This is an optimization exercise on Yosys and OpenROAD, whose aim is small area, a short achievable clock period and few clock cycles per item, not a production implementation. At most, simulation tests tie the RTL to the original design; equivalence was not proved. The series may have gaps, and a smaller design here may also do less where the tests do not look. Only the layout flow was run in runs 2 to 5 and 9 to 11; the RTL was not checked for function there. Power is estimated from default activity; no workload was simulated.

File: flow/design.v
module main(
    input clk, rst, start,
    input [3:0] ip,
    output reg [59:0] ans,
    output reg finish
    );
    reg [3:0]  d;       
    reg [6:0]  cnt;     
    reg [47:0] s;       
    reg [11:0] v;       
    wire [11:0] g, keep, frz;
    genvar i;
    generate
        for (i = 0; i < 12; i = i + 1) begin : pos
            assign g[i]    = v[i] && (s[4*i+:4] >= d);
            assign frz[i]  = (cnt >= 90 + i);
            assign keep[i] = frz[i] || (|g[11:i]);
        end
    endgenerate
    wire [11:0] vn = {keep[10:0], 1'b1};
    wire [11:0] wr = vn & ~keep;
    wire [3:0] s11 = s[47:44];
    wire [3:0] u = (v[11] && s11 >= d) ? s11 : d;
    wire [47:0] num = {s[3:0], s[7:4], s[11:8], s[15:12], s[19:16], s[23:20],
                       s[27:24], s[31:28], s[35:32], s[39:36], s[43:40], u};
    reg [59:0] sum;
    reg [15:0] c;
    integer k;
    always @(*) begin
        c[0] = 1'b0;
        for (k = 0; k < 15; k = k + 1) begin : add
            reg [4:0] t;
            t = ans[4*k+:4] + (k < 12 ? num[4*k+:4] : 4'd0) + c[k];
            if (t > 9) begin
                sum[4*k+:4] = t - 10;
                c[k+1] = 1'b1;
            end else begin
                sum[4*k+:4] = t[3:0];
                c[k+1] = 1'b0;
            end
        end
    end
    always @(posedge clk) begin
        d <= ip;
        if (rst) begin
            finish <= 1'b1;
            ans <= 60'd0;
        end else if (finish) begin
            cnt <= 7'd0;
            if (start) finish <= 1'b0;
        end else begin
            cnt <= cnt + 7'd1;
            if (cnt == 7'd0) v <= 12'd0;
            else begin
                v <= vn;
                for (k = 0; k < 12; k = k + 1)
                    if (wr[k]) s[4*k+:4] <= d;
            end
            if (cnt == 7'd100) begin
                finish <= 1'b1;
                ans <= sum;
            end
        end
    end
endmodule
File: flow/run.sh
#!/bin/bash
# synth_recipe.tcl (not shown) runs the flow's synth.tcl, then flattens the netlist and writes it again
# the make line also repeats each setting of config.mk as NAME=value (left out here)
make -C /OpenROAD-flow-scripts/flow DESIGN_CONFIG=/design/flow/config.mk WORK_HOME=/design/flow/orfs CLKGATE_MAP_FILE= SYNTH_SCRIPT=/design/flow/synth_recipe.tcl finish
File: flow/config.mk
export PLATFORM = sky130hd
export DESIGN_NAME = main
export DESIGN_NICKNAME = main
export VERILOG_FILES = /design/flow/design.v
export SDC_FILE = /design/flow/constraint.sdc
export NUM_CORES = 4
export LEC_CHECK = 0
export CAP_MARGIN = 20
export CORE_MARGIN = 2
export CORE_UTILIZATION = 40
export SLEW_MARGIN = 20
File: flow/constraint.sdc
create_clock -name core_clock -period 25.0 [get_ports {clk}]
set_input_delay 5.0000 -clock core_clock [delete_from_list [all_inputs] [get_ports {clk}]]
set_output_delay 5.0000 -clock core_clock [all_outputs]
set_load 0.01 [all_outputs]
**Run 1: cells coloured by class**

Fill, decap, tap and diode cells in grey.
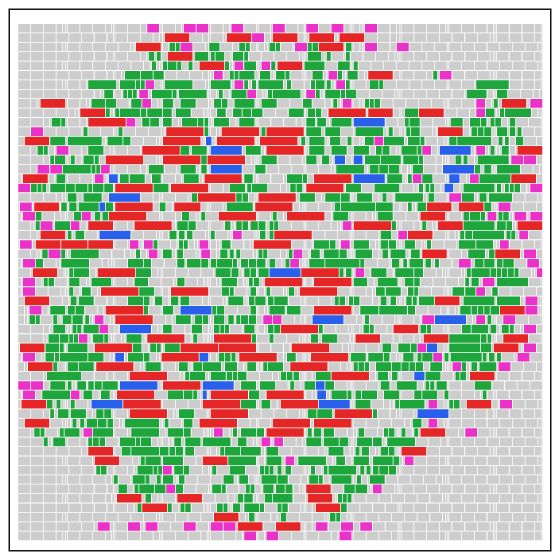
[magenta] other buffers and delay cells | cells: 128 | share of their area: 9.9%
[green] combinational and other logic | cells: 795 | share of their area: 56%
[blue] clock drivers and dummy loads | cells: 32 | share of their area: 4.9%
[red] flops | cells: 132 | share of their area: 29%

**Run 1: critical path on the layout**

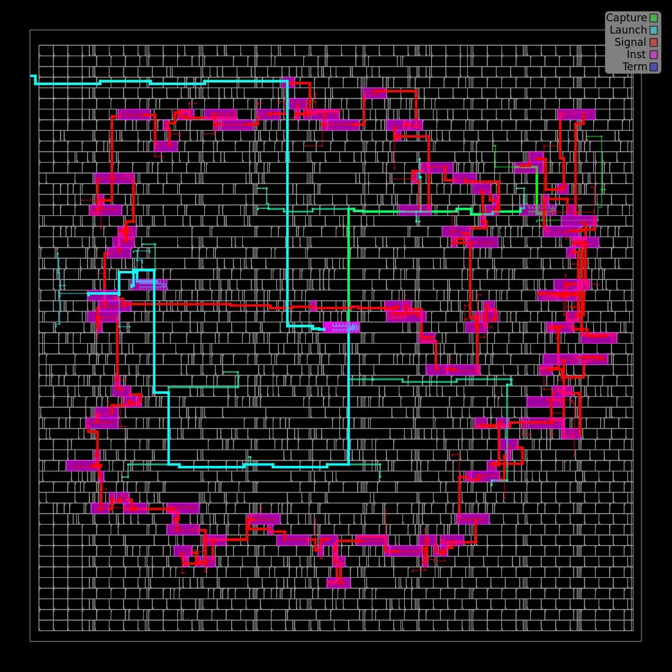
fin util: 51.7%
final setup TNS: 0 ns
worst setup margin: 1.07 ns

**Run 1: sequential cells grouped by signal name**

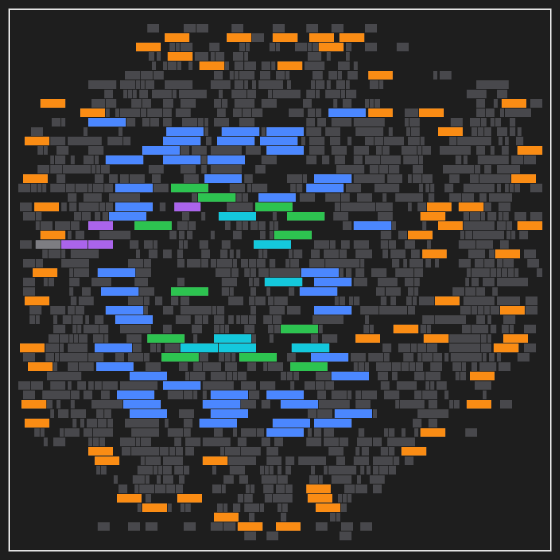
[orange] ans | placed flops: 60 | where: all over the die
[cyan] cnt | placed flops: 7 | where: middle
[green] v | placed flops: 12 | where: middle
[blue] s | placed flops: 48
[purple] d | placed flops: 4 | where: left middle

**Run 1: M2 wires**

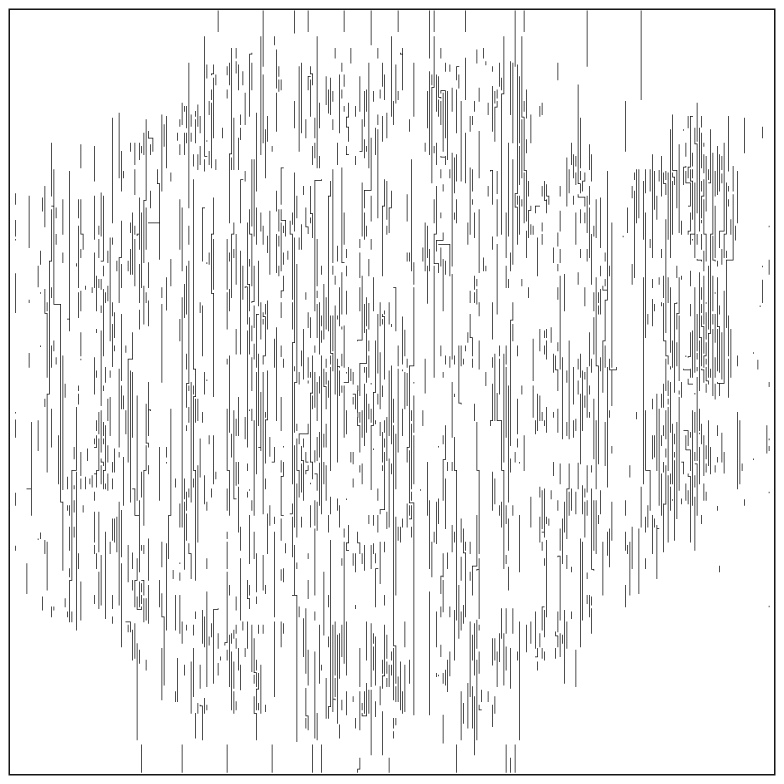
nets with wire on the layer: 1022
wire length on this layer: 10400 um
longest straight run: 46.9 um
share of all routed wire: 47%

==> run 1: layer usage <==
layer	vias to the layer above	wire length, um
met1	3497	10300
met5	-	0
met3	20	1240
met4	0	255
li1	3697	-
met2	139	10400
==> run 1: final cells by class <==
class                      count  area (um^2)  area share [%]
multi-input combinational    716         6100            51.9
sequential                   132         3320            28.2
timing repair buffer         128         1120            9.57
clock buffer                  17          425            3.62
tap                          285          357            3.04
inverter                      79          297            2.52
clock inverter                15          131            1.12
==> run 1: cell usage after synthesis, types with 3 or more instances <==
cell type / number
ha_1: 124
nand2_1: 86
inv_1: 79
nor2_1: 69
edfxtp_1: 67
dfxtp_1: 65
a21oi_1: 57
o21ai_0: 52
a21o_1: 36
xnor2_1: 28
fa_1: 23
nor3_1: 19
nand2b_1: 17
o21a_1: 17
a211oi_1: 16
clkbuf_1: 15
nand3_1: 15
buf_2: 13
mux2i_1: 12
or3_1: 12
a41oi_1: 11
and3b_1: 11
a31oi_1: 9
and3_1: 9
and2_1: 6
nor2b_1: 6
a211o_1: 5
a31o_2: 5
nor4_1: 5
o21bai_1: 5
o221a_2: 5
xor2_1: 5
a21boi_0: 4
nor3b_1: 4
a2111oi_0: 3
a311o_1: 3
nor4_2: 3
==> run 1: power groups by stage <==
stage | logic (mW) | registers [mW] | clock network, mW
final | 0.0691 | 0.236 | 0.242
after global routing | 0.0780 | 0.236 | 0.256
after CTS | 0.0642 | 0.235 | 0.247
after global placement | 0.0616 | 0.240 | 0
after floorplan | 0.0448 | 0.238 | 0
after detailed placement | 0.0626 | 0.240 | 0
==> run 1: cells by family after synthesis <==
logic type               share of synthesized area (%)
AND/OR/NAND/NOR                                   15.1
AO/OA/AOI/OAI                                     18.3
adder cells (fa/ha/maj)                           21.7
flip-flops                                        35.7
buffers and inverters                             4.63
XOR/XNOR                                          3.12
multiplexers                                      1.42
==> run 1: stage by stage <==
stage                     cell area [um^2]  hold slack [ns]  util (%)
after floorplan                       9330            0.492         -
after CTS                            11200            0.479      49.2
final                                11700            0.479      51.7
after detailed placement             10500            0.465      46.1
after global routing                 11700            0.506      51.7
after global placement               10500            0.464      46.1
==> run 1: state kept, by name (all words and copies together) (netlist names) <==
register  cells
d             4
v            12
ans          60
s            48
cnt           7
finish        1
==> run 1: worst min-delay path, cell delays in order, from the launching register on <==
cell and delay, ns:
dfxtp_1 0.33, nand2_1 0.06, a21oi_1 0.05
==> reports/results.tsv, run 1 <==
metric	value	unit
Max-slew headroom	36.0	%
clk sink count	132	
TritonCTS clock tree	yes	
Antenna Cells	0	
Clk pwr share	44.3	%
cell-internal power	0.400	mW
top cells by area, synth	edfxtp_1 (22%), ha_1 (17%), dfxtp_1 (14%)	
IO Count	68	
DR iter-0 viols	345	
Vias/cell	5.36	
FP Rows	55	
Crit Path Class	flip-flop to flip-flop	
Sw Ratio	26.9	%
Crit path buffers/inverters	35	
share of cells above drive strength 1	20.8	%
met2 usage	30.3	%
DP Cell Count	1310	
status	complete, no violations	
Longest Clk Path Bufs	2	
peak supply drop	0.0342	mV
hold path start	ans[22]	
FF-to-FF setup slack	1.07	ns
gpl congestion	0.846	
post-cts sizing count	27	
MaxCap Viol Count	0	
CP Capture Type	flip-flop	
Cells after Synth	956	
crit path max fanout	4	
Post-CTS Setup Repair Bufs	5	
DP HPWL	14900	um
largest net degree at the start of global routing	61	
Psw	0.147	mW
first-pass GRT wire length	36100	um
mapped cell area	9270	um^2
average size of a mapped cell	9.70	um^2
final-report hold violation count	0	
met3 Track Usage GR	4.15	%
share of the synthesized area in the top cell type	21.7	%
gr busiest metal	met2	
cts hold-fix bufs	0	
Logic pwr share	12.6	%
commonest non-fill, non-tap cell in the layout	ha_1	
IO Port Bufs	67	
Worst-Margin Slew	0.959	ns
DR pass1 iterations	4	
Clk pin slew, worst setup/hold paths	0.06	ns
power per cell area	46.5	nW/um^2
Nets	1228	
cell with the largest stage delay on the worst path	fa_2	
worst hold path type	flip-flop to flip-flop	
CP Launch Type	flip-flop	
Worst-Skew Late Latency	0.43	ns
Crit path depth	122	
Antenna Violating Nets Remaining	0	
total number of H-tree levels	4	
register area share after synthesis	35.7	%
Root Buffer	clkbuf_16	
Testbench counts for the RTL of run 1, summed over its fixed seeds: cycles 19,584, lines 192.
==> run 2, diff against run 1 <==
==> flow/design.v (replaced) <==
module main(
    input clk, rst, start,
    input [3:0] ip,
    output reg [59:0] ans,
    output reg finish
    );
    function automatic ge4(input [3:0] x, input [3:0] y);
        reg r;
        integer j;
        begin
            r = 1'b1;
            for (j = 0; j < 4; j = j + 1)
                r = (x[j] ^ y[j]) ? x[j] : r;
            ge4 = r;
        end
    endfunction
    function automatic gek(input [6:0] x, input [6:0] k);
        reg r;
        integer j;
        begin
            r = 1'b1;
            for (j = 0; j < 7; j = j + 1)
                r = k[j] ? (x[j] & r) : (x[j] | r);
            gek = r;
        end
    endfunction
    reg [3:0]  d;       
    reg [6:0]  cnt;     
    reg        busy;    
    reg [47:0] s;       
    reg [11:0] v;       
    wire [11:0] keep;
    genvar i;
    generate
        for (i = 0; i < 12; i = i + 1) begin : pos
            assign keep[i] = gek(cnt, 90 + i) | (v[i] & ge4(s[4*i+:4], d));
        end
    endgenerate
    wire [11:0] vn = {keep[10:0], 1'b1};
    wire [11:0] wr = vn & ~keep;
    wire load = busy && cnt == 7'd100;
    wire [3:0] s11 = s[47:44];
    wire [3:0] u = (v[11] & ge4(s11, d)) ? s11 : d;
    wire [47:0] num = {s[3:0], s[7:4], s[11:8], s[15:12], s[19:16], s[23:20],
                       s[27:24], s[31:28], s[35:32], s[39:36], s[43:40], u};
    wire [59:0] b = {12'd0, load ? num : 48'd0};
    wire [14:0] gd, pd;
    wire [3:0] r [0:14];
    generate
        for (i = 0; i < 15; i = i + 1) begin : dg
            wire [3:0] x = ans[4*i+:4];
            wire [3:0] y = b[4*i+:4];
            wire [4:0] sd;
            wire [4:0] c;
            assign c[0] = 1'b0;
            genvar j;
            for (j = 0; j < 4; j = j + 1) begin : rc
                assign sd[j] = x[j] ^ y[j] ^ c[j];
                assign c[j+1] = (x[j] & y[j]) | (c[j] & (x[j] ^ y[j]));
            end
            assign sd[4] = c[4];
            wire [3:0] h = sd[4:1];       
            assign gd[i] = h[3] | (h[2] & (h[1] | h[0]));
            assign r[i][0] = sd[0];
            assign r[i][3:1] = h[3] ? (h[0] ? 3'b100 : 3'b011) :
                               gd[i] ? {1'b0, h[1] & h[0], h[1] & ~h[0]} : h[2:0];
            assign pd[i] = r[i][3] & r[i][0];
        end
    endgenerate
    wire [15:0] cy;
    assign cy[0] = 1'b0;
    generate
        for (i = 0; i < 15; i = i + 1) begin : cc
            assign cy[i+1] = gd[i] | (pd[i] & cy[i]);
        end
    endgenerate
    wire [59:0] sum;
    generate
        for (i = 0; i < 15; i = i + 1) begin : fin
            wire [3:0] ri = r[i];
            wire t = ri[0] & cy[i];
            assign sum[4*i]   = ri[0] ^ cy[i];
            assign sum[4*i+1] = (ri[1] ^ t) & ~(ri[3] & t);
            assign sum[4*i+2] = ri[2] ^ (ri[1] & t);
            assign sum[4*i+3] = (ri[3] & ~t) | (ri[2] & ri[1] & t);
        end
    endgenerate
    always @(posedge clk) begin
        d <= ip;
        ans <= rst ? 60'd0 : sum;
        finish <= rst | (finish ? !start : load);
        busy <= !rst & (busy ? !load : (finish & start));
        cnt <= busy ? cnt + 7'd1 : 7'd0;
        v <= (cnt == 7'd0) ? 12'd0 : vn;
        for (integer k = 0; k < 12; k = k + 1)
            if (wr[k]) s[4*k+:4] <= d;
    end
endmodule
==> flow/flow/run.sh (new file) <==
#!/bin/bash
# Standard layout, with plain buffers on the ports.
set -euo pipefail
export BUFFER_PORTS_ARGS="-buffer_cell sky130_fd_sc_hd__buf_1"
bash standard.sh > standard.log 2>&1
==> flow/standard.sh (new file) <==
#!/bin/bash
# synth_recipe.tcl (not shown) runs the flow's synth.tcl, then flattens the netlist and writes it again
# the make line also repeats each setting of config.mk as NAME=value (left out here)
make -C /OpenROAD-flow-scripts/flow DESIGN_CONFIG=/design/flow/config.mk WORK_HOME=/design/flow/orfs CLKGATE_MAP_FILE= SYNTH_SCRIPT=/design/flow/synth_recipe.tcl "${@:-finish}"
--- a/flow/config.mk
+++ b/flow/config.mk
@@ -5,7 +5,11 @@
 export SDC_FILE = /design/flow/constraint.sdc
 export NUM_CORES = 4
 export LEC_CHECK = 0
+export ABC_AREA = 1
 export CAP_MARGIN = 20
 export CORE_MARGIN = 2
 export CORE_UTILIZATION = 40
+export CTS_BUF_LIST = sky130_fd_sc_hd__clkbuf_4
+export CTS_CLUSTER_DIAMETER = 100
+export CTS_CLUSTER_SIZE = 40
 export SLEW_MARGIN = 20
removed: flow/run.sh
**Run 2: sequential cells grouped by signal name**

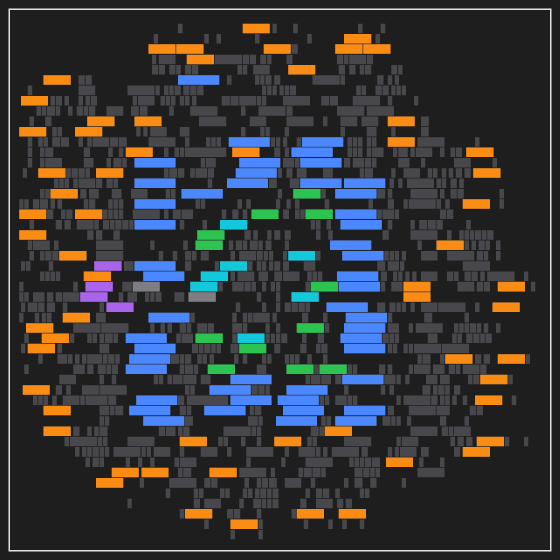
[cyan] cnt | placed flops: 7 | where: middle
[orange] ans | placed flops: 60 | where: all over the die
[green] v | placed flops: 12 | where: middle
[purple] d | placed flops: 4 | where: left middle
[blue] s | placed flops: 48
not coloured: 2

**Run 2: the metal 3 layer**

Cells faint in the background.
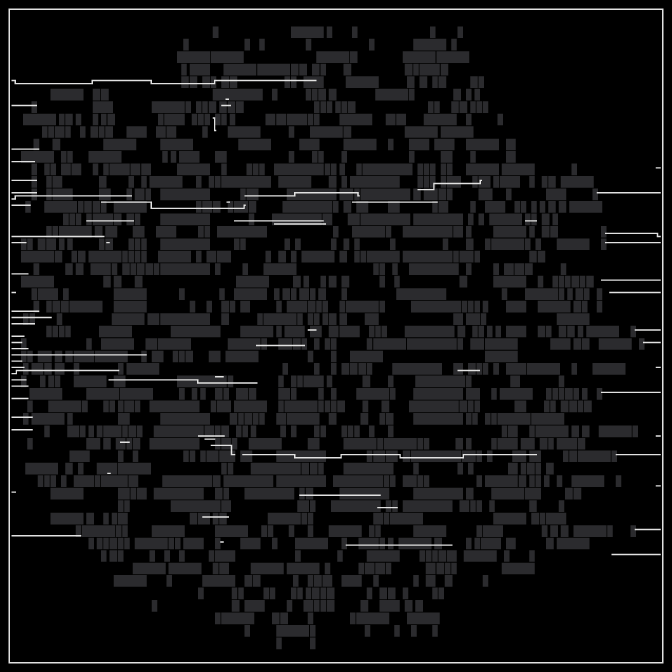
nets with wire on the layer: 60
wire length on this layer: 712 um
longest straight run: 29.2 um

==> reports/results.tsv, run 2 <==
metric	value	unit	change
DR pass1 iterations	7		+3
Post-synth top cells	inv_1 (151), nand2_1 (142), nor2_1 (112), dfxtp_1 (85), a21oi_1 (73)		
final setup TNS	0	ns	unchanged
gpl congestion	0.771		-8.9%
total number of H-tree levels	4		unchanged
status	complete, no violations		
Reg area	3140	um^2	-5.2%
average size of a mapped cell	8.37	um^2	-14%
mapped cell area	7640	um^2	-18%
gr busiest metal	met2		
top cells by area, synth	dfxtp_1 (22%), edfxtp_1 (19%), fa_1 (9.4%)		
Sw Ratio	24.7	%	-2.2 points
worst hold path type	flip-flop to flip-flop		
CP Launch Type	flip-flop		
Longest Clk Path Bufs	2		unchanged
Largest regs	ans (60), s (48), v (12)		
post-cts sizing count	0		-100%
IO Count	68		unchanged
power per cell area	45.4	nW/um^2	-2.3%
Clk pwr share	36.4	%	-7.9 points
Crit Path Class	flip-flop to flip-flop		
Vias/cell	4.65		-13%
peak supply drop	0.0267	mV	-22%
Post-CTS Setup Repair Bufs	0		-5
met2 usage	25.9	%	-4.4 points
Clk pin slew, worst setup/hold paths	0.12	ns	+0.06 ns
CP Capture Type	flip-flop		
share of cells above drive strength 1	9.90	%	-11 points
top-count cell post-synth	inv_1		
**Run 2: M2 wires**

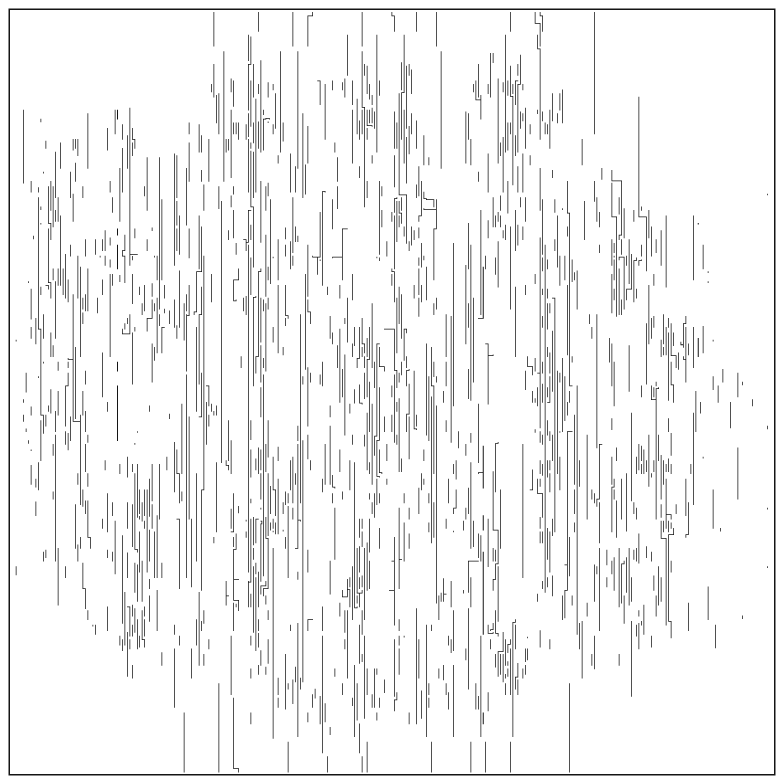
share of all routed wire: 45%
longest straight run: 64.6 um
main direction: vertical

[run 2: power groups by stage]
| stage | logic (mW) | clock network [mW] | registers [mW] |
|---|---|---|---|
| 2_1_floorplan | 0.00990 | 0 | 0.233 |
| 3_3_place_gp | 0.0154 | 0 | 0.233 |
| 3_5_place_dp | 0.0156 | 0 | 0.233 |
| 4_1_cts | 0.0157 | 0.145 | 0.228 |
| 5_1_grt | 0.0174 | 0.154 | 0.229 |
| 6_report | 0.0154 | 0.140 | 0.228 |
[run 2: kinds of logic (layout without fill, tap and decap cells)]
| group | after synthesis | in the layout | share of synthesized area [%] |
|---|---|---|---|
| xor gates and xnor gates | 2 | 2 | 0.229 |
| other | 0 | 2 | 0 |
| buffers and inverters | 196 | 283 | 9.63 |
| adders and majority gates | 81 | 81 | 16.8 |
| DFF | 133 | 133 | 41.1 |
| AOI/OAI and AO/OA | 184 | 184 | 13.4 |
| and+or+nand+nor | 317 | 317 | 18.9 |
[run 2: worst max path at each step]
stage | cells after the start | to | from
after detailed placement | 6 | ans[15] | rst
after global routing | 46 | ans[58] | d[0]
final | 46 | ans[58] | d[0]
after floorplan | 4 | ans[51] | rst
after global placement | 6 | ans[23] | rst
after CTS | 46 | ans[58] | d[0]
[run 2: layer usage]
layer | part of all wire (%) | wire, um
met4 | 1.3 | 204
met3 | 4.7 | 711
met5 | 0 | 0
met2 | 45 | 6870
met1 | 49 | 7490
[run 2: metrics by stage]
step / util (%) / instances / worst slack, ns / cell area, um^2
after floorplan: - / 913 / 19.39 / 7640
after global placement: 43.6 / 1202 / 18.46 / 8160
after detailed placement: 43.6 / 1202 / 18.41 / 8160
after CTS: 45.1 / 1234 / 18.68 / 8430
after global routing: 45.1 / 1236 / 18.12 / 8430
final: 45.1 / 1236 / 18.71 / 8430
[run 2: worst max-delay path, delay by kind of cell, from the launching register on]
family,cells,cell delay (ns)
AO/OA/AOI/OAI,6,0.81
flip-flops,1,0.71
AND/OR/NAND/NOR,29,1.96
adder cells (fa/ha/maj),7,2.19
buffers and inverters,4,0.52
[run 2: layout make-up]
class	count	share of cell area [%]
diodes	2	0.0593
clock buffers	17	1.51
clock inverters	15	1.63
inverters	178	7.92
multi-input cells	584	44.6
flip-flops and latches	133	37.3
well taps	234	3.47
repair buffers	73	3.52
==> run 3, diff against run 2 <==
==> flow/flow/run.sh (replaced) <==
#!/bin/bash
# Standard layout, with plain buffers on the ports and timing repair aimed
# well past the 25 ns constraint.
set -euo pipefail
export BUFFER_PORTS_ARGS="-buffer_cell sky130_fd_sc_hd__buf_1"
export SETUP_SLACK_MARGIN=19
bash standard.sh > standard.log 2>&1
**Run 3: M2 wires**

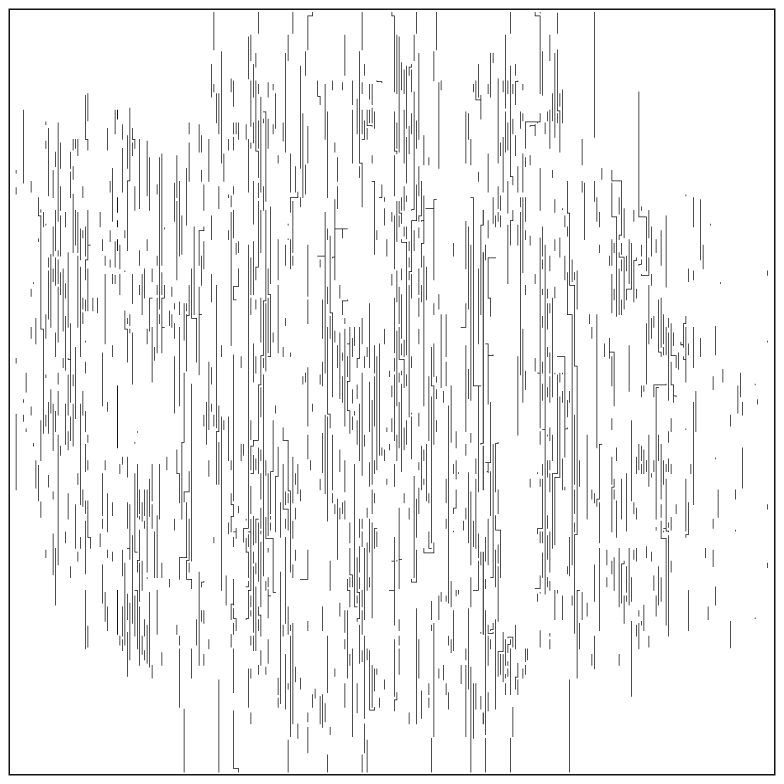
main direction: vertical
share of all routed wire: 46%
longest straight run: 64.9 um
nets with wire on the layer: 890

**Run 3: sequential cells grouped by signal name**

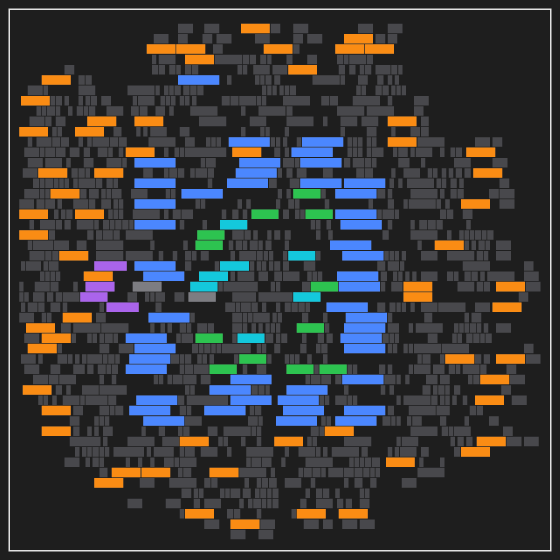
[cyan] cnt | placed flops: 7 | where: middle
[blue] s | placed flops: 48
[orange] ans | placed flops: 60 | where: all over the die
[purple] d | placed flops: 4 | where: left middle
[green] v | placed flops: 12 | where: middle

==> reports/results.tsv, run 3 <==
metric	value	unit	change
DP Cell Count	1202		unchanged
CP top delay family	flip-flops		
vias after detailed routing	6112		
synthesized flop and latch total	133		
power per cell area	40.4	nW/um^2	-11%
top cells by area, synth	dfxtp_1 (22%), edfxtp_1 (19%), fa_1 (9.4%)		
critical path, cell by cell	buf_6		
met2 routed WL	7750	um	+13%
average size of a mapped cell	8.37	um^2	unchanged
Crit path buffers/inverters	1		-3
M1 WL	7870	um	+5.1%
Crit path depth	1		-98%
GR Util All Layers	16.7	%	
commonest non-fill, non-tap cell in the layout	inv_1		
share of cells above drive strength 1	28.4	%	+19 points
Post-synth top flop	dfxtp_1		
FP Rows	50		
FMAX	0.166	GHz	
Initial Util	40.8	%	
Die Wd	142	um	
Antenna Violating Nets Remaining	0		
r2r worst-path depth	47		
Longest Clk Path Bufs	2		unchanged
hold depth	1		
Post-synth top cells	inv_1 (151), nand2_1 (142), nor2_1 (112), dfxtp_1 (85), a21oi_1 (73)		
Nets	1137		
Crit Path Class	flip-flop to output port		
RSZ-0062 raised after global routing	true		
status	complete, no violations		
share of the synthesized area in the top cell type	22.3	%	
Vias/cell	4.71		+1.2%
DIE AREA	20200	um^2	
CP Launch Type	flip-flop		
Routed WL per cell	12.8	um	
gpl congestion	0.771		unchanged
metal3 WL	781	um	+9.8%
worst hold path type	flip-flop to flip-flop		
top-count cell post-synth	inv_1		
mapped cell area	7640	um^2	unchanged
DR pass1 iterations	4		-3
Max Used Layer	met4		
final non-filler cell total	1299		+5.1%
final setup TNS	0	ns	unchanged
Largest regs	ans (60), s (48), v (12)		
peak supply drop	0.0269	mV	+0.64%
Max-slew headroom	59.4	%	
crit path launch	finish		
Clk pin slew, worst setup/hold paths	0.12	ns	about the same
CP Capture Type	output port		
IO Count	68		unchanged
**Run 3: CTS result over the die**

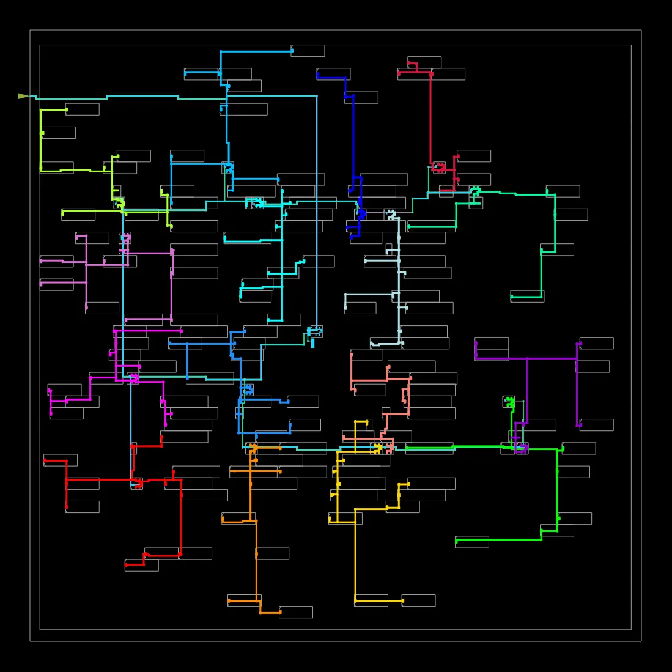
seq_cells: 133
total number of H-tree levels: 4
Root Buffer: clkbuf_4
clk sink count: 133
cts bufs inserted: 17

[run 3: cell counts after synthesis]
Identical to the previous run, type by type.
[run 3: stage by stage]
stage / hold WS [ns] / utilization, % / setup WS (ns) / instance area, um^2
floorplan: 0.441 / - / 19.39 / 7640
global placement: 0.469 / 43.6 / 18.46 / 8160
detailed placement: 0.476 / 43.6 / 18.41 / 8160
CTS: 0.494 / 49.9 / 18.94 / 9330
global route: 0.497 / 51.2 / 18.88 / 9580
finish: 0.463 / 51.2 / 18.97 / 9580
[run 3: worst paths after layout]
kind	endpoint	slack, ns
setup reg to reg	ans[58]	19.40
setup / recovery	finish	18.97
hold / removal	cnt[0]	0.46
hold reg to reg	cnt[0]	0.46
[run 3: report_power, final]
group / leakage, nW / internal, mW / switching, mW / total [mW]
Sequential: 1.16 / 0.226 / 0.00198 / 0.228
Clock: 0.146 / 0.0580 / 0.0823 / 0.140
Combinational: 3.49 / 0.00574 / 0.0121 / 0.0178
[run 3: logic make-up (layout without fill, tap and decap cells)]
kind of cell	Yosys count	count (layout)	synth area share, %
adders and majority gates	81	81	16.8
and+or+nand+nor	317	317	18.9
DFF	133	133	41.1
AOI/OAI and AO/OA	184	184	13.4
xor gates and xnor gates	2	2	0.229
buffers and inverters	196	346	9.63
other	0	2	0
[run 3: cell type report]
type | count | area, um^2
inverter | 178 | 691
sequential | 133 | 3230
clock buffer | 17 | 128
tap | 234 | 293
fill | 1725 | 9130
timing repair inverter | 2 | 10.0
timing repair buffer | 134 | 1270
clock inverter | 15 | 138
antenna | 2 | 5.00
multi-input combinational | 584 | 3810
[run 3: routing by layer]
layer  track usage, %  vias to the layer above
li1                 -                     3211
met1             21.8                     2768
met2             27.3                      110
met3             4.37                       23
met4             4.79                        0
met5                0                        -
[run 3: repair_timing]
| item | in CTS | in global routing |
|---|---|---|
| hold buffers | 0 | 0 |
| cloned | 0 | 4 |
| gates resized for setup | 188 | 29 |
| setup endpoints to repair | 71 | 88 |
| buffers inserted | 47 | 12 |
| pin swaps | 0 | 5 |
==> run 4, diff against run 3 <==
==> flow/run.sh (new file) <==
#!/bin/bash
# synth_recipe.tcl (not shown) runs the flow's synth.tcl, then flattens the netlist and writes it again
# the make line also repeats each setting of config.mk as NAME=value (left out here)
make -C /OpenROAD-flow-scripts/flow DESIGN_CONFIG=/design/flow/config.mk WORK_HOME=/design/flow/orfs CLKGATE_MAP_FILE= SYNTH_SCRIPT=/design/flow/synth_recipe.tcl finish
removed: flow/flow/run.sh
removed: flow/standard.sh
**Run 4: CTS result over the die**

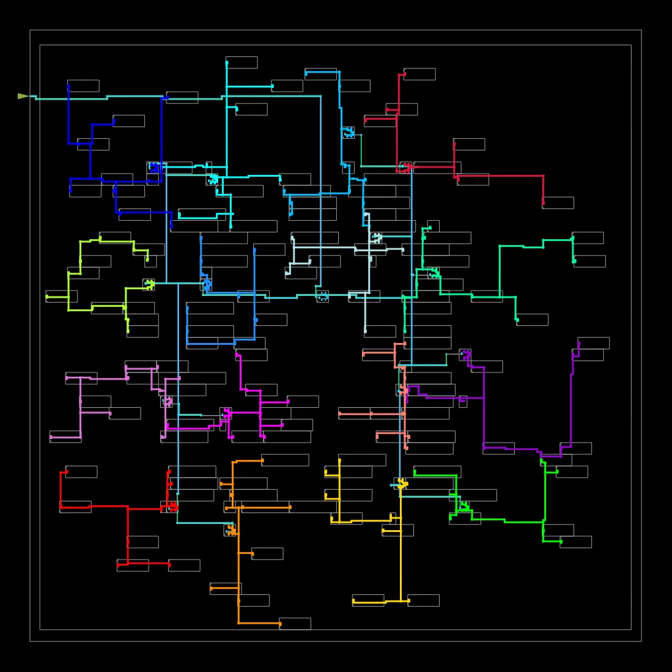

**Run 4: the metal 3 layer**

Cells faint in the background.
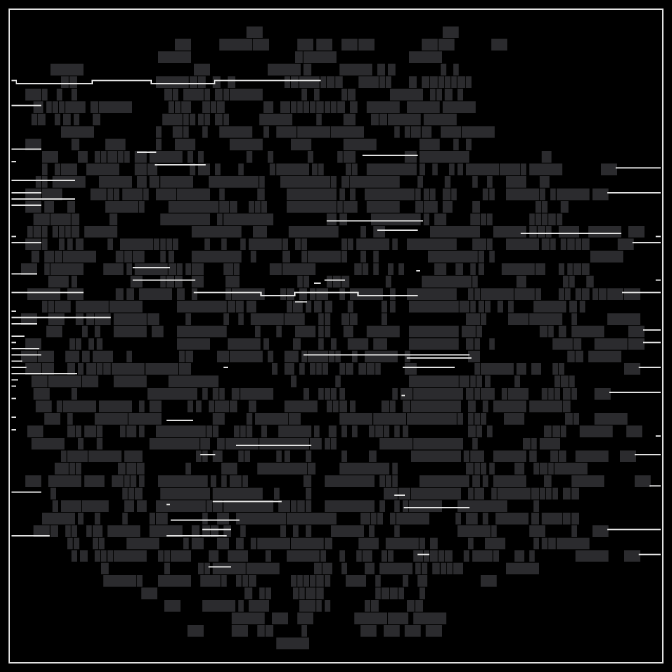
wire length on this layer: 628 um
longest straight run: 35.9 um
main direction: horizontal
nets with wire on the layer: 56

==> reports/results.tsv, run 4 <==
metric	value	unit	change
status	complete, no violations		
Post-synth top cells	inv_1 (151), nand2_1 (142), nor2_1 (112), dfxtp_1 (85), a21oi_1 (73)		
GR Util All Layers	16.4	%	-0.31 points
Sw Ratio	22.9	%	-2.0 points
gpl congestion	0.765		-0.78%
final non-filler cell total	1234		-5.0%
Psw	0.0882	mW	-8.4%
clk sink count	133		unchanged
Logic pwr share	4.2	%	-0.4 points
CP top delay family	buffers and inverters		
RSZ-0062 raised after global routing	false		
Largest regs	ans (60), s (48), v (12)		
Crit Path Class	flip-flop to output port		
cell-internal power	0.297	mW	+2.3%
critical path, cell by cell	clkdlybuf4s50_1		
Routed WL per cell	12.7	um	-1.3%
Initial Util	40.8	%	unchanged
post-synthesis simple-gate area fraction	18.9	%	unchanged
top-count cell post-synth	inv_1		
Die Wd	142	um	unchanged
Clk pwr share	36.5	%	+0.2 points
FMAX	0.153	GHz	-7.8%
Clk pin slew, worst setup/hold paths	0.11	ns	about the same
power per cell area	43.5	nW/um^2	+7.9%
largest family of logic cells by synthesized area	simple AND/OR/NAND/NOR gates		
post-cts sizing count	0		-100%
synthesized-area fraction occupied by adder cells	16.8	%	unchanged
Max-slew headroom	49.9	%	-9.4 points
CP Capture Type	output port		
share of cells above drive strength 1	9.80	%	-19 points
Post-synth top flop	dfxtp_1		
CP Launch Type	flip-flop		
Synth Area in Compound Gates	13.4	%	unchanged
DR pass1 iterations	5		+1
IO Count	68		unchanged
share of the synthesized area in the top cell type	22.3	%	unchanged
synthesized flop and latch total	133		unchanged
mapped cell area	7640	um^2	unchanged
Antenna Cells	0		-2
Nets	1074		-5.5%
**Run 4: cells coloured by class**

Fill, decap, tap and diode cells in grey.
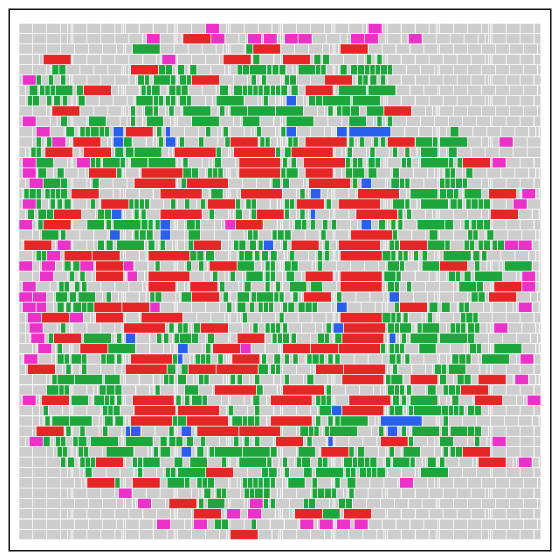
Final Cell Area: 8850 um^2
fin util: 47.3%
sequential share of cell area: 35.5%
FP Rows: 50
CORE AREA: 18700 um^2

==> run 4: cell counts after synthesis <==
Identical to the previous run, type by type.
==> run 4: metal layers <==
layer  track usage [%]  part of all wire (%)
met5                 0                     0
met4              6.16                   1.6
met3              4.21                   4.0
met2              26.1                    46
met1              21.5                    48
==> run 4: stage by stage <==
step | hold WS [ns] | power, mW | instance area (um^2) | worst slack [ns] | utilization (%)
after floorplan | 0.441 | 0.243 | 7640 | 19.39 | -
after global placement | 0.471 | 0.249 | 8580 | 18.10 | 45.9
after detailed placement | 0.479 | 0.250 | 8580 | 18.06 | 45.9
after CTS | 0.494 | 0.391 | 8850 | 18.39 | 47.3
after global routing | 0.514 | 0.402 | 8850 | 17.98 | 47.3
final | 0.493 | 0.385 | 8850 | 18.46 | 47.3
==> run 4: final timing paths <==
check	slack [ns]	from	cells past startpoint	to
max	18.46	ans[50]	1	ans[50]
min	0.49	cnt[4]	2	cnt[4]
max reg2reg	18.62	d[0]	46	ans[58]
min reg2reg	0.49	cnt[4]	2	cnt[4]
==> run 4: final cells by class <==
class	count	area, um^2	area share, %
sequential	133	3140	35.5
multi-input combinational	584	3760	42.5
inverter	178	668	7.55
timing repair buffer	73	716	8.09
tap	234	293	3.31
clock buffer	24	180	2.04
clock inverter	8	83.8	0.948
==> run 4: kinds of logic (layout without fill, tap and decap cells) <==
logic type	after synthesis	count (layout)
XOR/XNOR	2	2
AND/OR/NAND/NOR	317	317
AO/OA/AOI/OAI	184	184
buffers and inverters	196	283
adder cells (fa/ha/maj)	81	81
flip-flops	133	133
==> run 4: power by group through the flow <==
stage                     Combinational (mW)  Sequential (mW)  Clock (mW)
after floorplan                      0.00990            0.233           0
final                                 0.0162            0.228       0.141
after detailed placement              0.0165            0.233           0
after global routing                  0.0182            0.229       0.155
after global placement                0.0163            0.233           0
after CTS                             0.0165            0.228       0.146
==> run 5, diff against run 4 <==
--- a/flow/config.mk
+++ b/flow/config.mk
@@ -9,7 +9,4 @@
 export CAP_MARGIN = 20
 export CORE_MARGIN = 2
 export CORE_UTILIZATION = 40
-export CTS_BUF_LIST = sky130_fd_sc_hd__clkbuf_4
-export CTS_CLUSTER_DIAMETER = 100
-export CTS_CLUSTER_SIZE = 40
 export SLEW_MARGIN = 20
**Run 5: M2 wires**

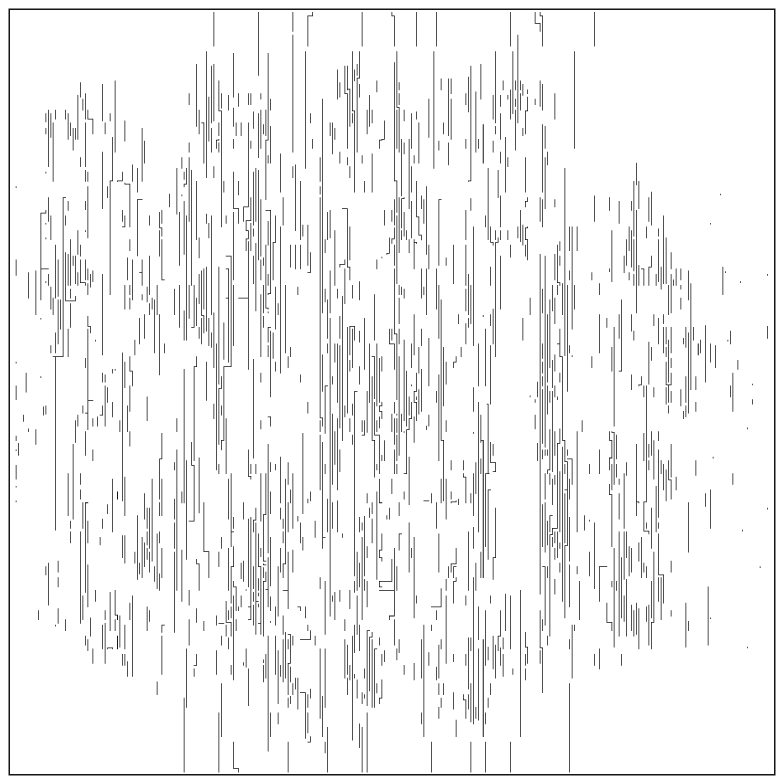
main direction: vertical
nets with wire on the layer: 861
share of all routed wire: 46%
longest straight run: 63.2 um

**Run 5: sequential cells grouped by signal name**

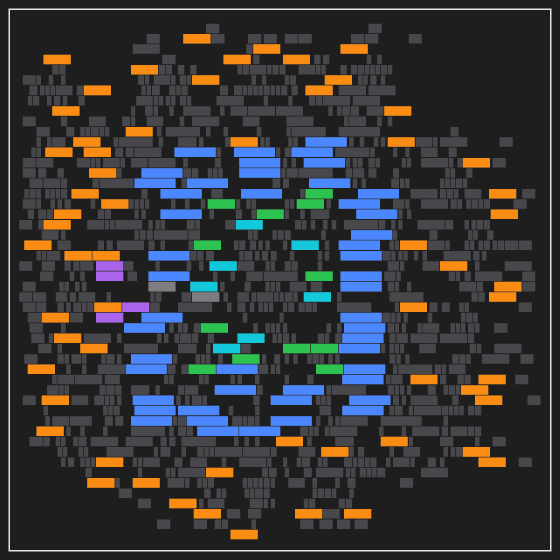
sequential share of cell area: 34.3%
Reg area: 3140 um^2

==> reports/results.tsv, run 5 <==
metric	value	unit	change
Die Wd	142	um	unchanged
RSZ-0062 raised after global routing	false		
top-count cell post-synth	inv_1		
fillers	1797		
Initial Util	40.8	%	unchanged
CP Launch Type	input pin		
cts bufs inserted	17		
Sw Ratio	20.5	%	-2.4 points
Post-synth top flop	dfxtp_1		
mapped cell area	7640	um^2	unchanged
Psw	0.101	mW	+15%
hold path start	cnt[4]		
commonest non-fill, non-tap cell in the layout	inv_1		
biggest area consumer among synthesized cells	dfxtp_1		
DP HPWL	11200	um	
Logic pwr share	3.3	%	-0.9 points
Worst-Margin Slew	0.752	ns	
cell-internal power	0.392	mW	+32%
IO Count	68		unchanged
average size of a mapped cell	8.37	um^2	
status	complete, no violations		
clk sink count	133		unchanged
Routed WL per cell	12.8	um	+0.81%
post-cts sizing count	0		unchanged
largest net degree at the start of global routing	45		
Synth Area in Compound Gates	13.4	%	unchanged
share of cells above drive strength 1	9.60	%	-0.20 points
crit path launch	rst		
Crit Path Class	input pin to flip-flop		
final-report hold violation count	0		
gpl congestion	0.765		unchanged
crit path max fanout	23		
synthesized-area fraction occupied by adder cells	16.8	%	unchanged
Max-slew headroom	49.8	%	-0.16 points
Clk pwr share	50.4	%	+14 points
GR Util All Layers	16.3	%	-0.024 points
post-synthesis simple-gate area fraction	18.9	%	unchanged
FMAX	0.153	GHz	+0.17%
Clk pin slew, worst setup/hold paths	0.05	ns	-0.06 ns
power per cell area	53.8	nW/um^2	+24%
share of the synthesized area in the top cell type	22.3	%	unchanged
Nets	1074		unchanged
CP Capture Type	flip-flop		
Largest regs	ans (60), s (48), v (12)		
Post-synth top cells	inv_1 (151), nand2_1 (142), nor2_1 (112), dfxtp_1 (85), a21oi_1 (73)		
Antenna Cells	0		unchanged
synthesized flop and latch total	133		unchanged
largest family of logic cells by synthesized area	simple AND/OR/NAND/NOR gates		
CORE AREA	18700	um^2	unchanged
fin util	49.0	%	+1.7 points
FF-to-FF Start	cnt[5]		
final non-filler cell total	1234		unchanged
FP Rows	50		unchanged
DR iter-0 viols	273		
**Run 5: CTS result over the die**

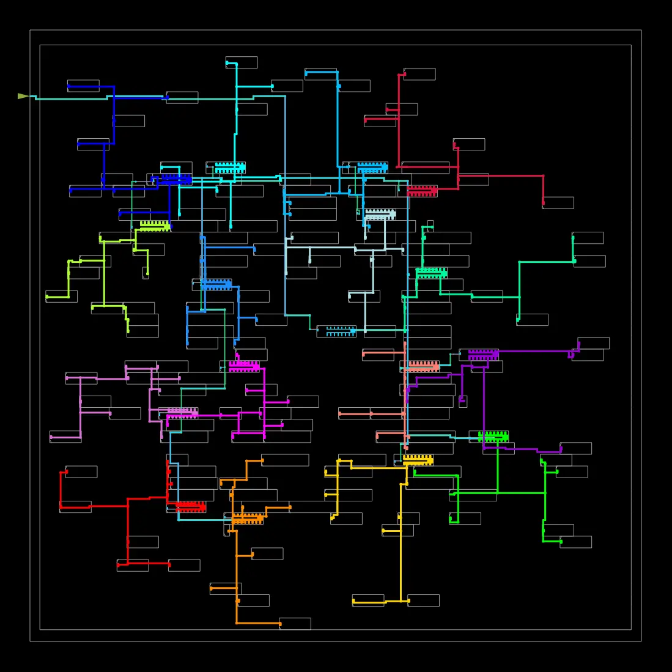
Root Buffer: clkbuf_16

[run 5: cell families after synthesis]
| kind of cell | Yosys count |
|---|---|
| flops | 133 |
| compound gates | 184 |
| fa+ha+maj | 81 |
| xor+xnor | 2 |
| buf+inv | 196 |
| simple gates | 317 |
[run 5: final timing paths]
path	to	slack, ns	cells after the start
hold reg to reg	cnt[4]	0.49	2
setup / recovery	ans[55]	18.48	6
setup reg to reg	ans[58]	18.62	44
hold / removal	cnt[4]	0.49	2
[run 5: cell type report]
type,count,area (um^2),share of cell area [%]
inverter,178,668,7.29
timing repair buffer,73,716,7.81
sequential,133,3140,34.3
tap,234,293,3.19
clock inverter,3,65.1,0.710
clock buffer,29,520,5.68
multi-input combinational,584,3760,41.0
[run 5: power by group through the flow]
stage	Clock, mW	Combinational, mW	Sequential (mW)
floorplan	0	0.00990	0.233
global placement	0	0.0163	0.233
detailed placement	0	0.0165	0.233
CTS	0.254	0.0165	0.229
global route	0.262	0.0182	0.229
finish	0.248	0.0162	0.229
[run 5: routing by layer]
layer / global-route usage [%] / part of all wire, % / vias up
met3: 3.77 / 4.2 / 20
met2: 26.3 / 46 / 117
met4: 5.79 / 1.5 / 0
li1: - / - / 3078
met5: 0 / 0 / -
met1: 21.7 / 49 / 2707
[run 5: critical path, cell delays in order]
cell and delay [ns]:
clkdlybuf4s50_1 0.39, buf_4 0.24, inv_1 0.53, buf_4 0.39, o21ai_0 0.13, a21oi_1 0.15
[run 5: metrics by stage]
stage / hold slack (ns) / setup WS [ns] / power [mW] / area [um^2]
2_1_floorplan: 0.441 / 19.39 / 0.243 / 7640
3_3_place_gp: 0.471 / 18.10 / 0.249 / 8580
3_5_place_dp: 0.479 / 18.06 / 0.250 / 8580
4_1_cts: 0.488 / 18.50 / 0.499 / 9170
5_1_grt: 0.506 / 17.98 / 0.510 / 9170
6_report: 0.486 / 18.48 / 0.493 / 9170
==> run 6, diff against run 5 <==
--- a/flow/design.v
+++ b/flow/design.v
@@ -68,12 +68,29 @@
         end
     endgenerate
     wire [15:0] cy;
-    assign cy[0] = 1'b0;
+    wire [3:0] gg, pg, cg;
+    generate
+        for (i = 0; i < 4; i = i + 1) begin : grp
+            wire [3:0] gi = gd[4*i+:4];
+            wire [3:0] pi = (i == 3) ? {1'b0, pd[14:12]} : pd[4*i+:4];
+            assign gg[i] = gi[3] | (pi[3] & (gi[2] | (pi[2] & (gi[1] | (pi[1] & gi[0])))));
+            assign pg[i] = &pi;
+        end
+    endgenerate
+    assign cg[0] = 1'b0;
+    assign cg[1] = gg[0];
+    assign cg[2] = gg[1] | (pg[1] & gg[0]);
+    assign cg[3] = gg[2] | (pg[2] & gg[1]) | (pg[2] & pg[1] & gg[0]);
     generate
         for (i = 0; i < 15; i = i + 1) begin : cc
-            assign cy[i+1] = gd[i] | (pd[i] & cy[i]);
+            if (i % 4 == 0) begin : first
+                assign cy[i] = cg[i/4];
+            end else begin : next
+                assign cy[i] = gd[i-1] | (pd[i-1] & cy[i-1]);
+            end
         end
     endgenerate
+    assign cy[15] = 1'b0;
     wire [59:0] sum;
     generate
         for (i = 0; i < 15; i = i + 1) begin : fin
==> flow/flow/run.sh (new file) <==
#!/bin/bash
# Standard layout, with plain buffers on the ports.
set -euo pipefail
export BUFFER_PORTS_ARGS="-buffer_cell sky130_fd_sc_hd__buf_1"
bash standard.sh > standard.log 2>&1
==> flow/standard.sh (new file) <==
#!/bin/bash
# synth_recipe.tcl (not shown) runs the flow's synth.tcl, then flattens the netlist and writes it again
# the make line also repeats each setting of config.mk as NAME=value (left out here)
make -C /OpenROAD-flow-scripts/flow DESIGN_CONFIG=/design/flow/config.mk WORK_HOME=/design/flow/orfs CLKGATE_MAP_FILE= SYNTH_SCRIPT=/design/flow/synth_recipe.tcl "${@:-finish}"
--- a/flow/config.mk
+++ b/flow/config.mk
@@ -9,4 +9,7 @@
 export CAP_MARGIN = 20
 export CORE_MARGIN = 2
 export CORE_UTILIZATION = 40
+export CTS_BUF_LIST = sky130_fd_sc_hd__clkbuf_4
+export CTS_CLUSTER_DIAMETER = 100
+export CTS_CLUSTER_SIZE = 40
 export SLEW_MARGIN = 20
removed: flow/run.sh
**Run 6: M2 wires**

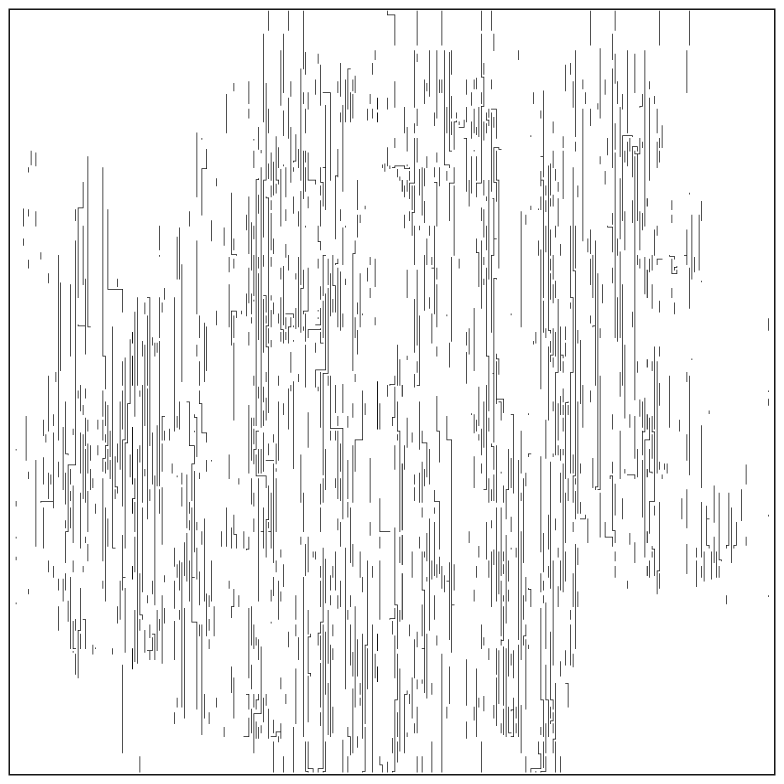
met2 usage: 28.1%
vias after detailed routing: 5971

**Run 6: CTS result over the die**

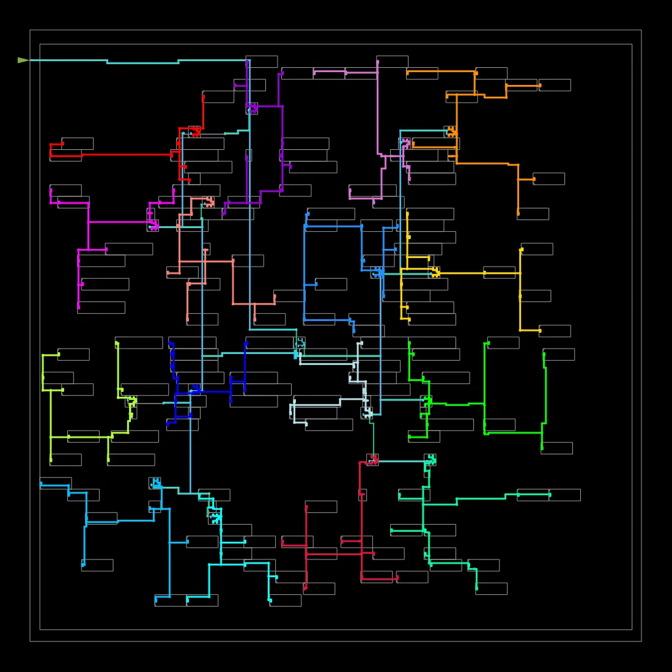
Root Buffer: clkbuf_4

==> reports/results.tsv, run 6 <==
metric	value	unit	change
FP Rows	50		unchanged
GR Util All Layers	16.9	%	+0.56 points
Largest regs	ans (60), s (48), v (12)		
library cells used by synthesis	38		
post-place setup slack	18.48	ns	+0.425 ns
CP Launch Type	flip-flop		
Synth Area in XOR/XNOR	0.115	%	
mapped cell area	7620	um^2	-0.29%
IO Port Bufs	67		
power per cell area	44.1	nW/um^2	-18%
cts bufs inserted	17		unchanged
Max-slew headroom	47.4	%	-2.4 points
FMAX	0.163	GHz	+6.2%
Nets	1094		+1.9%
Die Wd	142	um	-0.14%
Post-synth top cells	inv_1 (184), nand2_1 (149), nor2_1 (117), dfxtp_1 (85), a21oi_1 (73)		
Crit Path Class	flip-flop to output port		
clk sink count	133		unchanged
synthesized flop and latch total	133		unchanged
Biggest register	ans		
top-count cell post-synth	inv_1		
Routed WL per cell	13.0	um	+1.9%
critical path, cell by cell	buf_1		
largest family of logic cells by synthesized area	simple AND/OR/NAND/NOR gates		
worst hold path type	flip-flop to flip-flop		
share of the synthesized area in the top cell type	22.3	%	+0.066 points
top cells by area, synth	dfxtp_1 (22%), edfxtp_1 (19%), fa_1 (9.5%)		
CP Capture Type	output port		
Post-synth top flop	dfxtp_1		
status	complete, no violations		
synthesized-area fraction occupied by adder cells	17.1	%	+0.33 points
largest net degree at the start of global routing	29		-36%
Synth Area in Compound Gates	13.9	%	+0.57 points
final-report hold violation count	0		unchanged
Crit path buffers/inverters	1		-3
Clk pin slew, worst setup/hold paths	0.11	ns	+0.06 ns
RSZ-0062 raised after global routing	false		
DP HPWL	12000	um	+7.4%
DR iter-0 viols	390		+43%
CORE AREA	18700	um^2	unchanged
Worst-Margin Slew	0.789	ns	+0.0366 ns
Initial Util	40.7	%	-0.12 points
commonest non-fill, non-tap cell in the layout	inv_1		
IO Count	68		unchanged
CP top delay family	flip-flops		
share of cells above drive strength 1	6.86	%	-2.7 points
crit path max fanout	2		-91%
worst setup margin	18.86	ns	+0.380 ns
commonest non-fill, non-tap cells in the layout	inv_1 (184), nand2_1 (149), nor2_1 (117)		
biggest area consumer among synthesized cells	dfxtp_1		
cell with the largest stage delay on the worst path	dfxtp_1		
gpl congestion	0.859		+12%
post-cts sizing count	0		unchanged
average size of a mapped cell	8.17	um^2	-2.4%
max incr delay on CP	0.43	ns	-0.10 ns
post-synthesis simple-gate area fraction	17.4	%	-1.5 points
Longest Clk Path Bufs	2		
Testbench counts for the RTL of run 6, summed over its fixed seeds: cycles 19,584, lines 192.
**Run 6: the metal 3 layer**

Cells faint in the background.
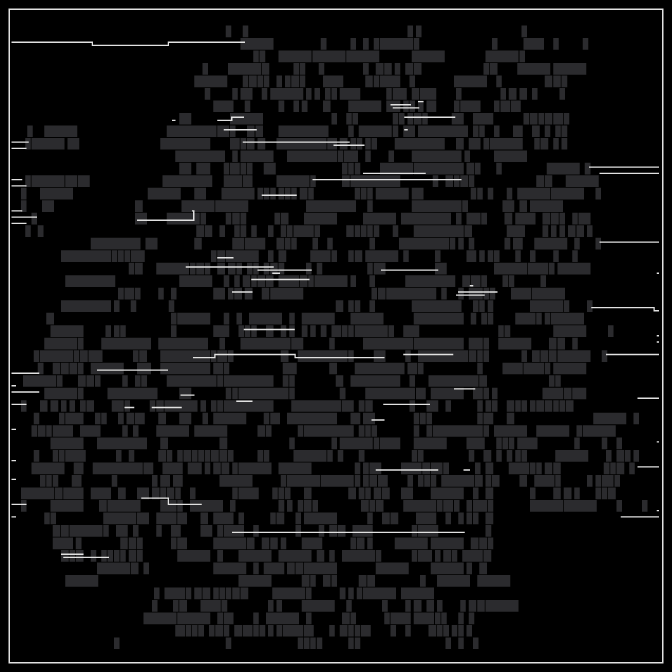
nets with wire on the layer: 55
longest straight run: 50.4 um

## run 6: changes by cell type after synthesis, sizes merged, moves of 3 or more
cell    delta
nand3     +14
nor2       -5
buf        +4
o221ai     -3
inv       +13
clkbuf     -4
clkinv     -3
a21oi      +3
## run 6: cells by family after synthesis
family | after synthesis
AND/OR/NAND/NOR | 321
buffers and inverters | 206
AO/OA/AOI/OAI | 189
flip-flops | 133
adder cells (fa/ha/maj) | 83
XOR/XNOR | 1
## run 6: stage by stage
stage / instances / power (mW) / util, % / instance area, um^2 / hold WS [ns]
2_1_floorplan: 933 / 0.243 / - / 7620 / 0.417
3_3_place_gp: 1222 / 0.249 / 43.5 / 8140 / 0.430
3_5_place_dp: 1222 / 0.249 / 43.5 / 8140 / 0.440
4_1_cts: 1254 / 0.375 / 44.7 / 8360 / 0.461
5_1_grt: 1255 / 0.386 / 44.7 / 8370 / 0.473
6_report: 1255 / 0.369 / 44.7 / 8370 / 0.463
## run 6: area by class of cell
cell class / count / area (um^2)
Inverter: 188 / 706
Multi-Input combinational cell: 594 / 3700
Tap cell: 234 / 293
Antenna cell: 1 / 2.50
Clock buffer: 18 / 135
Timing Repair Buffer: 73 / 297
Sequential cell: 133 / 3140
Fill cell: 1874 / 10300
Clock inverter: 14 / 93.8
## run 6: report_power, final
group	switching (mW)	leakage, nW	internal [mW]
clock network	0.0777	0.129	0.0475
logic	0.0111	2.65	0.00391
registers	0.00174	1.12	0.227
## run 6: worst paths after layout
| path | from | to | slack [ns] | cells after the start |
|---|---|---|---|---|
| worst min-delay path | cnt[0] | cnt[0] | 0.46 | 1 |
| worst max-delay path | ans[27] | ans[27] | 18.86 | 1 |
| worst max register to register | d[0] | ans[58] | 19.29 | 34 |
| worst min register to register | cnt[0] | cnt[0] | 0.46 | 1 |
## run 6: layer usage
layer	wire length, um	global-route usage, %	up-vias
li1	-	-	3141
met1	7790	22.1	2708
met2	7710	28.1	101
met3	592	3.50	21
met4	248	5.63	0
met5	0	0	-
==> run 7, diff against run 6 <==
--- a/flow/config.mk
+++ b/flow/config.mk
@@ -9,7 +9,7 @@
 export CAP_MARGIN = 20
 export CORE_MARGIN = 2
 export CORE_UTILIZATION = 40
-export CTS_BUF_LIST = sky130_fd_sc_hd__clkbuf_4
+export CTS_BUF_LIST = sky130_fd_sc_hd__clkbuf_8
 export CTS_CLUSTER_DIAMETER = 100
-export CTS_CLUSTER_SIZE = 40
+export CTS_CLUSTER_SIZE = 30
 export SLEW_MARGIN = 20
**Run 7: critical path on the layout**

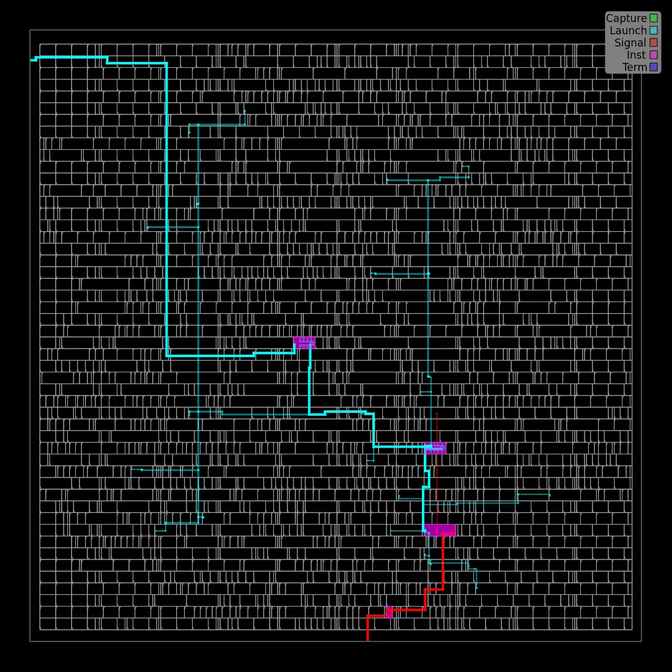
minimum clock period: 6.03 ns
worst setup margin: 18.97 ns
final non-filler cell total: 1254
fin util: 45.5%

**Run 7: cells coloured by class**

Fill, decap, tap and diode cells in grey.
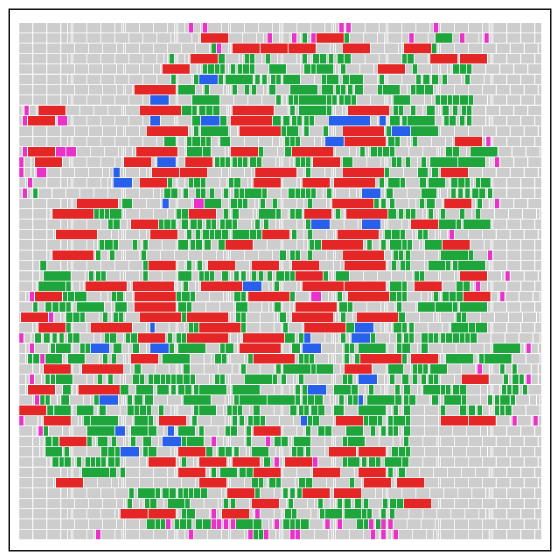
[red] flops | cells: 133 | share of their area: 38%
[blue] clock drivers and dummy loads | cells: 32 | share of their area: 4.5%
[magenta] other buffers and delay cells | cells: 73 | share of their area: 3.6%
[green] combinational and other logic | cells: 782 | share of their area: 54%

==> reports/results.tsv, run 7 <==
metric	value	unit	change
FF-to-FF Start	d[0]		
total power	0.414	mW	+12%
FF-to-FF setup slack	19.24	ns	-0.05 ns
crit path max fanout	2		unchanged
post-cts sizing count	0		unchanged
vias after detailed routing	5947		-0.40%
RSZ-0062 raised after global routing	false		
CP top delay family	flip-flops		
r2r worst-path depth	34		unchanged
fillers	1855		-1.0%
Max Used Layer	met4		
IO Count	68		unchanged
cts bufs inserted	17		unchanged
biggest area consumer among synthesized cells	dfxtp_1		
gpl congestion	0.859		unchanged
post-place setup slack	18.48	ns	unchanged
critical path, cell by cell	buf_1		
Final Cell Area	8510	um^2	+1.7%
CP Capture Type	output port		
CORE AREA	18700	um^2	unchanged
hold path start	cnt[0]		
top cells by area, synth	dfxtp_1 (22%), edfxtp_1 (19%), fa_1 (9.5%)		
IO Port Bufs	67		unchanged
CP Launch Type	flip-flop		
max incr delay on CP	0.41	ns	-0.02 ns
final-report hold violation count	0		unchanged
Crit Path Class	flip-flop to output port		
Die Wd	142	um	unchanged
Biggest register	ans		
hold depth	1		unchanged
Clk pin slew, worst setup/hold paths	0.08	ns	-0.03 ns
Antenna Cells	0		-1
status	complete, no violations		
met2 routed WL	7590	um	-1.5%
share of the synthesized area in the top cell type	22.3	%	unchanged
power per cell area	48.6	nW/um^2	+10%
area of the multi-input gates	3700	um^2	unchanged
metal3 WL	591	um	-0.17%
**Run 7: CTS result over the die**

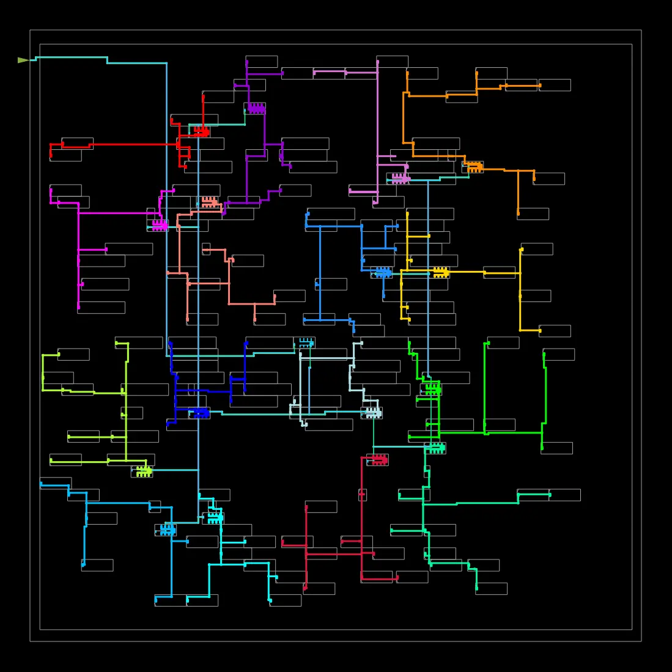
Root Buffer: clkbuf_8

==> run 7: cell types whose count changed in the layout (fill, tap and decap cells not counted) <==
cell	delta
clkbuf_8	+21
inv_1	+1
diode_2	-1
clkinv_1	-4
clkbuf_4	-18
==> run 7: final cells by class <==
type	instances	area share, %
Clock buffer	21	3.40
Clock inverter	11	0.971
Inverter	188	8.30
Multi-Input combinational cell	594	43.5
Sequential cell	133	36.9
Tap cell	234	3.44
Timing Repair Buffer	73	3.49
==> run 7: cells by family after synthesis <==
kind of cell	count (synthesis)	share of synthesized area [%]
xor gates and xnor gates	1	0.115
AOI/OAI and AO/OA	189	13.9
DFF	133	41.3
adders and majority gates	83	17.1
and+or+nand+nor	321	17.4
buffers and inverters	206	10.2
==> run 7: how the worst max path moves through the flow <==
stage	startpoint	end	slack (ns)	depth (start not counted)
after floorplan	rst	ans[47]	19.42	4
after global placement	rst	ans[39]	18.51	6
after detailed placement	rst	ans[35]	18.48	6
after CTS	ans[27]	ans[27]	18.92	1
after global routing	d[0]	ans[58]	18.71	34
final	ans[27]	ans[27]	18.97	1
==> run 7: layer usage <==
| layer | GRT usage, % | vias up |
|---|---|---|
| li1 | - | 3132 |
| met1 | 22.4 | 2691 |
| met2 | 28.0 | 104 |
| met3 | 3.13 | 20 |
| met4 | 5.95 | 0 |
| met5 | 0 | - |
==> run 7: report_power, final <==
part | internal, mW | switching [mW] | leakage (nW)
sequential | 0.227 | 0.00177 | 1.12
clock | 0.0873 | 0.0827 | 0.196
combinational | 0.00391 | 0.0111 | 2.65
==> run 8, diff against run 7 <==
==> flow/run.sh (new file) <==
#!/bin/bash
# synth_recipe.tcl (not shown) runs the flow's synth.tcl, then flattens the netlist and writes it again
# the make line also repeats each setting of config.mk as NAME=value (left out here)
make -C /OpenROAD-flow-scripts/flow DESIGN_CONFIG=/design/flow/config.mk WORK_HOME=/design/flow/orfs CLKGATE_MAP_FILE= SYNTH_SCRIPT=/design/flow/synth_recipe.tcl finish
removed: flow/flow/run.sh
removed: flow/standard.sh
**Run 8: M2 wires**

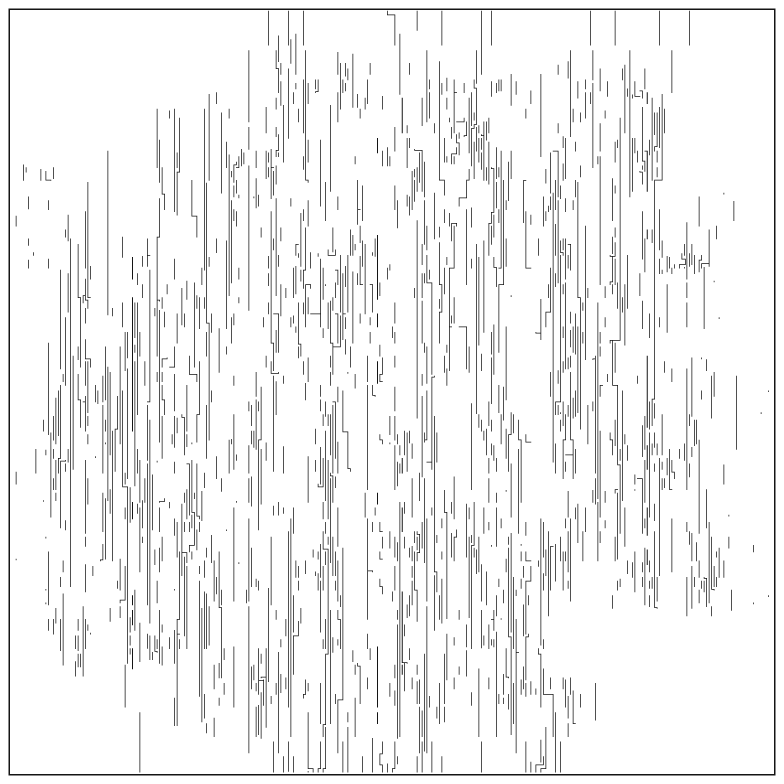
main direction: vertical
wire length on this layer: 7420 um
nets with wire on the layer: 872

**Run 8: sequential cells grouped by signal name**

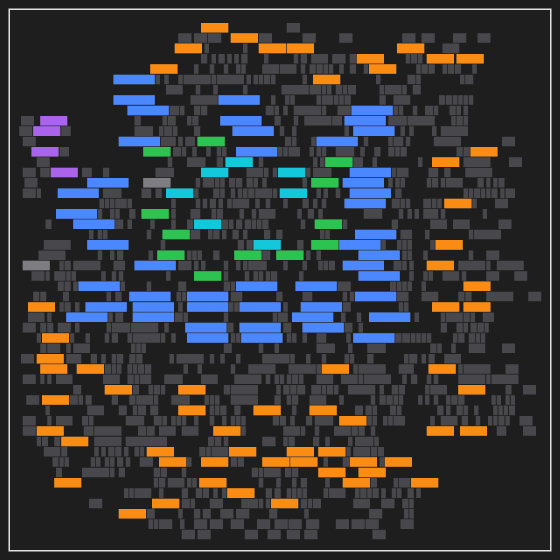
[green] v | placed flops: 12
[purple] d | placed flops: 4 | where: top left
[orange] ans | placed flops: 60 | where: all over the die
[cyan] cnt | placed flops: 7
[blue] s | placed flops: 48
not coloured: 2

==> reports/results.tsv, run 8 <==
metric	value	unit	change
antenna violations before repair	0		
status	complete, no violations		
worst setup margin	18.60	ns	-0.374 ns
CP Capture Type	output port		
FMAX	0.156	GHz	
CORE AREA	18700	um^2	unchanged
gpl congestion	0.843		-1.9%
Crit Path Class	flip-flop to output port		
IO Port Bufs	67		unchanged
Clk pin slew, worst setup/hold paths	0.07	ns	about the same
vias in the first global route	5681		
Largest regs	ans (60), s (48), v (12)		
post-place setup slack	18.16	ns	-0.319 ns
RSZ-0062 raised after global routing	false		
max incr delay on CP	0.56	ns	+0.15 ns
final non-filler cell total	1254		unchanged
post-cts sizing count	0		unchanged
CP top delay family	buffers and inverters		
Cells after Synth	933		
IO Count	68		unchanged
total power	0.401	mW	-3.0%
fillers	1862		+0.38%
top cells by area, synth	dfxtp_1 (22%), edfxtp_1 (19%), fa_1 (9.5%)		
critical path, cell by cell	clkdlybuf4s50_1		
final-report hold violation count	0		unchanged
vias after detailed routing	5953		+0.10%
biggest area consumer among synthesized cells	dfxtp_1		
Biggest register	ans		
crit path max fanout	5		+3
Antenna Cells	0		unchanged
power per cell area	45.1	nW/um^2	-7.2%
CP Launch Type	flip-flop		
minimum clock period	6.40	ns	+0.374 ns
Final Cell Area	8890	um^2	+4.5%
share of the synthesized area in the top cell type	22.3	%	unchanged
**Run 8: cells coloured by class**

Fill, decap, tap and diode cells in grey.
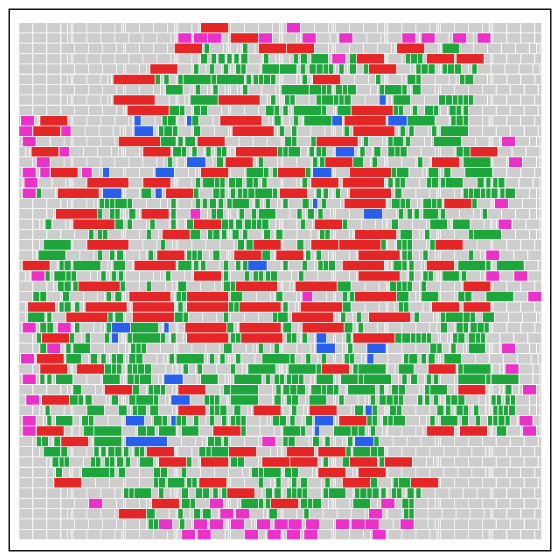
[red] flops | cells: 133 | share of their area: 37%
[green] combinational and other logic | cells: 782 | share of their area: 51%
[magenta] other buffers and delay cells | cells: 73 | share of their area: 8.3%
[blue] clock drivers and dummy loads | cells: 32 | share of their area: 3.9%

==> run 8: kinds of logic after synthesis <==
group,Yosys count,synth area share (%)
DFF,133,41.3
AOI/OAI and AO/OA,189,13.9
buffers and inverters,206,10.2
adders and majority gates,83,17.1
xor gates and xnor gates,1,0.115
and+or+nand+nor,321,17.4
==> run 8: cell type report <==
type / instances / area [um^2] / area share (%)
timing repair buffer: 73 / 716 / 8.05
inverter: 188 / 706 / 7.94
clock buffer: 17 / 234 / 2.63
clock inverter: 15 / 98.8 / 1.11
tap: 234 / 293 / 3.29
sequential: 133 / 3140 / 35.4
multi-input combinational: 594 / 3700 / 41.6
==> run 8: final timing paths <==
kind | startpoint | end | slack, ns | cells after the start
max reg2reg | d[0] | ans[58] | 19.25 | 34
min reg2reg | cnt[0] | cnt[0] | 0.46 | 1
max | ans[50] | ans[50] | 18.60 | 1
min | cnt[0] | cnt[0] | 0.46 | 1
==> run 8: power by group <==
group	switching (mW)	total [mW]	internal (mW)
Clock	0.0818	0.157	0.0752
Combinational	0.0109	0.0156	0.00466
Sequential	0.00174	0.229	0.227
==> run 8: per-layer routing <==
layer / up-vias / track usage (%) / wire [um]
met3: 15 / 3.57 / 640
li1: 3136 / - / -
met1: 2715 / 23.1 / 7780
met4: 0 / 5.32 / 203
met5: - / 0 / 0
met2: 87 / 27.5 / 7420
==> run 9, diff against run 8 <==
==> flow/design.v (replaced) <==
module main(
    input clk, rst, start,
    input [3:0] ip,
    output reg [59:0] ans,
    output reg finish
    );
    function automatic ge4(input [3:0] x, input [3:0] y);
        reg r;
        integer j;
        begin
            r = 1'b1;
            for (j = 0; j < 4; j = j + 1)
                r = (x[j] ^ y[j]) ? x[j] : r;
            ge4 = r;
        end
    endfunction
    function automatic gek(input [6:0] x, input [6:0] k);
        reg r;
        integer j;
        begin
            r = 1'b1;
            for (j = 0; j < 7; j = j + 1)
                r = k[j] ? (x[j] & r) : (x[j] | r);
            gek = r;
        end
    endfunction
    reg [3:0]  d;       
    reg [6:0]  cnt;     
    reg [47:0] s;       
    reg [11:0] v;       
    wire [11:0] g, keep, frz;
    genvar i;
    generate
        for (i = 0; i < 12; i = i + 1) begin : pos
            assign g[i]    = v[i] & ge4(s[4*i+:4], d);
            assign frz[i]  = gek(cnt, 90 + i);
            assign keep[i] = frz[i] | (|g[11:i]);
        end
    endgenerate
    wire [11:0] vn = {keep[10:0], 1'b1};
    wire [11:0] wr = vn & ~keep;
    wire load = !finish && cnt == 7'd100;
    wire [3:0] s11 = s[47:44];
    wire [3:0] u = g[11] ? s11 : d;
    wire [47:0] num = {s[3:0], s[7:4], s[11:8], s[15:12], s[19:16], s[23:20],
                       s[27:24], s[31:28], s[35:32], s[39:36], s[43:40], u};
    wire [59:0] b = {12'd0, load ? num : 48'd0};
    wire [14:0] gd, pd;
    wire [14:0] s0;
    wire [2:0] m [0:14];
    generate
        for (i = 0; i < 15; i = i + 1) begin : dg
            wire [3:0] x = ans[4*i+:4];
            wire [3:0] y = b[4*i+:4];
            wire [4:0] sd;
            wire [4:0] c;
            assign c[0] = 1'b0;
            genvar j;
            for (j = 0; j < 4; j = j + 1) begin : rc
                assign sd[j] = x[j] ^ y[j] ^ c[j];
                assign c[j+1] = (x[j] & y[j]) | (c[j] & (x[j] ^ y[j]));
            end
            assign sd[4] = c[4];
            wire [3:0] h = sd[4:1];
            assign s0[i] = sd[0];
            assign gd[i] = h[3] | (h[2] & (h[1] | h[0]));
            assign pd[i] = h[2] & ~h[1] & ~h[0] & sd[0];
            assign m[i] = h[3] ? (h[0] ? 3'b100 : 3'b011) :
                          gd[i] ? {1'b0, h[1] & h[0], h[1] & ~h[0]} : h[2:0];
        end
    endgenerate
    wire [15:0] cy;
    assign cy[0] = 1'b0;
    generate
        for (i = 0; i < 15; i = i + 1) begin : cc
            assign cy[i+1] = gd[i] | (pd[i] & cy[i]);
        end
    endgenerate
    wire [59:0] sum;
    generate
        for (i = 0; i < 15; i = i + 1) begin : fin
            wire inc = s0[i] & cy[i];
            wire [2:0] mi = m[i];
            assign sum[4*i] = s0[i] ^ cy[i];
            assign sum[4*i+1+:3] = !inc ? mi :
                {mi[1] & mi[0], mi[1] ^ mi[0], ~mi[0] & ~mi[2]};
        end
    endgenerate
    always @(posedge clk) begin
        d <= ip;
        ans <= rst ? 60'd0 : sum;
        finish <= rst | (finish ? !start : load);
        cnt <= finish ? 7'd0 : cnt + 7'd1;
        v <= (cnt == 7'd0) ? 12'd0 : vn;
        for (integer k = 0; k < 12; k = k + 1)
            if (wr[k]) s[4*k+:4] <= d;
    end
endmodule
==> flow/config.mk (replaced) <==
export PLATFORM = sky130hd
export DESIGN_NAME = main
export DESIGN_NICKNAME = main
export VERILOG_FILES = /design/flow/design.v
export SDC_FILE = /design/flow/constraint.sdc
export NUM_CORES = 4
export LEC_CHECK = 0
export CAP_MARGIN = 20
export CORE_MARGIN = 2
export CORE_UTILIZATION = 40
export SLEW_MARGIN = 20
**Run 9: critical path on the layout**

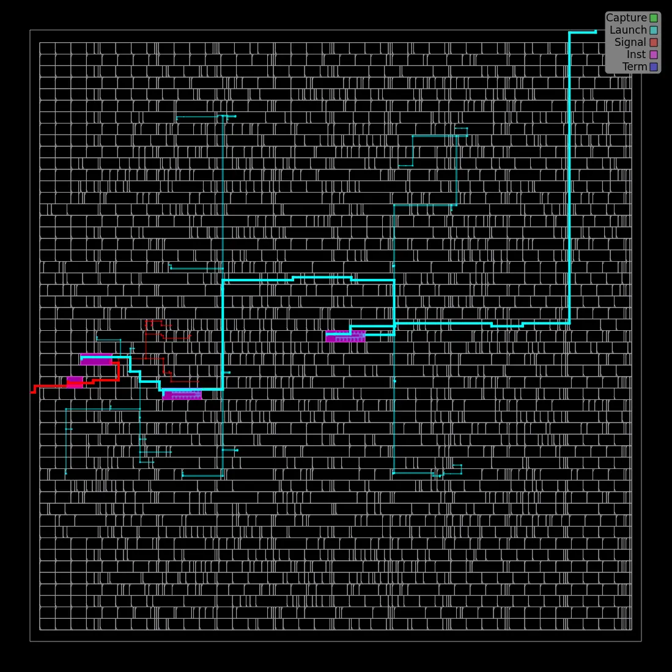
minimum clock period: 6.57 ns
fin util: 48.5%
worst setup margin: 18.43 ns

**Run 9: sequential cells grouped by signal name**

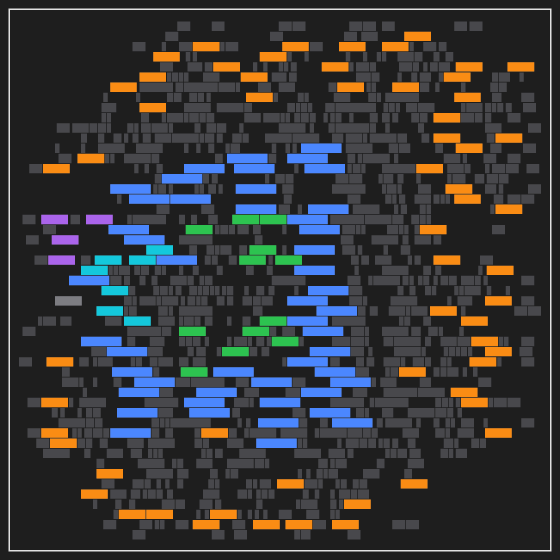
[blue] s | placed flops: 48
[orange] ans | placed flops: 60 | where: all over the die
[purple] d | placed flops: 4 | where: left middle
[cyan] cnt | placed flops: 7 | where: left middle
[green] v | placed flops: 12 | where: middle
not coloured: 1

==> reports/results.tsv, run 9 <==
metric	value	unit	change
IO Count	68		unchanged
CP Capture Type	output port		
cell-internal power	0.388	mW	+26%
Flop pwr share	46.2	%	-11 points
Sw Ratio	21.9	%	-1.6 points
RSZ-0062 raised after global routing	false		
vias in the first global route	5685		+0.070%
Final Cell Area	9400	um^2	+5.8%
share of the synthesized area in the top cell type	21.3	%	-1.0 points
antenna violations before repair	0		unchanged
total power	0.497	mW	+24%
r2r worst-path depth	22		-35%
IO Port Bufs	67		unchanged
post-cts sizing count	0		unchanged
hold depth	1		unchanged
final non-filler cell total	1185		-5.5%
Largest regs	ans (60), s (48), v (12)		
power per cell area	52.8	nW/um^2	+17%
Logic pwr share	3.3	%	-0.6 points
fillers	1867		+0.27%
FF-to-FF setup slack	19.05	ns	-0.20 ns
final-report hold violation count	0		unchanged
Clk pwr share	50.5	%	+11 points
Crit path depth	1		unchanged
Antenna Cells	0		unchanged
top cells by area, synth	dfxtp_1 (21%), edfxtp_1 (18%), fa_1 (9.1%)		
post-place setup slack	18.88	ns	+0.721 ns
status	complete, no violations		
**Run 9: the metal 3 layer**

Cells faint in the background.
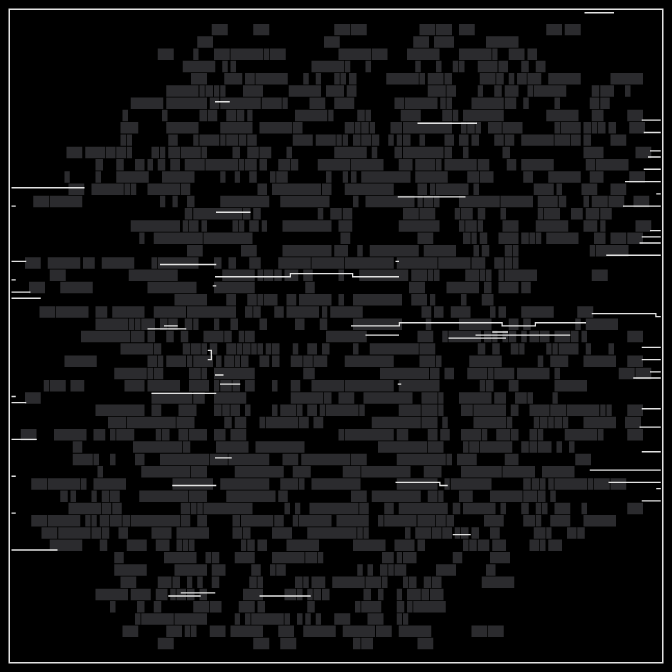
vias after detailed routing: 5846
final WL: 15800 um
met3 Track Usage GR: 3.05%

run 9: cell count changes after synthesis, moves of 24 or more:
cell / change
inv_1: -116
nor2b_1: +38
o21ai_0: -27
a21oi_1: -24
nor2_1: -41
nand2_1: -53
run 9: cell families after synthesis:
group	synth area share, %
adders and majority gates	20.0
xor gates and xnor gates	0.999
AOI/OAI and AO/OA	11.9
and+or+nand+nor	19.4
buffers and inverters	5.11
DFF	39.6
muxes	3.03
run 9: worst reg2reg max path: stages (launching register included):
cell and delay (ns):
dfxtp_1 0.70, inv_2 0.30, maj3_2 0.38, maj3_2 0.35, nand2_1 0.16, nand2_1 0.07, a21boi_1 0.16, ha_1 0.16
inv_1 0.05, fa_1 0.41, fa_1 0.39, inv_1 0.09, fa_1 0.47, a21boi_1 0.16, o21ai_1 0.24, a21oi_1 0.17
o21ai_1 0.36, nand4b_1 0.20, a31oi_1 0.13, a31o_1 0.24, ha_1 0.24, nand3b_1 0.18, a311oi_1 0.25
run 9: layout make-up:
cell class | instances | area (um^2) | area share [%]
Sequential cell | 132 | 3120 | 33.2
Clock buffer | 20 | 468 | 4.98
Multi-Input combinational cell | 611 | 4370 | 46.5
Inverter | 72 | 270 | 2.88
Clock inverter | 12 | 128 | 1.36
Tap cell | 265 | 332 | 3.53
Timing Repair Buffer | 73 | 711 | 7.56
run 9: metal layers:
layer  wire length [um]  vias to the layer above  GRT usage [%]
li1                   -                     3032              -
met1               8140                     2719           22.7
met2               6920                       77           25.5
met3                463                       18           3.05
met4                233                        0           5.31
met5                  0                        -              0
run 9: path summary, 6_finish.rpt:
kind | startpoint | to
max | finish | finish
min | cnt[0] | cnt[0]
min reg2reg | cnt[0] | cnt[0]
max reg2reg | d[2] | ans[57]
run 9: power by group through the flow:
stage	sequential (mW)	combinational [mW]	clock, mW
2_1_floorplan	0.233	0.0114	0
3_3_place_gp	0.234	0.0164	0
3_5_place_dp	0.234	0.0164	0
4_1_cts	0.230	0.0166	0.257
5_1_grt	0.230	0.0181	0.266
6_report	0.230	0.0162	0.251
==> run 10, diff against run 9 <==
--- a/flow/config.mk
+++ b/flow/config.mk
@@ -5,6 +5,7 @@
 export SDC_FILE = /design/flow/constraint.sdc
 export NUM_CORES = 4
 export LEC_CHECK = 0
+export ABC_AREA = 1
 export CAP_MARGIN = 20
 export CORE_MARGIN = 2
 export CORE_UTILIZATION = 40
**Run 10: sequential cells grouped by signal name**

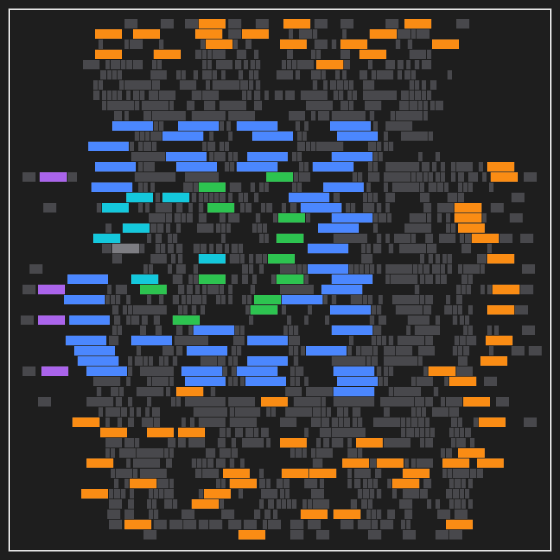
[purple] d | placed flops: 4 | where: left middle
[orange] ans | placed flops: 60 | where: all over the die
[cyan] cnt | placed flops: 7 | where: left middle
[blue] s | placed flops: 48
[green] v | placed flops: 12 | where: middle

**Run 10: cells coloured by class**

Fill, decap, tap and diode cells in grey.
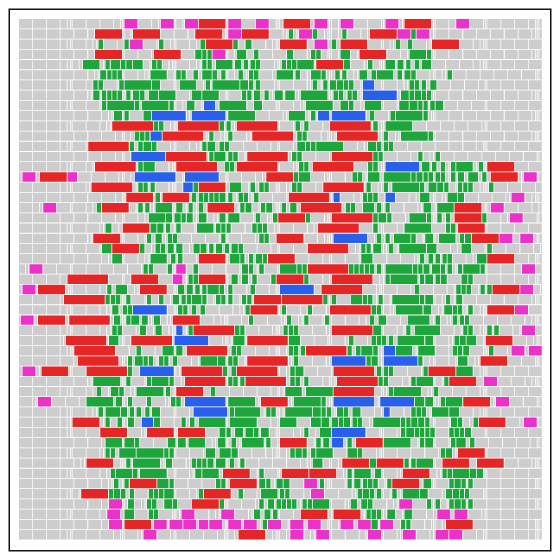
[green] combinational and other logic | cells: 823 | share of their area: 51%
[blue] clock drivers and dummy loads | cells: 32 | share of their area: 6.7%
[magenta] other buffers and delay cells | cells: 71 | share of their area: 7.7%
[red] flops | cells: 132 | share of their area: 35%

==> reports/results.tsv, run 10 <==
metric	value	unit	change
status	complete, no violations		
Worst-Skew Late Latency	0.42	ns	
Antenna Cells	0		unchanged
IO Port Bufs	67		unchanged
antenna violations before repair	0		unchanged
IO Count	68		unchanged
minimum clock period	6.84	ns	+0.268 ns
r2r worst-path depth	46		+110%
fin util	48.5	%	+0.063 points
Largest regs	ans (60), s (48), v (12)		
commonest non-fill, non-tap cell in the layout	inv_1		
vias after detailed routing	6169		+5.5%
CP Capture Type	flip-flop		
register area share after synthesis	40.0	%	
Crit path depth	5		+4
vias in the first global route	5635		-0.88%
share of the synthesized area in the top cell type	21.5	%	+0.21 points
post-route clock period utilization	27.4	%	
capture point of the worst reg-to-reg path	ans[59]		
final non-filler cell total	1323		+12%
final WL	16000	um	+1.6%
Worst setup endpoint	ans[11]		
DR iter-0 viols	348		
top cells by area, synth	dfxtp_1 (22%), edfxtp_1 (18%), inv_1 (11%)		
FF-to-FF setup slack	18.72	ns	-0.33 ns
RSZ-0062 raised after global routing	false		
total power	0.504	mW	+1.5%
final-report hold violation count	0		unchanged
crit path launch	rst		
FF-to-FF Start	d[1]		
cts bufs inserted	17		
power per cell area	53.7	nW/um^2	+1.7%
share of cells above drive strength 1	7.37	%	
Cells after Synth	973		
max incr delay on CP	0.81	ns	
Biggest register	ans		
fillers	1871		+0.21%
Die Wd	144	um	
GR Util All Layers	16.3	%	
post-cts sizing count	0		unchanged
library cells used by synthesis	36		
**Run 10: M2 wires**

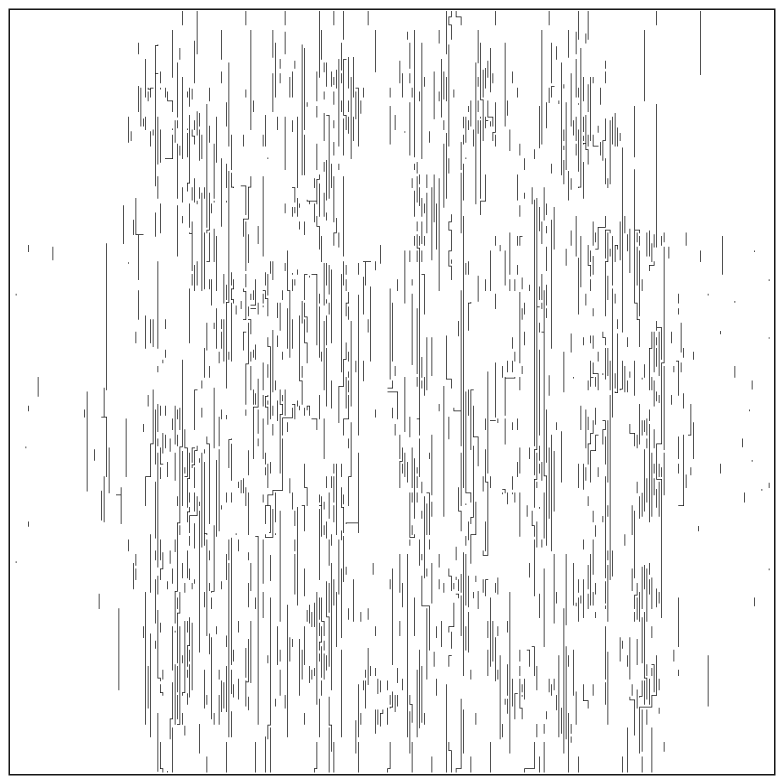
longest straight run: 51.0 um
main direction: vertical

-- run 10: cell types whose count changed in the layout (fill, tap and decap cells not counted), moves of 16 or more --
cell / change
mux2i_1: -16
maj3_1: -19
nor2_1: +37
nand2_2: +29
nor2b_1: -38
o22ai_1: +21
inv_1: +152
nand2_1: +93
and2_1: -20
nand2b_1: -16
-- run 10: cell families after synthesis --
kind of cell / count (synthesis) / share of synthesized area (%)
XOR/XNOR: 2 / 0.224
adder cells (fa/ha/maj): 80 / 16.3
AO/OA/AOI/OAI: 155 / 12.3
AND/OR/NAND/NOR: 360 / 19.4
buffers and inverters: 244 / 11.8
flip-flops: 132 / 40.0
-- run 10: worst reg2reg max path: cells and delay by family (launching register included) --
family	cells	cell delay (ns)
buffers and inverters	4	0.63
adder cells (fa/ha/maj)	5	1.64
flip-flops	1	0.71
AO/OA/AOI/OAI	6	0.89
AND/OR/NAND/NOR	31	2.37
-- run 10: layout make-up --
class,count,area [um^2],area share [%]
Clock inverter,15,181,1.93
Sequential cell,132,3120,33.3
Inverter,226,848,9.04
Timing Repair Buffer,71,701,7.47
Multi-Input combinational cell,597,3770,40.2
Clock buffer,17,425,4.54
Tap cell,265,332,3.53
-- run 10: layer usage --
metal	part of all wire (%)	wire length (um)	track usage, %
met1	50	7960	22.2
met2	46	7340	25.9
met3	3.1	504	3.47
met4	1.3	211	5.16
met5	0	0	0
-- run 10: how the worst min path moves through the flow --
stage | start | end | slack [ns] | cells after the start
CTS | cnt[0] | cnt[0] | 0.44 | 1
finish | cnt[0] | cnt[0] | 0.45 | 1
global placement | cnt[0] | cnt[0] | 0.42 | 1
detailed placement | cnt[0] | cnt[0] | 0.43 | 1
floorplan | cnt[0] | cnt[0] | 0.40 | 1
global route | cnt[0] | cnt[0] | 0.46 | 1
-- run 10: through the flow --
stage               setup slack [ns]  cell area (um^2)
floorplan                      19.11              7810
global placement               17.73              8770
detailed placement             17.70              8770
CTS                            18.15              9380
global route                   18.02              9380
finish                         18.16              9380
-- run 10: power breakdown --
part | switching [mW] | internal (mW)
Sequential | 0.00346 | 0.227
Combinational | 0.0121 | 0.00560
Clock | 0.0983 | 0.158
Total | 0.114 | 0.390
==> run 11, diff against run 10 <==
==> flow/design.v (replaced) <==
module main(
    input clk, rst, start,
    input [3:0] ip,
    output reg [59:0] ans,
    output reg finish
    );
    function automatic ge4(input [3:0] x, input [3:0] y);
        reg r;
        integer j;
        begin
            r = 1'b1;
            for (j = 0; j < 4; j = j + 1)
                r = (x[j] ^ y[j]) ? x[j] : r;
            ge4 = r;
        end
    endfunction
    function automatic gek(input [6:0] x, input [6:0] k);
        reg r;
        integer j;
        begin
            r = 1'b1;
            for (j = 0; j < 7; j = j + 1)
                r = k[j] ? (x[j] & r) : (x[j] | r);
            gek = r;
        end
    endfunction
    reg [3:0]  d;       
    reg [6:0]  cnt;     
    reg        busy;    
    reg [47:0] s;       
    reg [11:0] v;       
    wire [11:0] keep, frz;
    genvar i;
    generate
        for (i = 0; i < 12; i = i + 1) begin : pos
            assign frz[i]  = gek(cnt, 90 + i);
            assign keep[i] = frz[i] | (v[i] & ge4(s[4*i+:4], d));
        end
    endgenerate
    wire [11:0] vn = {keep[10:0], 1'b1};
    wire [11:0] wr = vn & ~keep;
    wire rot  = busy & gek(cnt, 86);
    wire addx = gek(cnt, 89);
    wire [11:0] sel = frz ^ {frz[10:0], addx};
    reg  [3:0] ss;
    reg        sv;
    integer k;
    always @(*) begin
        ss = 4'd0;
        sv = 1'b0;
        for (k = 0; k < 12; k = k + 1) begin
            ss = ss | (s[4*k+:4] & {4{sel[k]}});
            sv = sv | (v[k] & sel[k]);
        end
    end
    wire [3:0] x = (sv & ge4(ss, d)) ? ss : (d & {4{addx}});
    wire [3:0] a = ans[59:56];
    wire [4:0] sd;
    wire [4:0] c;
    assign c[0] = 1'b0;
    genvar j;
    generate
        for (j = 0; j < 4; j = j + 1) begin : rc
            assign sd[j] = a[j] ^ x[j] ^ c[j];
            assign c[j+1] = (a[j] & x[j]) | (c[j] & (a[j] ^ x[j]));
        end
    endgenerate
    assign sd[4] = c[4];
    wire [3:0] h = sd[4:1];
    wire cout = h[3] | (h[2] & (h[1] | h[0]));
    wire [3:0] lo = {h[3] ? (h[0] ? 3'b100 : 3'b011) :
                     cout ? {1'b0, h[1] & h[0], h[1] & ~h[0]} : h[2:0], sd[0]};
    wire [14:0] cy;
    assign cy[0] = cout;
    generate
        for (i = 0; i < 14; i = i + 1) begin : ch
            assign cy[i+1] = cy[i] & ans[4*i+3] & ans[4*i];
        end
    endgenerate
    wire [13:0] inc = cy[13:0] & {frz[10:0], 3'b111};
    wire [59:0] turned;
    assign turned[3:0] = lo;
    generate
        for (i = 1; i < 15; i = i + 1) begin : tn
            wire [3:0] q = ans[4*(i-1)+:4];
            wire t = inc[i-1];
            assign turned[4*i]   = q[0] ^ t;
            assign turned[4*i+1] = (q[1] ^ (t & q[0])) & ~(t & q[3]);
            assign turned[4*i+2] = q[2] ^ (t & q[1] & q[0]);
            assign turned[4*i+3] = q[3] ^ (t & q[0] & (q[3] | (q[2] & q[1])));
        end
    endgenerate
    always @(posedge clk) begin
        d <= ip;
        if (rst) ans <= 60'd0;
        else if (rot) ans <= turned;
        finish <= rst | (finish ? !start : (cnt == 7'd100));
        busy <= !rst & (busy ? (cnt != 7'd100) : (finish & start));
        cnt <= busy ? cnt + 7'd1 : 7'd0;
        v <= (cnt == 7'd0) ? 12'd0 : vn;
        for (k = 0; k < 12; k = k + 1)
            if (wr[k]) s[4*k+:4] <= d;
    end
endmodule
==> flow/flow/run.sh (new file) <==
#!/bin/bash
# Standard layout, with plain buffers on the ports.
set -euo pipefail
export BUFFER_PORTS_ARGS="-buffer_cell sky130_fd_sc_hd__buf_1"
bash standard.sh > standard.log 2>&1
==> flow/standard.sh (new file) <==
#!/bin/bash
# synth_recipe.tcl (not shown) runs the flow's synth.tcl, then flattens the netlist and writes it again
# the make line also repeats each setting of config.mk as NAME=value (left out here)
make -C /OpenROAD-flow-scripts/flow DESIGN_CONFIG=/design/flow/config.mk WORK_HOME=/design/flow/orfs CLKGATE_MAP_FILE= SYNTH_SCRIPT=/design/flow/synth_recipe.tcl "${@:-finish}"
--- a/flow/config.mk
+++ b/flow/config.mk
@@ -9,4 +9,7 @@
 export CAP_MARGIN = 20
 export CORE_MARGIN = 2
 export CORE_UTILIZATION = 40
+export CTS_BUF_LIST = sky130_fd_sc_hd__clkbuf_8
+export CTS_CLUSTER_DIAMETER = 100
+export CTS_CLUSTER_SIZE = 30
 export SLEW_MARGIN = 20
removed: flow/run.sh
**Run 11: CTS result over the die**

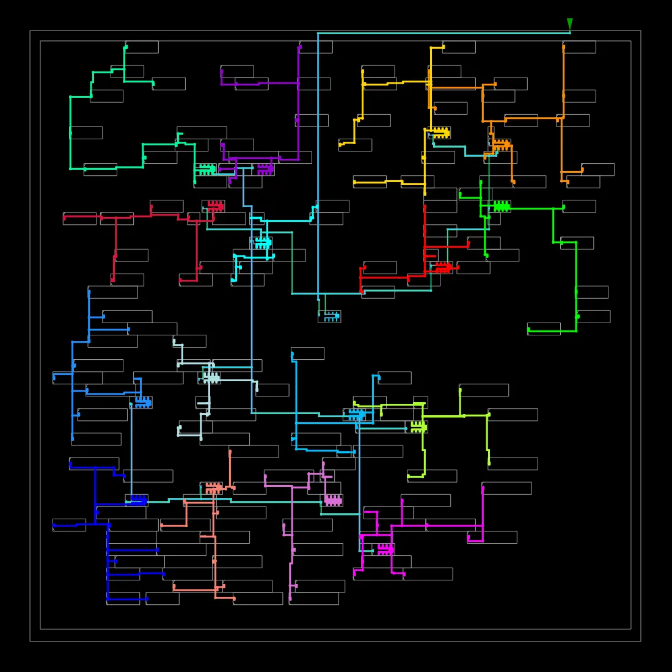

**Run 11: M2 wires**

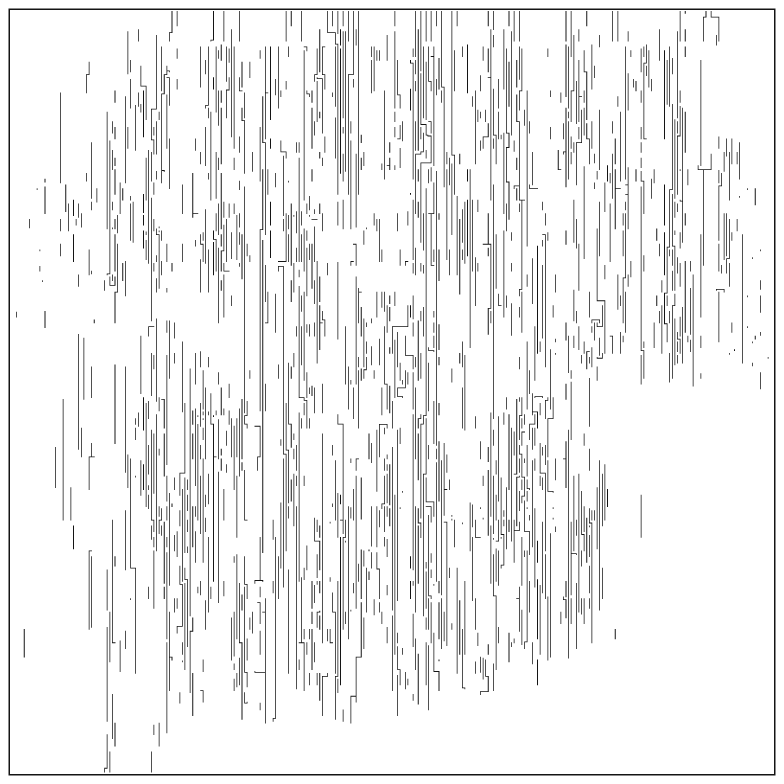
longest straight run: 55.4 um
share of all routed wire: 45%
main direction: vertical
nets with wire on the layer: 747

==> reports/results.tsv, run 11 <==
metric	value	unit	change
status	complete, no violations		
share of cells above drive strength 1	7.72	%	+0.34 points
IO Count	68		unchanged
Largest regs	ans (60), s (48), v (12)		
Antenna Cells	0		unchanged
hold depth	1		unchanged
Sw Ratio	22.4	%	-0.17 points
top cells by area, synth	dfxtp_1 (25%), edfxtp_1 (21%), nand2_1 (9.6%)		
antenna violations before repair	0		unchanged
minimum clock period	6.68	ns	-0.161 ns
Psw	0.104	mW	-8.6%
vias in the first global route	5437		-3.5%
Die Wd	136	um	-5.7%
worst setup margin	18.32	ns	+0.161 ns
IO Port Bufs	67		unchanged
RSZ-0062 raised after global routing	false		
capture point of the worst reg-to-reg path	ans[55]		
cell-internal power	0.360	mW	-7.6%
r2r worst-path depth	38		-17%
final WL	17500	um	+9.3%
hold path start	cnt[0]		
Cells after Synth	894		-8.1%
Worst-Skew Late Latency	0.47	ns	+0.05 ns
DR iter-0 viols	355		+2.0%
post-route clock period utilization	26.7	%	-0.64 points
commonest non-fill, non-tap cell in the layout	nand2_1		
power per cell area	58.8	nW/um^2	+9.4%
max incr delay on CP	0.54	ns	-0.27 ns
post-cts sizing count	0		unchanged
Nets	988		
Min-Delay Endpoint	cnt[0]		
FF-to-FF Start	cnt[1]		
Biggest register	ans		
post-place setup slack	18.38	ns	+0.678 ns
GR Util All Layers	19.2	%	+3.0 points
final-report hold violation count	0		unchanged
CP Capture Type	flip-flop		
chip height	136	um	
Logic pwr share	3.4	%	about the same
share of the synthesized area in the top cell type	24.6	%	+3.0 points
MaxCap Viol Count	0		
vias after detailed routing	6041		-2.1%
library cells used by synthesis	44		+22%
Clk pwr share	47.4	%	-3.4 points
cts bufs inserted	17		unchanged
**Run 11: sequential cells grouped by signal name**

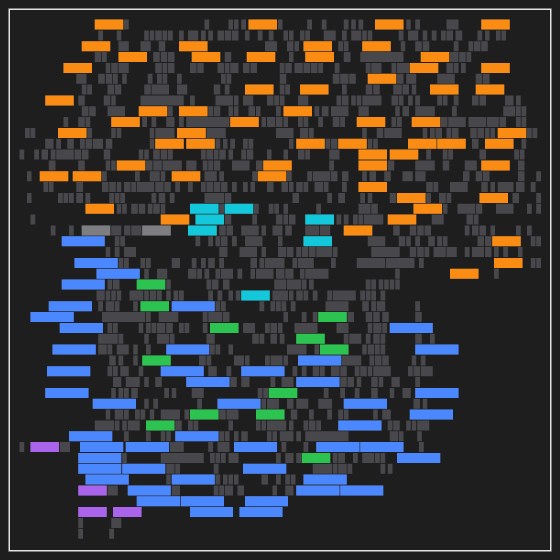
[purple] d | placed flops: 4 | where: bottom left
[blue] s | placed flops: 48
[cyan] cnt | placed flops: 7 | where: middle
[orange] ans | placed flops: 60
[green] v | placed flops: 12
not coloured: 2

[run 11: cell types whose count changed after synthesis, sizes merged, moves of 25 or more]
cell and delta:
nand2 -35, nand3 +51, inv -99, fa -33, a21oi +28, ha -25
[run 11: stage by stage]
stage	util [%]	instance area, um^2	power, mW	instances
6_report	46.1	7900	0.464	1197
5_1_grt	46.1	7900	0.478	1197
4_1_cts	46.1	7900	0.468	1197
3_5_place_dp	43.3	7410	0.249	1165
3_3_place_gp	43.3	7410	0.249	1165
2_1_floorplan	-	6930	0.244	894
[run 11: worst max-delay path by stage]
stage / start / to / slack (ns) / cells past startpoint
after detailed placement: cnt[1] / ans[55] / 18.38 / 38
final: cnt[1] / ans[55] / 18.32 / 38
after floorplan: rst / ans[18] / 19.14 / 5
after CTS: cnt[1] / ans[55] / 18.37 / 38
after global routing: cnt[0] / ans[55] / 17.78 / 38
after global placement: cnt[1] / ans[55] / 18.37 / 38
[run 11: routing by layer]
layer | wire (um) | global-route usage (%) | up-vias
met5 | 0 | 0 | -
met4 | 205 | 5.79 | 0
met3 | 777 | 4.45 | 16
met2 | 7950 | 29.9 | 131
met1 | 8570 | 26.6 | 2766
li1 | - | - | 3128
[run 11: logic make-up (layout without fill, tap and decap cells)]
logic type | Yosys count | after routing | synth area share, %
fa+ha+maj | 27 | 27 | 5.02
flops | 133 | 133 | 45.4
compound gates | 195 | 195 | 16.6
xor+xnor | 9 | 9 | 1.36
simple gates | 378 | 378 | 23.4
buf+inv | 152 | 230 | 8.24
[run 11: final cells by class]
class / instances / area [um^2]
Tap cell: 225 / 282
Fill cell: 1741 / 9220
Clock buffer: 17 / 234
Clock inverter: 15 / 251
Timing Repair Buffer: 73 / 297
Inverter: 125 / 469
Sequential cell: 133 / 3140
Multi-Input combinational cell: 609 / 3220
[run 11: power by group through the flow]
stage               Clock [mW]  Combinational (mW)  Sequential [mW]
floorplan                    0              0.0106            0.233
global placement             0              0.0159            0.233
detailed placement           0              0.0159            0.233
CTS                      0.223              0.0160            0.228
global route             0.232              0.0178            0.229
finish                   0.220              0.0159            0.228
[run 11: worst max-delay path, delay by kind of cell (launching register included)]
| kind | cells | cell delay (ns) |
|---|---|---|
| AO/OA/AOI/OAI | 5 | 0.70 |
| adder cells (fa/ha/maj) | 7 | 2.28 |
| buffers and inverters | 3 | 0.22 |
| flip-flops | 1 | 0.37 |
| AND/OR/NAND/NOR | 23 | 3.05 |
==> run 12, diff against run 11 <==
--- a/flow/design.v
+++ b/flow/design.v
@@ -41,7 +41,12 @@
     wire [11:0] wr = vn & ~keep;
     wire rot  = busy & gek(cnt, 86);
     wire addx = gek(cnt, 89);
-    wire [11:0] sel = frz ^ {frz[10:0], addx};
+    wire [11:0] sel;
+    generate
+        for (i = 0; i < 12; i = i + 1) begin : sl
+            assign sel[i] = cnt == 89 + i;
+        end
+    endgenerate
     reg  [3:0] ss;
     reg        sv;
     integer k;
@@ -70,14 +75,14 @@
     wire cout = h[3] | (h[2] & (h[1] | h[0]));
     wire [3:0] lo = {h[3] ? (h[0] ? 3'b100 : 3'b011) :
                      cout ? {1'b0, h[1] & h[0], h[1] & ~h[0]} : h[2:0], sd[0]};
-    wire [14:0] cy;
-    assign cy[0] = cout;
+    wire [13:0] en;
+    assign en[0] = 1'b1;
     generate
-        for (i = 0; i < 14; i = i + 1) begin : ch
-            assign cy[i+1] = cy[i] & ans[4*i+3] & ans[4*i];
+        for (i = 0; i < 13; i = i + 1) begin : ch
+            assign en[i+1] = en[i] & ans[4*i+3] & ans[4*i];
         end
     endgenerate
-    wire [13:0] inc = cy[13:0] & {frz[10:0], 3'b111};
+    wire [13:0] inc = {14{cout}} & en & {frz[10:0], 3'b111};
     wire [59:0] turned;
     assign turned[3:0] = lo;
     generate
==> flow/flow/run.sh (replaced) <==
#!/bin/bash
# Standard layout, with plain buffers on the ports.
set -euo pipefail
export BUFFER_PORTS_ARGS="-buffer_cell sky130_fd_sc_hd__buf_1"
export SETUP_SLACK_MARGIN=19.2
bash standard.sh > standard.log 2>&1
**Run 12: CTS result over the die**

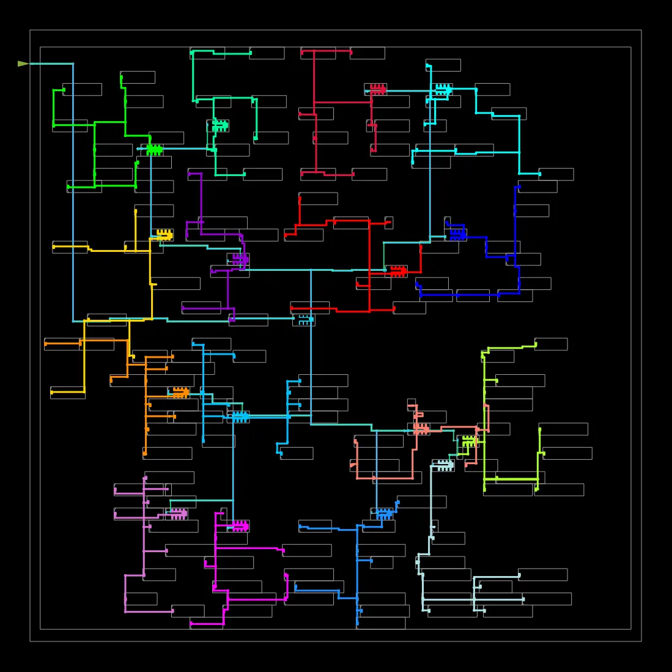

**Run 12: the metal 3 layer**

Cells faint in the background.
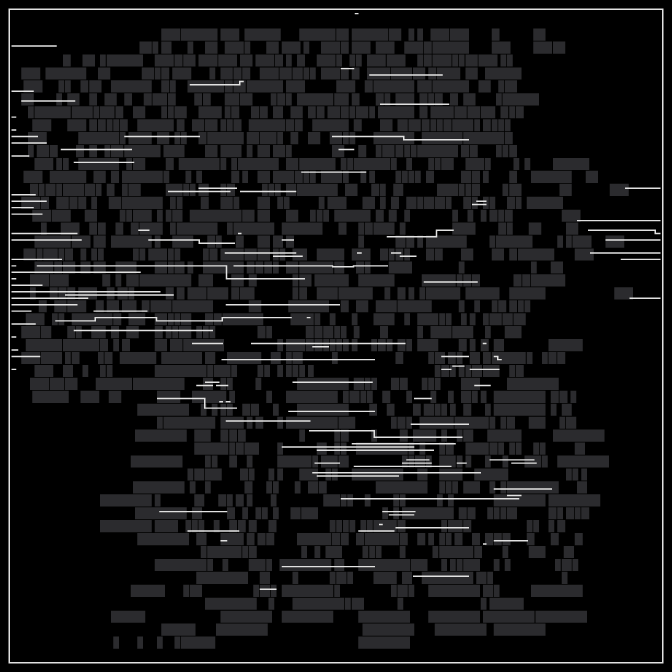
met3 Track Usage GR: 5.74%
vias after detailed routing: 6739
final WL: 21000 um

==> reports/results.tsv, run 12 <==
metric	value	unit	change
status	complete, no violations		
share of the synthesized area in the top cell type	24.0	%	-0.56 points
r2r worst-path depth	29		-24%
MaxCap Viol Count	0		unchanged
power per cell area	46.0	nW/um^2	-22%
chip height	137	um	+1.1%
Largest regs	ans (60), s (48), v (12)		
CP top delay family	flip-flops		
M1 WL	9550	um	+11%
cts bufs inserted	17		unchanged
met2 usage	35.7	%	+5.7 points
IO Count	68		unchanged
Max Used Layer	met4		
metal3 WL	1320	um	+70%
Crit path buffers/inverters	1		-2
Min-Delay Endpoint	cnt[0]		
top cells by area, synth	dfxtp_1 (24%), edfxtp_1 (20%), nand2_1 (8.9%)		
library cells used by synthesis	44		unchanged
RSZ-0062 raised after global routing	true		
IO Port Bufs	67		unchanged
Die Wd	137	um	+1.1%
vias in the first global route	6366		+17%
GR Util All Layers	22.8	%	+3.5 points
Antenna Cells	0		unchanged
minimum clock period	5.94	ns	-0.733 ns
commonest non-fill, non-tap cell in the layout	nand2_1		
fin util	52.4	%	+6.3 points
Testbench counts for the RTL of run 12, summed over its fixed seeds: cycles 19,584, lines 192.
**Run 12: M2 wires**

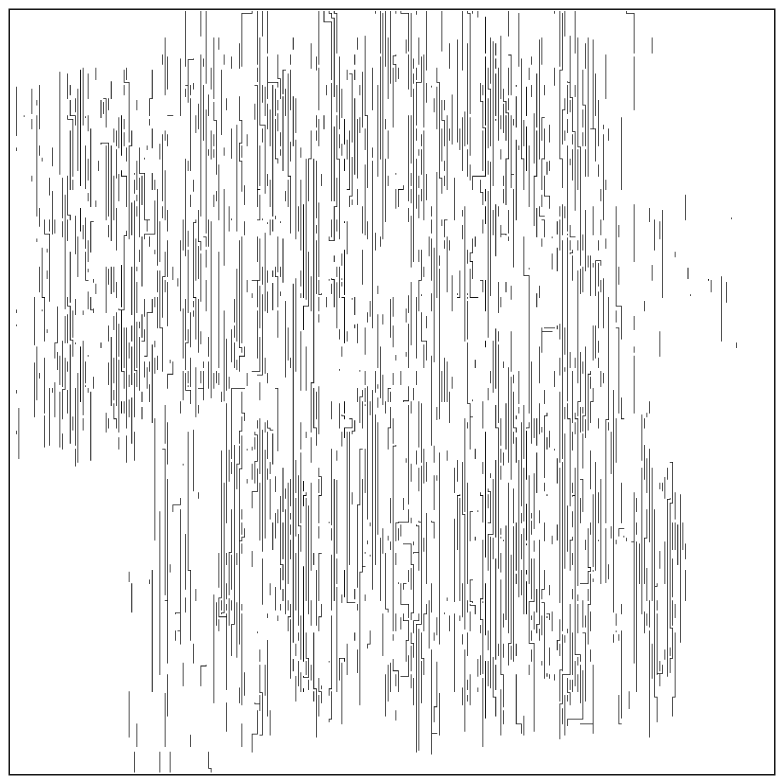
longest straight run: 64.3 um
nets with wire on the layer: 865
wire length on this layer: 9760 um

[run 12: cell types whose count changed after synthesis, moves of 9 or more]
cell,previous run,this run
inv_1,120,96
nand3_1,61,82
nor2_1,101,116
a21oi_1,70,56
nand2_1,178,168
nand4_1,5,14
o221ai_1,9,0
[run 12: layout make-up]
class	instances	area (um^2)	share of cell area, %
clock inverters	13	105	1.16
multi-input cells	644	3410	37.6
repair inverters	2	15.0	0.166
well taps	225	282	3.11
flip-flops and latches	133	3290	36.3
clock buffers	19	262	2.89
inverters	107	405	4.47
repair buffers	144	1300	14.3
[run 12: worst max path at each step]
stage / end / slack, ns / depth (start not counted)
detailed placement: ans[1] / 18.30 / 5
floorplan: ans[44] / 19.21 / 5
global route: ans[0] / 19.02 / 1
finish: ans[4] / 19.06 / 1
global placement: ans[1] / 18.37 / 5
CTS: ans[4] / 19.03 / 1
[run 12: timing repair]
item / in CTS / in global routing
hold endpoints to repair: 0 / 0
setup buffers: 59 / 14
pin swaps: 0 / 1
resized for setup: 216 / 3
cloned: 2 / 1
endpoints found under the setup margin: 100 / 84
[run 12: report_power, final]
part           switching (mW)  internal [mW]  leakage [nW]  total [mW]
combinational          0.0117        0.00548          2.68      0.0172
clock                  0.0825         0.0904         0.219       0.173
sequential            0.00355          0.224          1.16       0.227
total                  0.0977          0.320          4.07       0.417
[run 12: cell families (layout without fill, tap and decap cells)]
family                     count (synthesis)  in the layout  share of synthesized area, %
AOI/OAI and AO/OA                        172            172                          13.5
and+or+nand+nor                          421            422                          26.2
xor gates and xnor gates                  12             12                          1.48
adders and majority gates                 36             36                          6.25
DFF                                      133            133                          44.4
muxes                                      2              2                         0.300
buffers and inverters                    137            285                          7.86
[run 12: through the flow]
stage	total power [mW]	instance area, um^2	hold slack [ns]	std cells	setup WS [ns]
6_report	0.417	9060	0.486	1287	19.06
5_1_grt	0.432	9060	0.506	1287	19.02
4_1_cts	0.418	8930	0.489	1272	19.03
3_5_place_dp	0.250	7500	0.463	1179	18.30
3_3_place_gp	0.250	7500	0.462	1179	18.37
2_1_floorplan	0.244	7090	0.433	913	19.21
[run 12: worst reg2reg max path, delay by kind of cell (launching register included)]
kind                     cells  cell delay (ns)
adder cells (fa/ha/maj)      6             2.09
AND/OR/NAND/NOR             16             1.91
AO/OA/AOI/OAI                4             0.59
flip-flops                   1             0.45
buffers and inverters        3             0.32
==> run 13, diff against run 12 <==
==> flow/flow/run.sh (replaced) <==
#!/bin/bash
# Standard layout, with plain buffers on the ports.
set -euo pipefail
export BUFFER_PORTS_ARGS="-buffer_cell sky130_fd_sc_hd__buf_1"
export SETUP_SLACK_MARGIN=19.0
bash standard.sh > standard.log 2>&1
**Run 13: M2 wires**

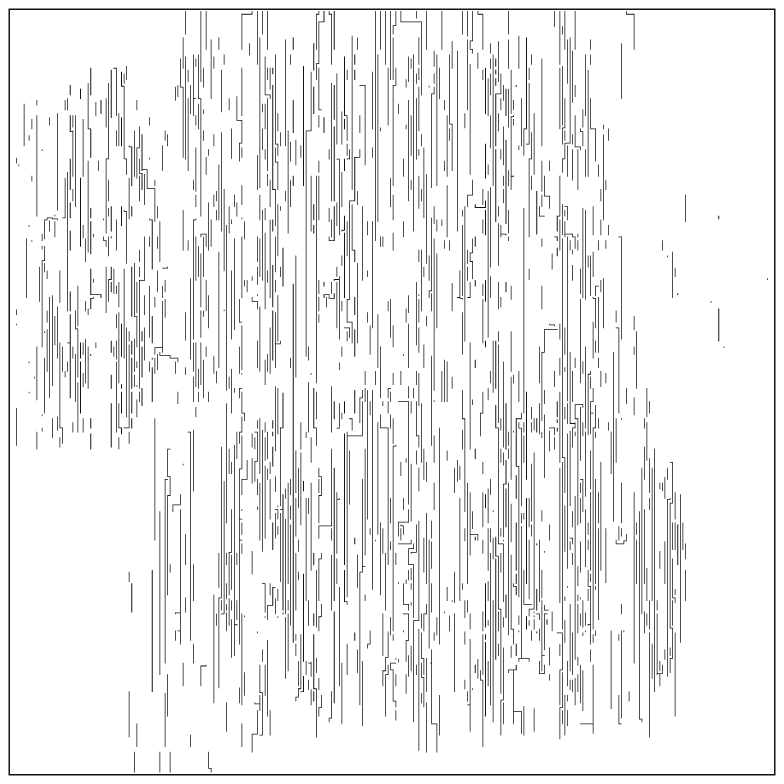
longest straight run: 64.3 um
share of all routed wire: 45%
wire length on this layer: 8770 um
main direction: vertical

**Run 13: CTS result over the die**

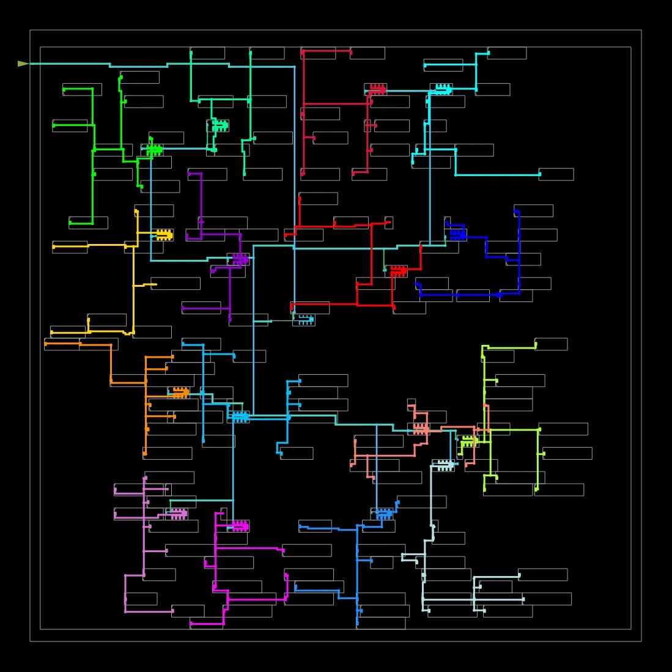

==> reports/results.tsv, run 13 <==
metric	value	unit	change
total power	0.413	mW	-0.96%
MaxCap Viol Count	0		unchanged
RSZ-0062 raised after global routing	true		
CP top delay family	flip-flops		
final WL	19400	um	-7.8%
fin util	48.1	%	-4.3 points
vias after detailed routing	6354		-5.7%
library cells used by synthesis	44		unchanged
M1 WL	9250	um	-3.1%
chip height	137	um	unchanged
power per cell area	49.7	nW/um^2	+7.8%
worst setup margin	19.03	ns	-0.0214 ns
status	complete, no violations		
vias in the first global route	5891		-7.5%
minimum clock period	5.97	ns	+0.0214 ns
cts bufs inserted	17		unchanged
top cells by area, synth	dfxtp_1 (24%), edfxtp_1 (20%), nand2_1 (8.9%)		
Largest regs	ans (60), s (48), v (12)		
metal3 WL	985	um	-26%
final-report hold violation count	0		
share of the synthesized area in the top cell type	24.0	%	unchanged
IO Count	68		unchanged
Die Wd	137	um	unchanged
IO Port Bufs	67		unchanged
GR Util All Layers	21.4	%	-1.4 points
commonest non-fill, non-tap cell in the layout	nand2_1		
top-count cell post-synth	nand2_1		
Crit path buffers/inverters	1		unchanged
r2r worst-path depth	28		-3.4%
Final Hold Slack	0.485	ns	-0.00100 ns
Antenna Cells	0		unchanged
**Run 13: sequential cells grouped by signal name**

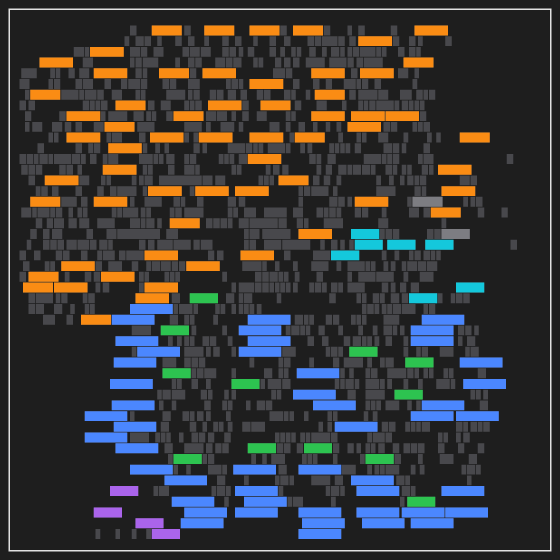
[cyan] cnt | placed flops: 7 | where: right middle
[orange] ans | placed flops: 60
[purple] d | placed flops: 4 | where: bottom left
[green] v | placed flops: 12
[blue] s | placed flops: 48
not coloured: 2

[run 13: cell count changes in the layout (fill, tap and decap cells not counted), moves of 4 or more]
cell,change
clkbuf_2,+4
buf_6,-55
dfxtp_2,-13
buf_4,-49
dfxtp_4,+12
buf_2,+48
[run 13: repair_timing]
action                                  4_1_cts  5_1_grt
gates resized for setup                     131       43
gates cloned                                  1        0
pin swaps                                     0        0
endpoints found under the setup margin       99       44
buffers inserted                              1       19
hold endpoints to repair                      0        0
[run 13: cell families after synthesis]
group	count (synthesis)	synth area share [%]
buffers and inverters	137	7.86
adders and majority gates	36	6.25
muxes	2	0.300
DFF	133	44.4
xor gates and xnor gates	12	1.48
AOI/OAI and AO/OA	172	13.5
and+or+nand+nor	421	26.2
[run 13: per-layer routing]
metal	vias up	track usage (%)
met5	-	0
met3	31	4.89
met4	0	7.22
li1	3227	-
met2	160	32.9
met1	2936	29.5
[run 13: area by class of cell]
cell class              count  area (um^2)  area share (%)
clock buffers              19          262            3.14
clock inverters            13          105            1.26
inverters                 107          405            4.87
multi-input cells         643         3390            40.8
flip-flops and latches    133         3320            39.9
well taps                 225          282            3.38
repair buffers             91          553            6.64
repair inverters            1         7.51          0.0902
[run 13: where the power goes]
part           switching (mW)  internal, mW
Combinational          0.0111       0.00458
Sequential            0.00359         0.222
Clock                  0.0812        0.0903
Total                  0.0959         0.317
[run 13: worst paths after layout]
check	from	end	slack, ns
worst max-delay path	ans[59]	ans[59]	19.03
worst min-delay path	cnt[0]	cnt[0]	0.48
worst min register to register	cnt[0]	cnt[0]	0.48
worst max register to register	cnt[4]	ans[23]	19.57
[run 13: through the flow]
step | instance area [um^2] | std cells
after global placement | 7500 | 1179
after global routing | 8320 | 1232
final | 8320 | 1232
after CTS | 8060 | 1213
after detailed placement | 7500 | 1179
after floorplan | 7090 | 913

## Gallery

CTS result over the die.
shot_01.png
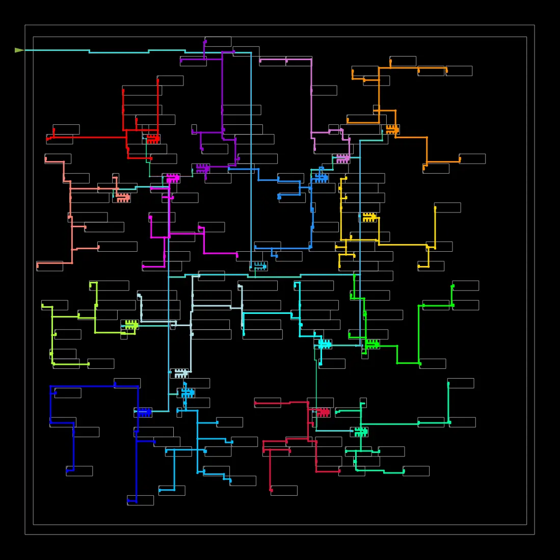
shot_02.png
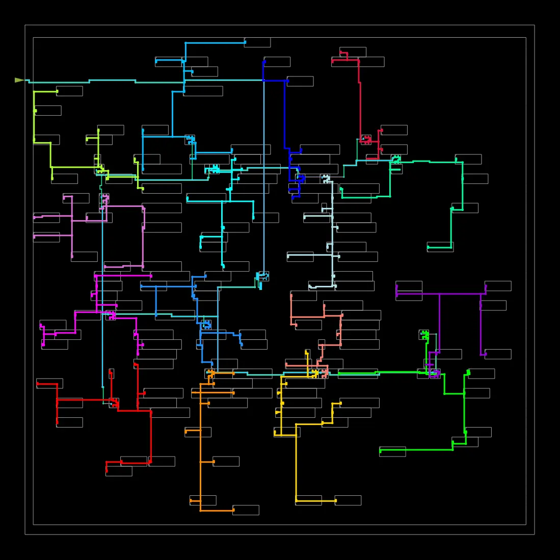
shot_03.png
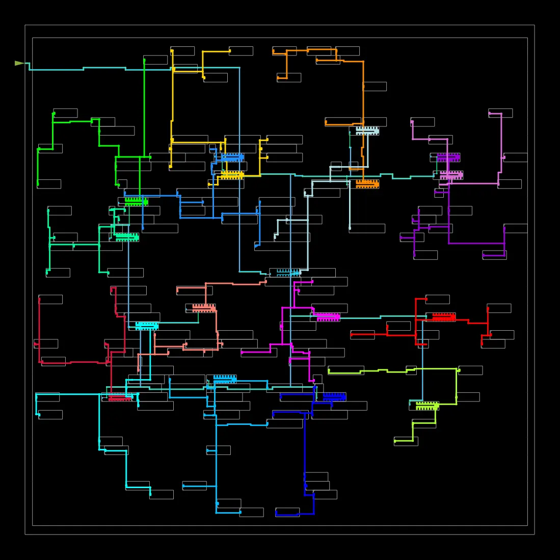
shot_04.png
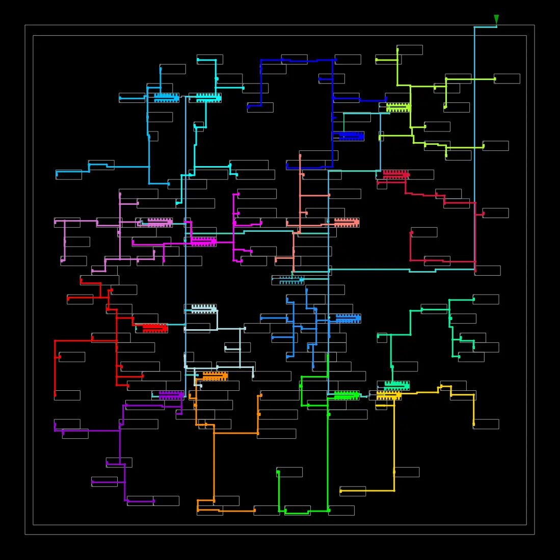
shot_05.png
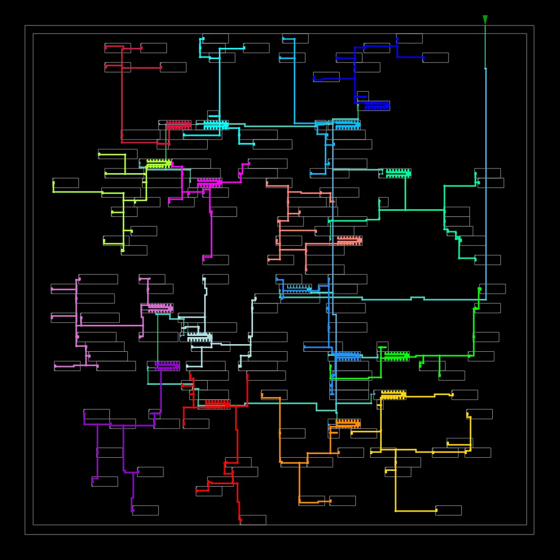
shot_03.png: run 1
shot_02.png: run 2
shot_04.png: run 9
shot_05.png: run 10
shot_01.png: run 8


==> layout pictures side by side <==
M2 wires.
image #1
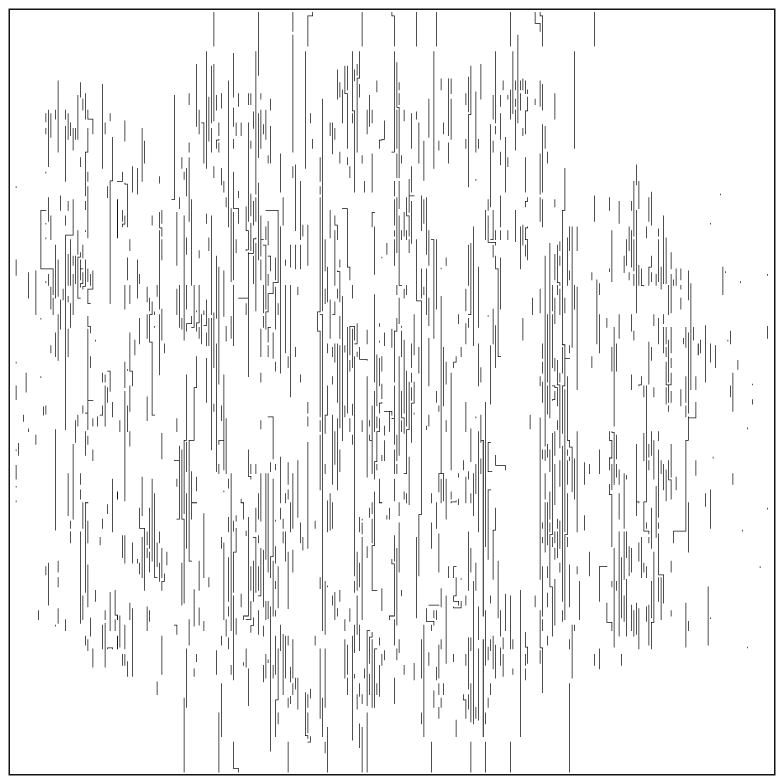
image #2
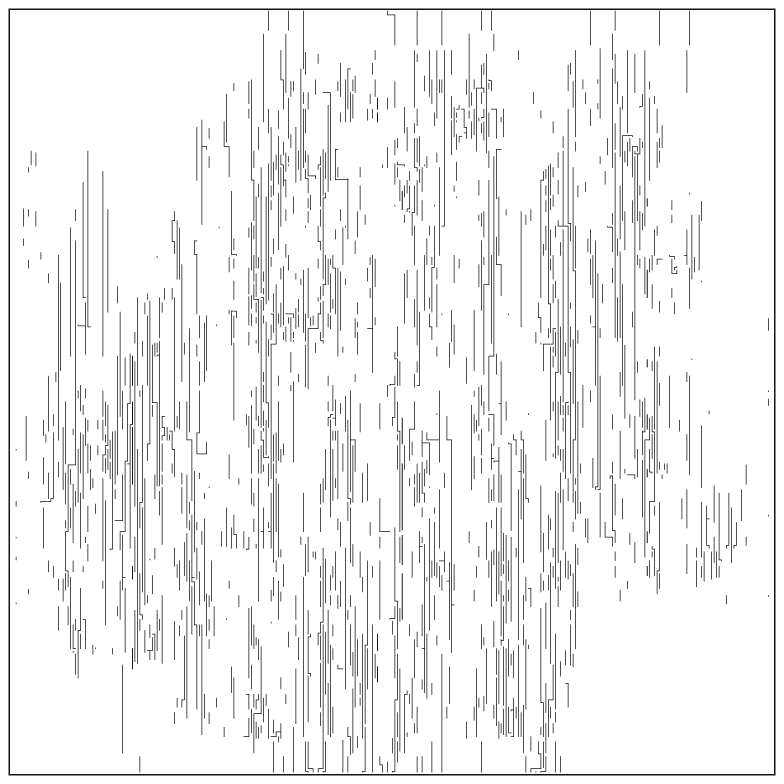
image #3
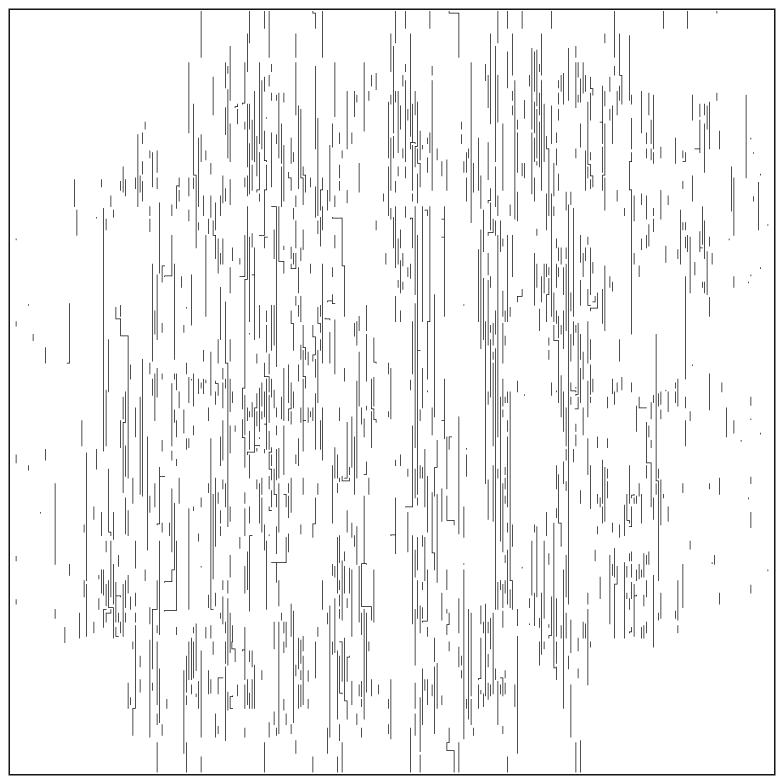
run 7 -> image #2
run 4 -> image #1
run 9 -> image #3

Key to image #3:
nets with wire on the layer: 832
longest straight run: 75.5 um
wire length on this layer: 6920 um
share of all routed wire: 44%

Check on run 13: ideal ports give 19.035 ns setup slack; a clkbuf_16 on the clock port and buf_2 on the inputs give 18.996 ns; moving port delays by the midpoint clock arrival (0.493 ns) as well gives 18.655 ns.
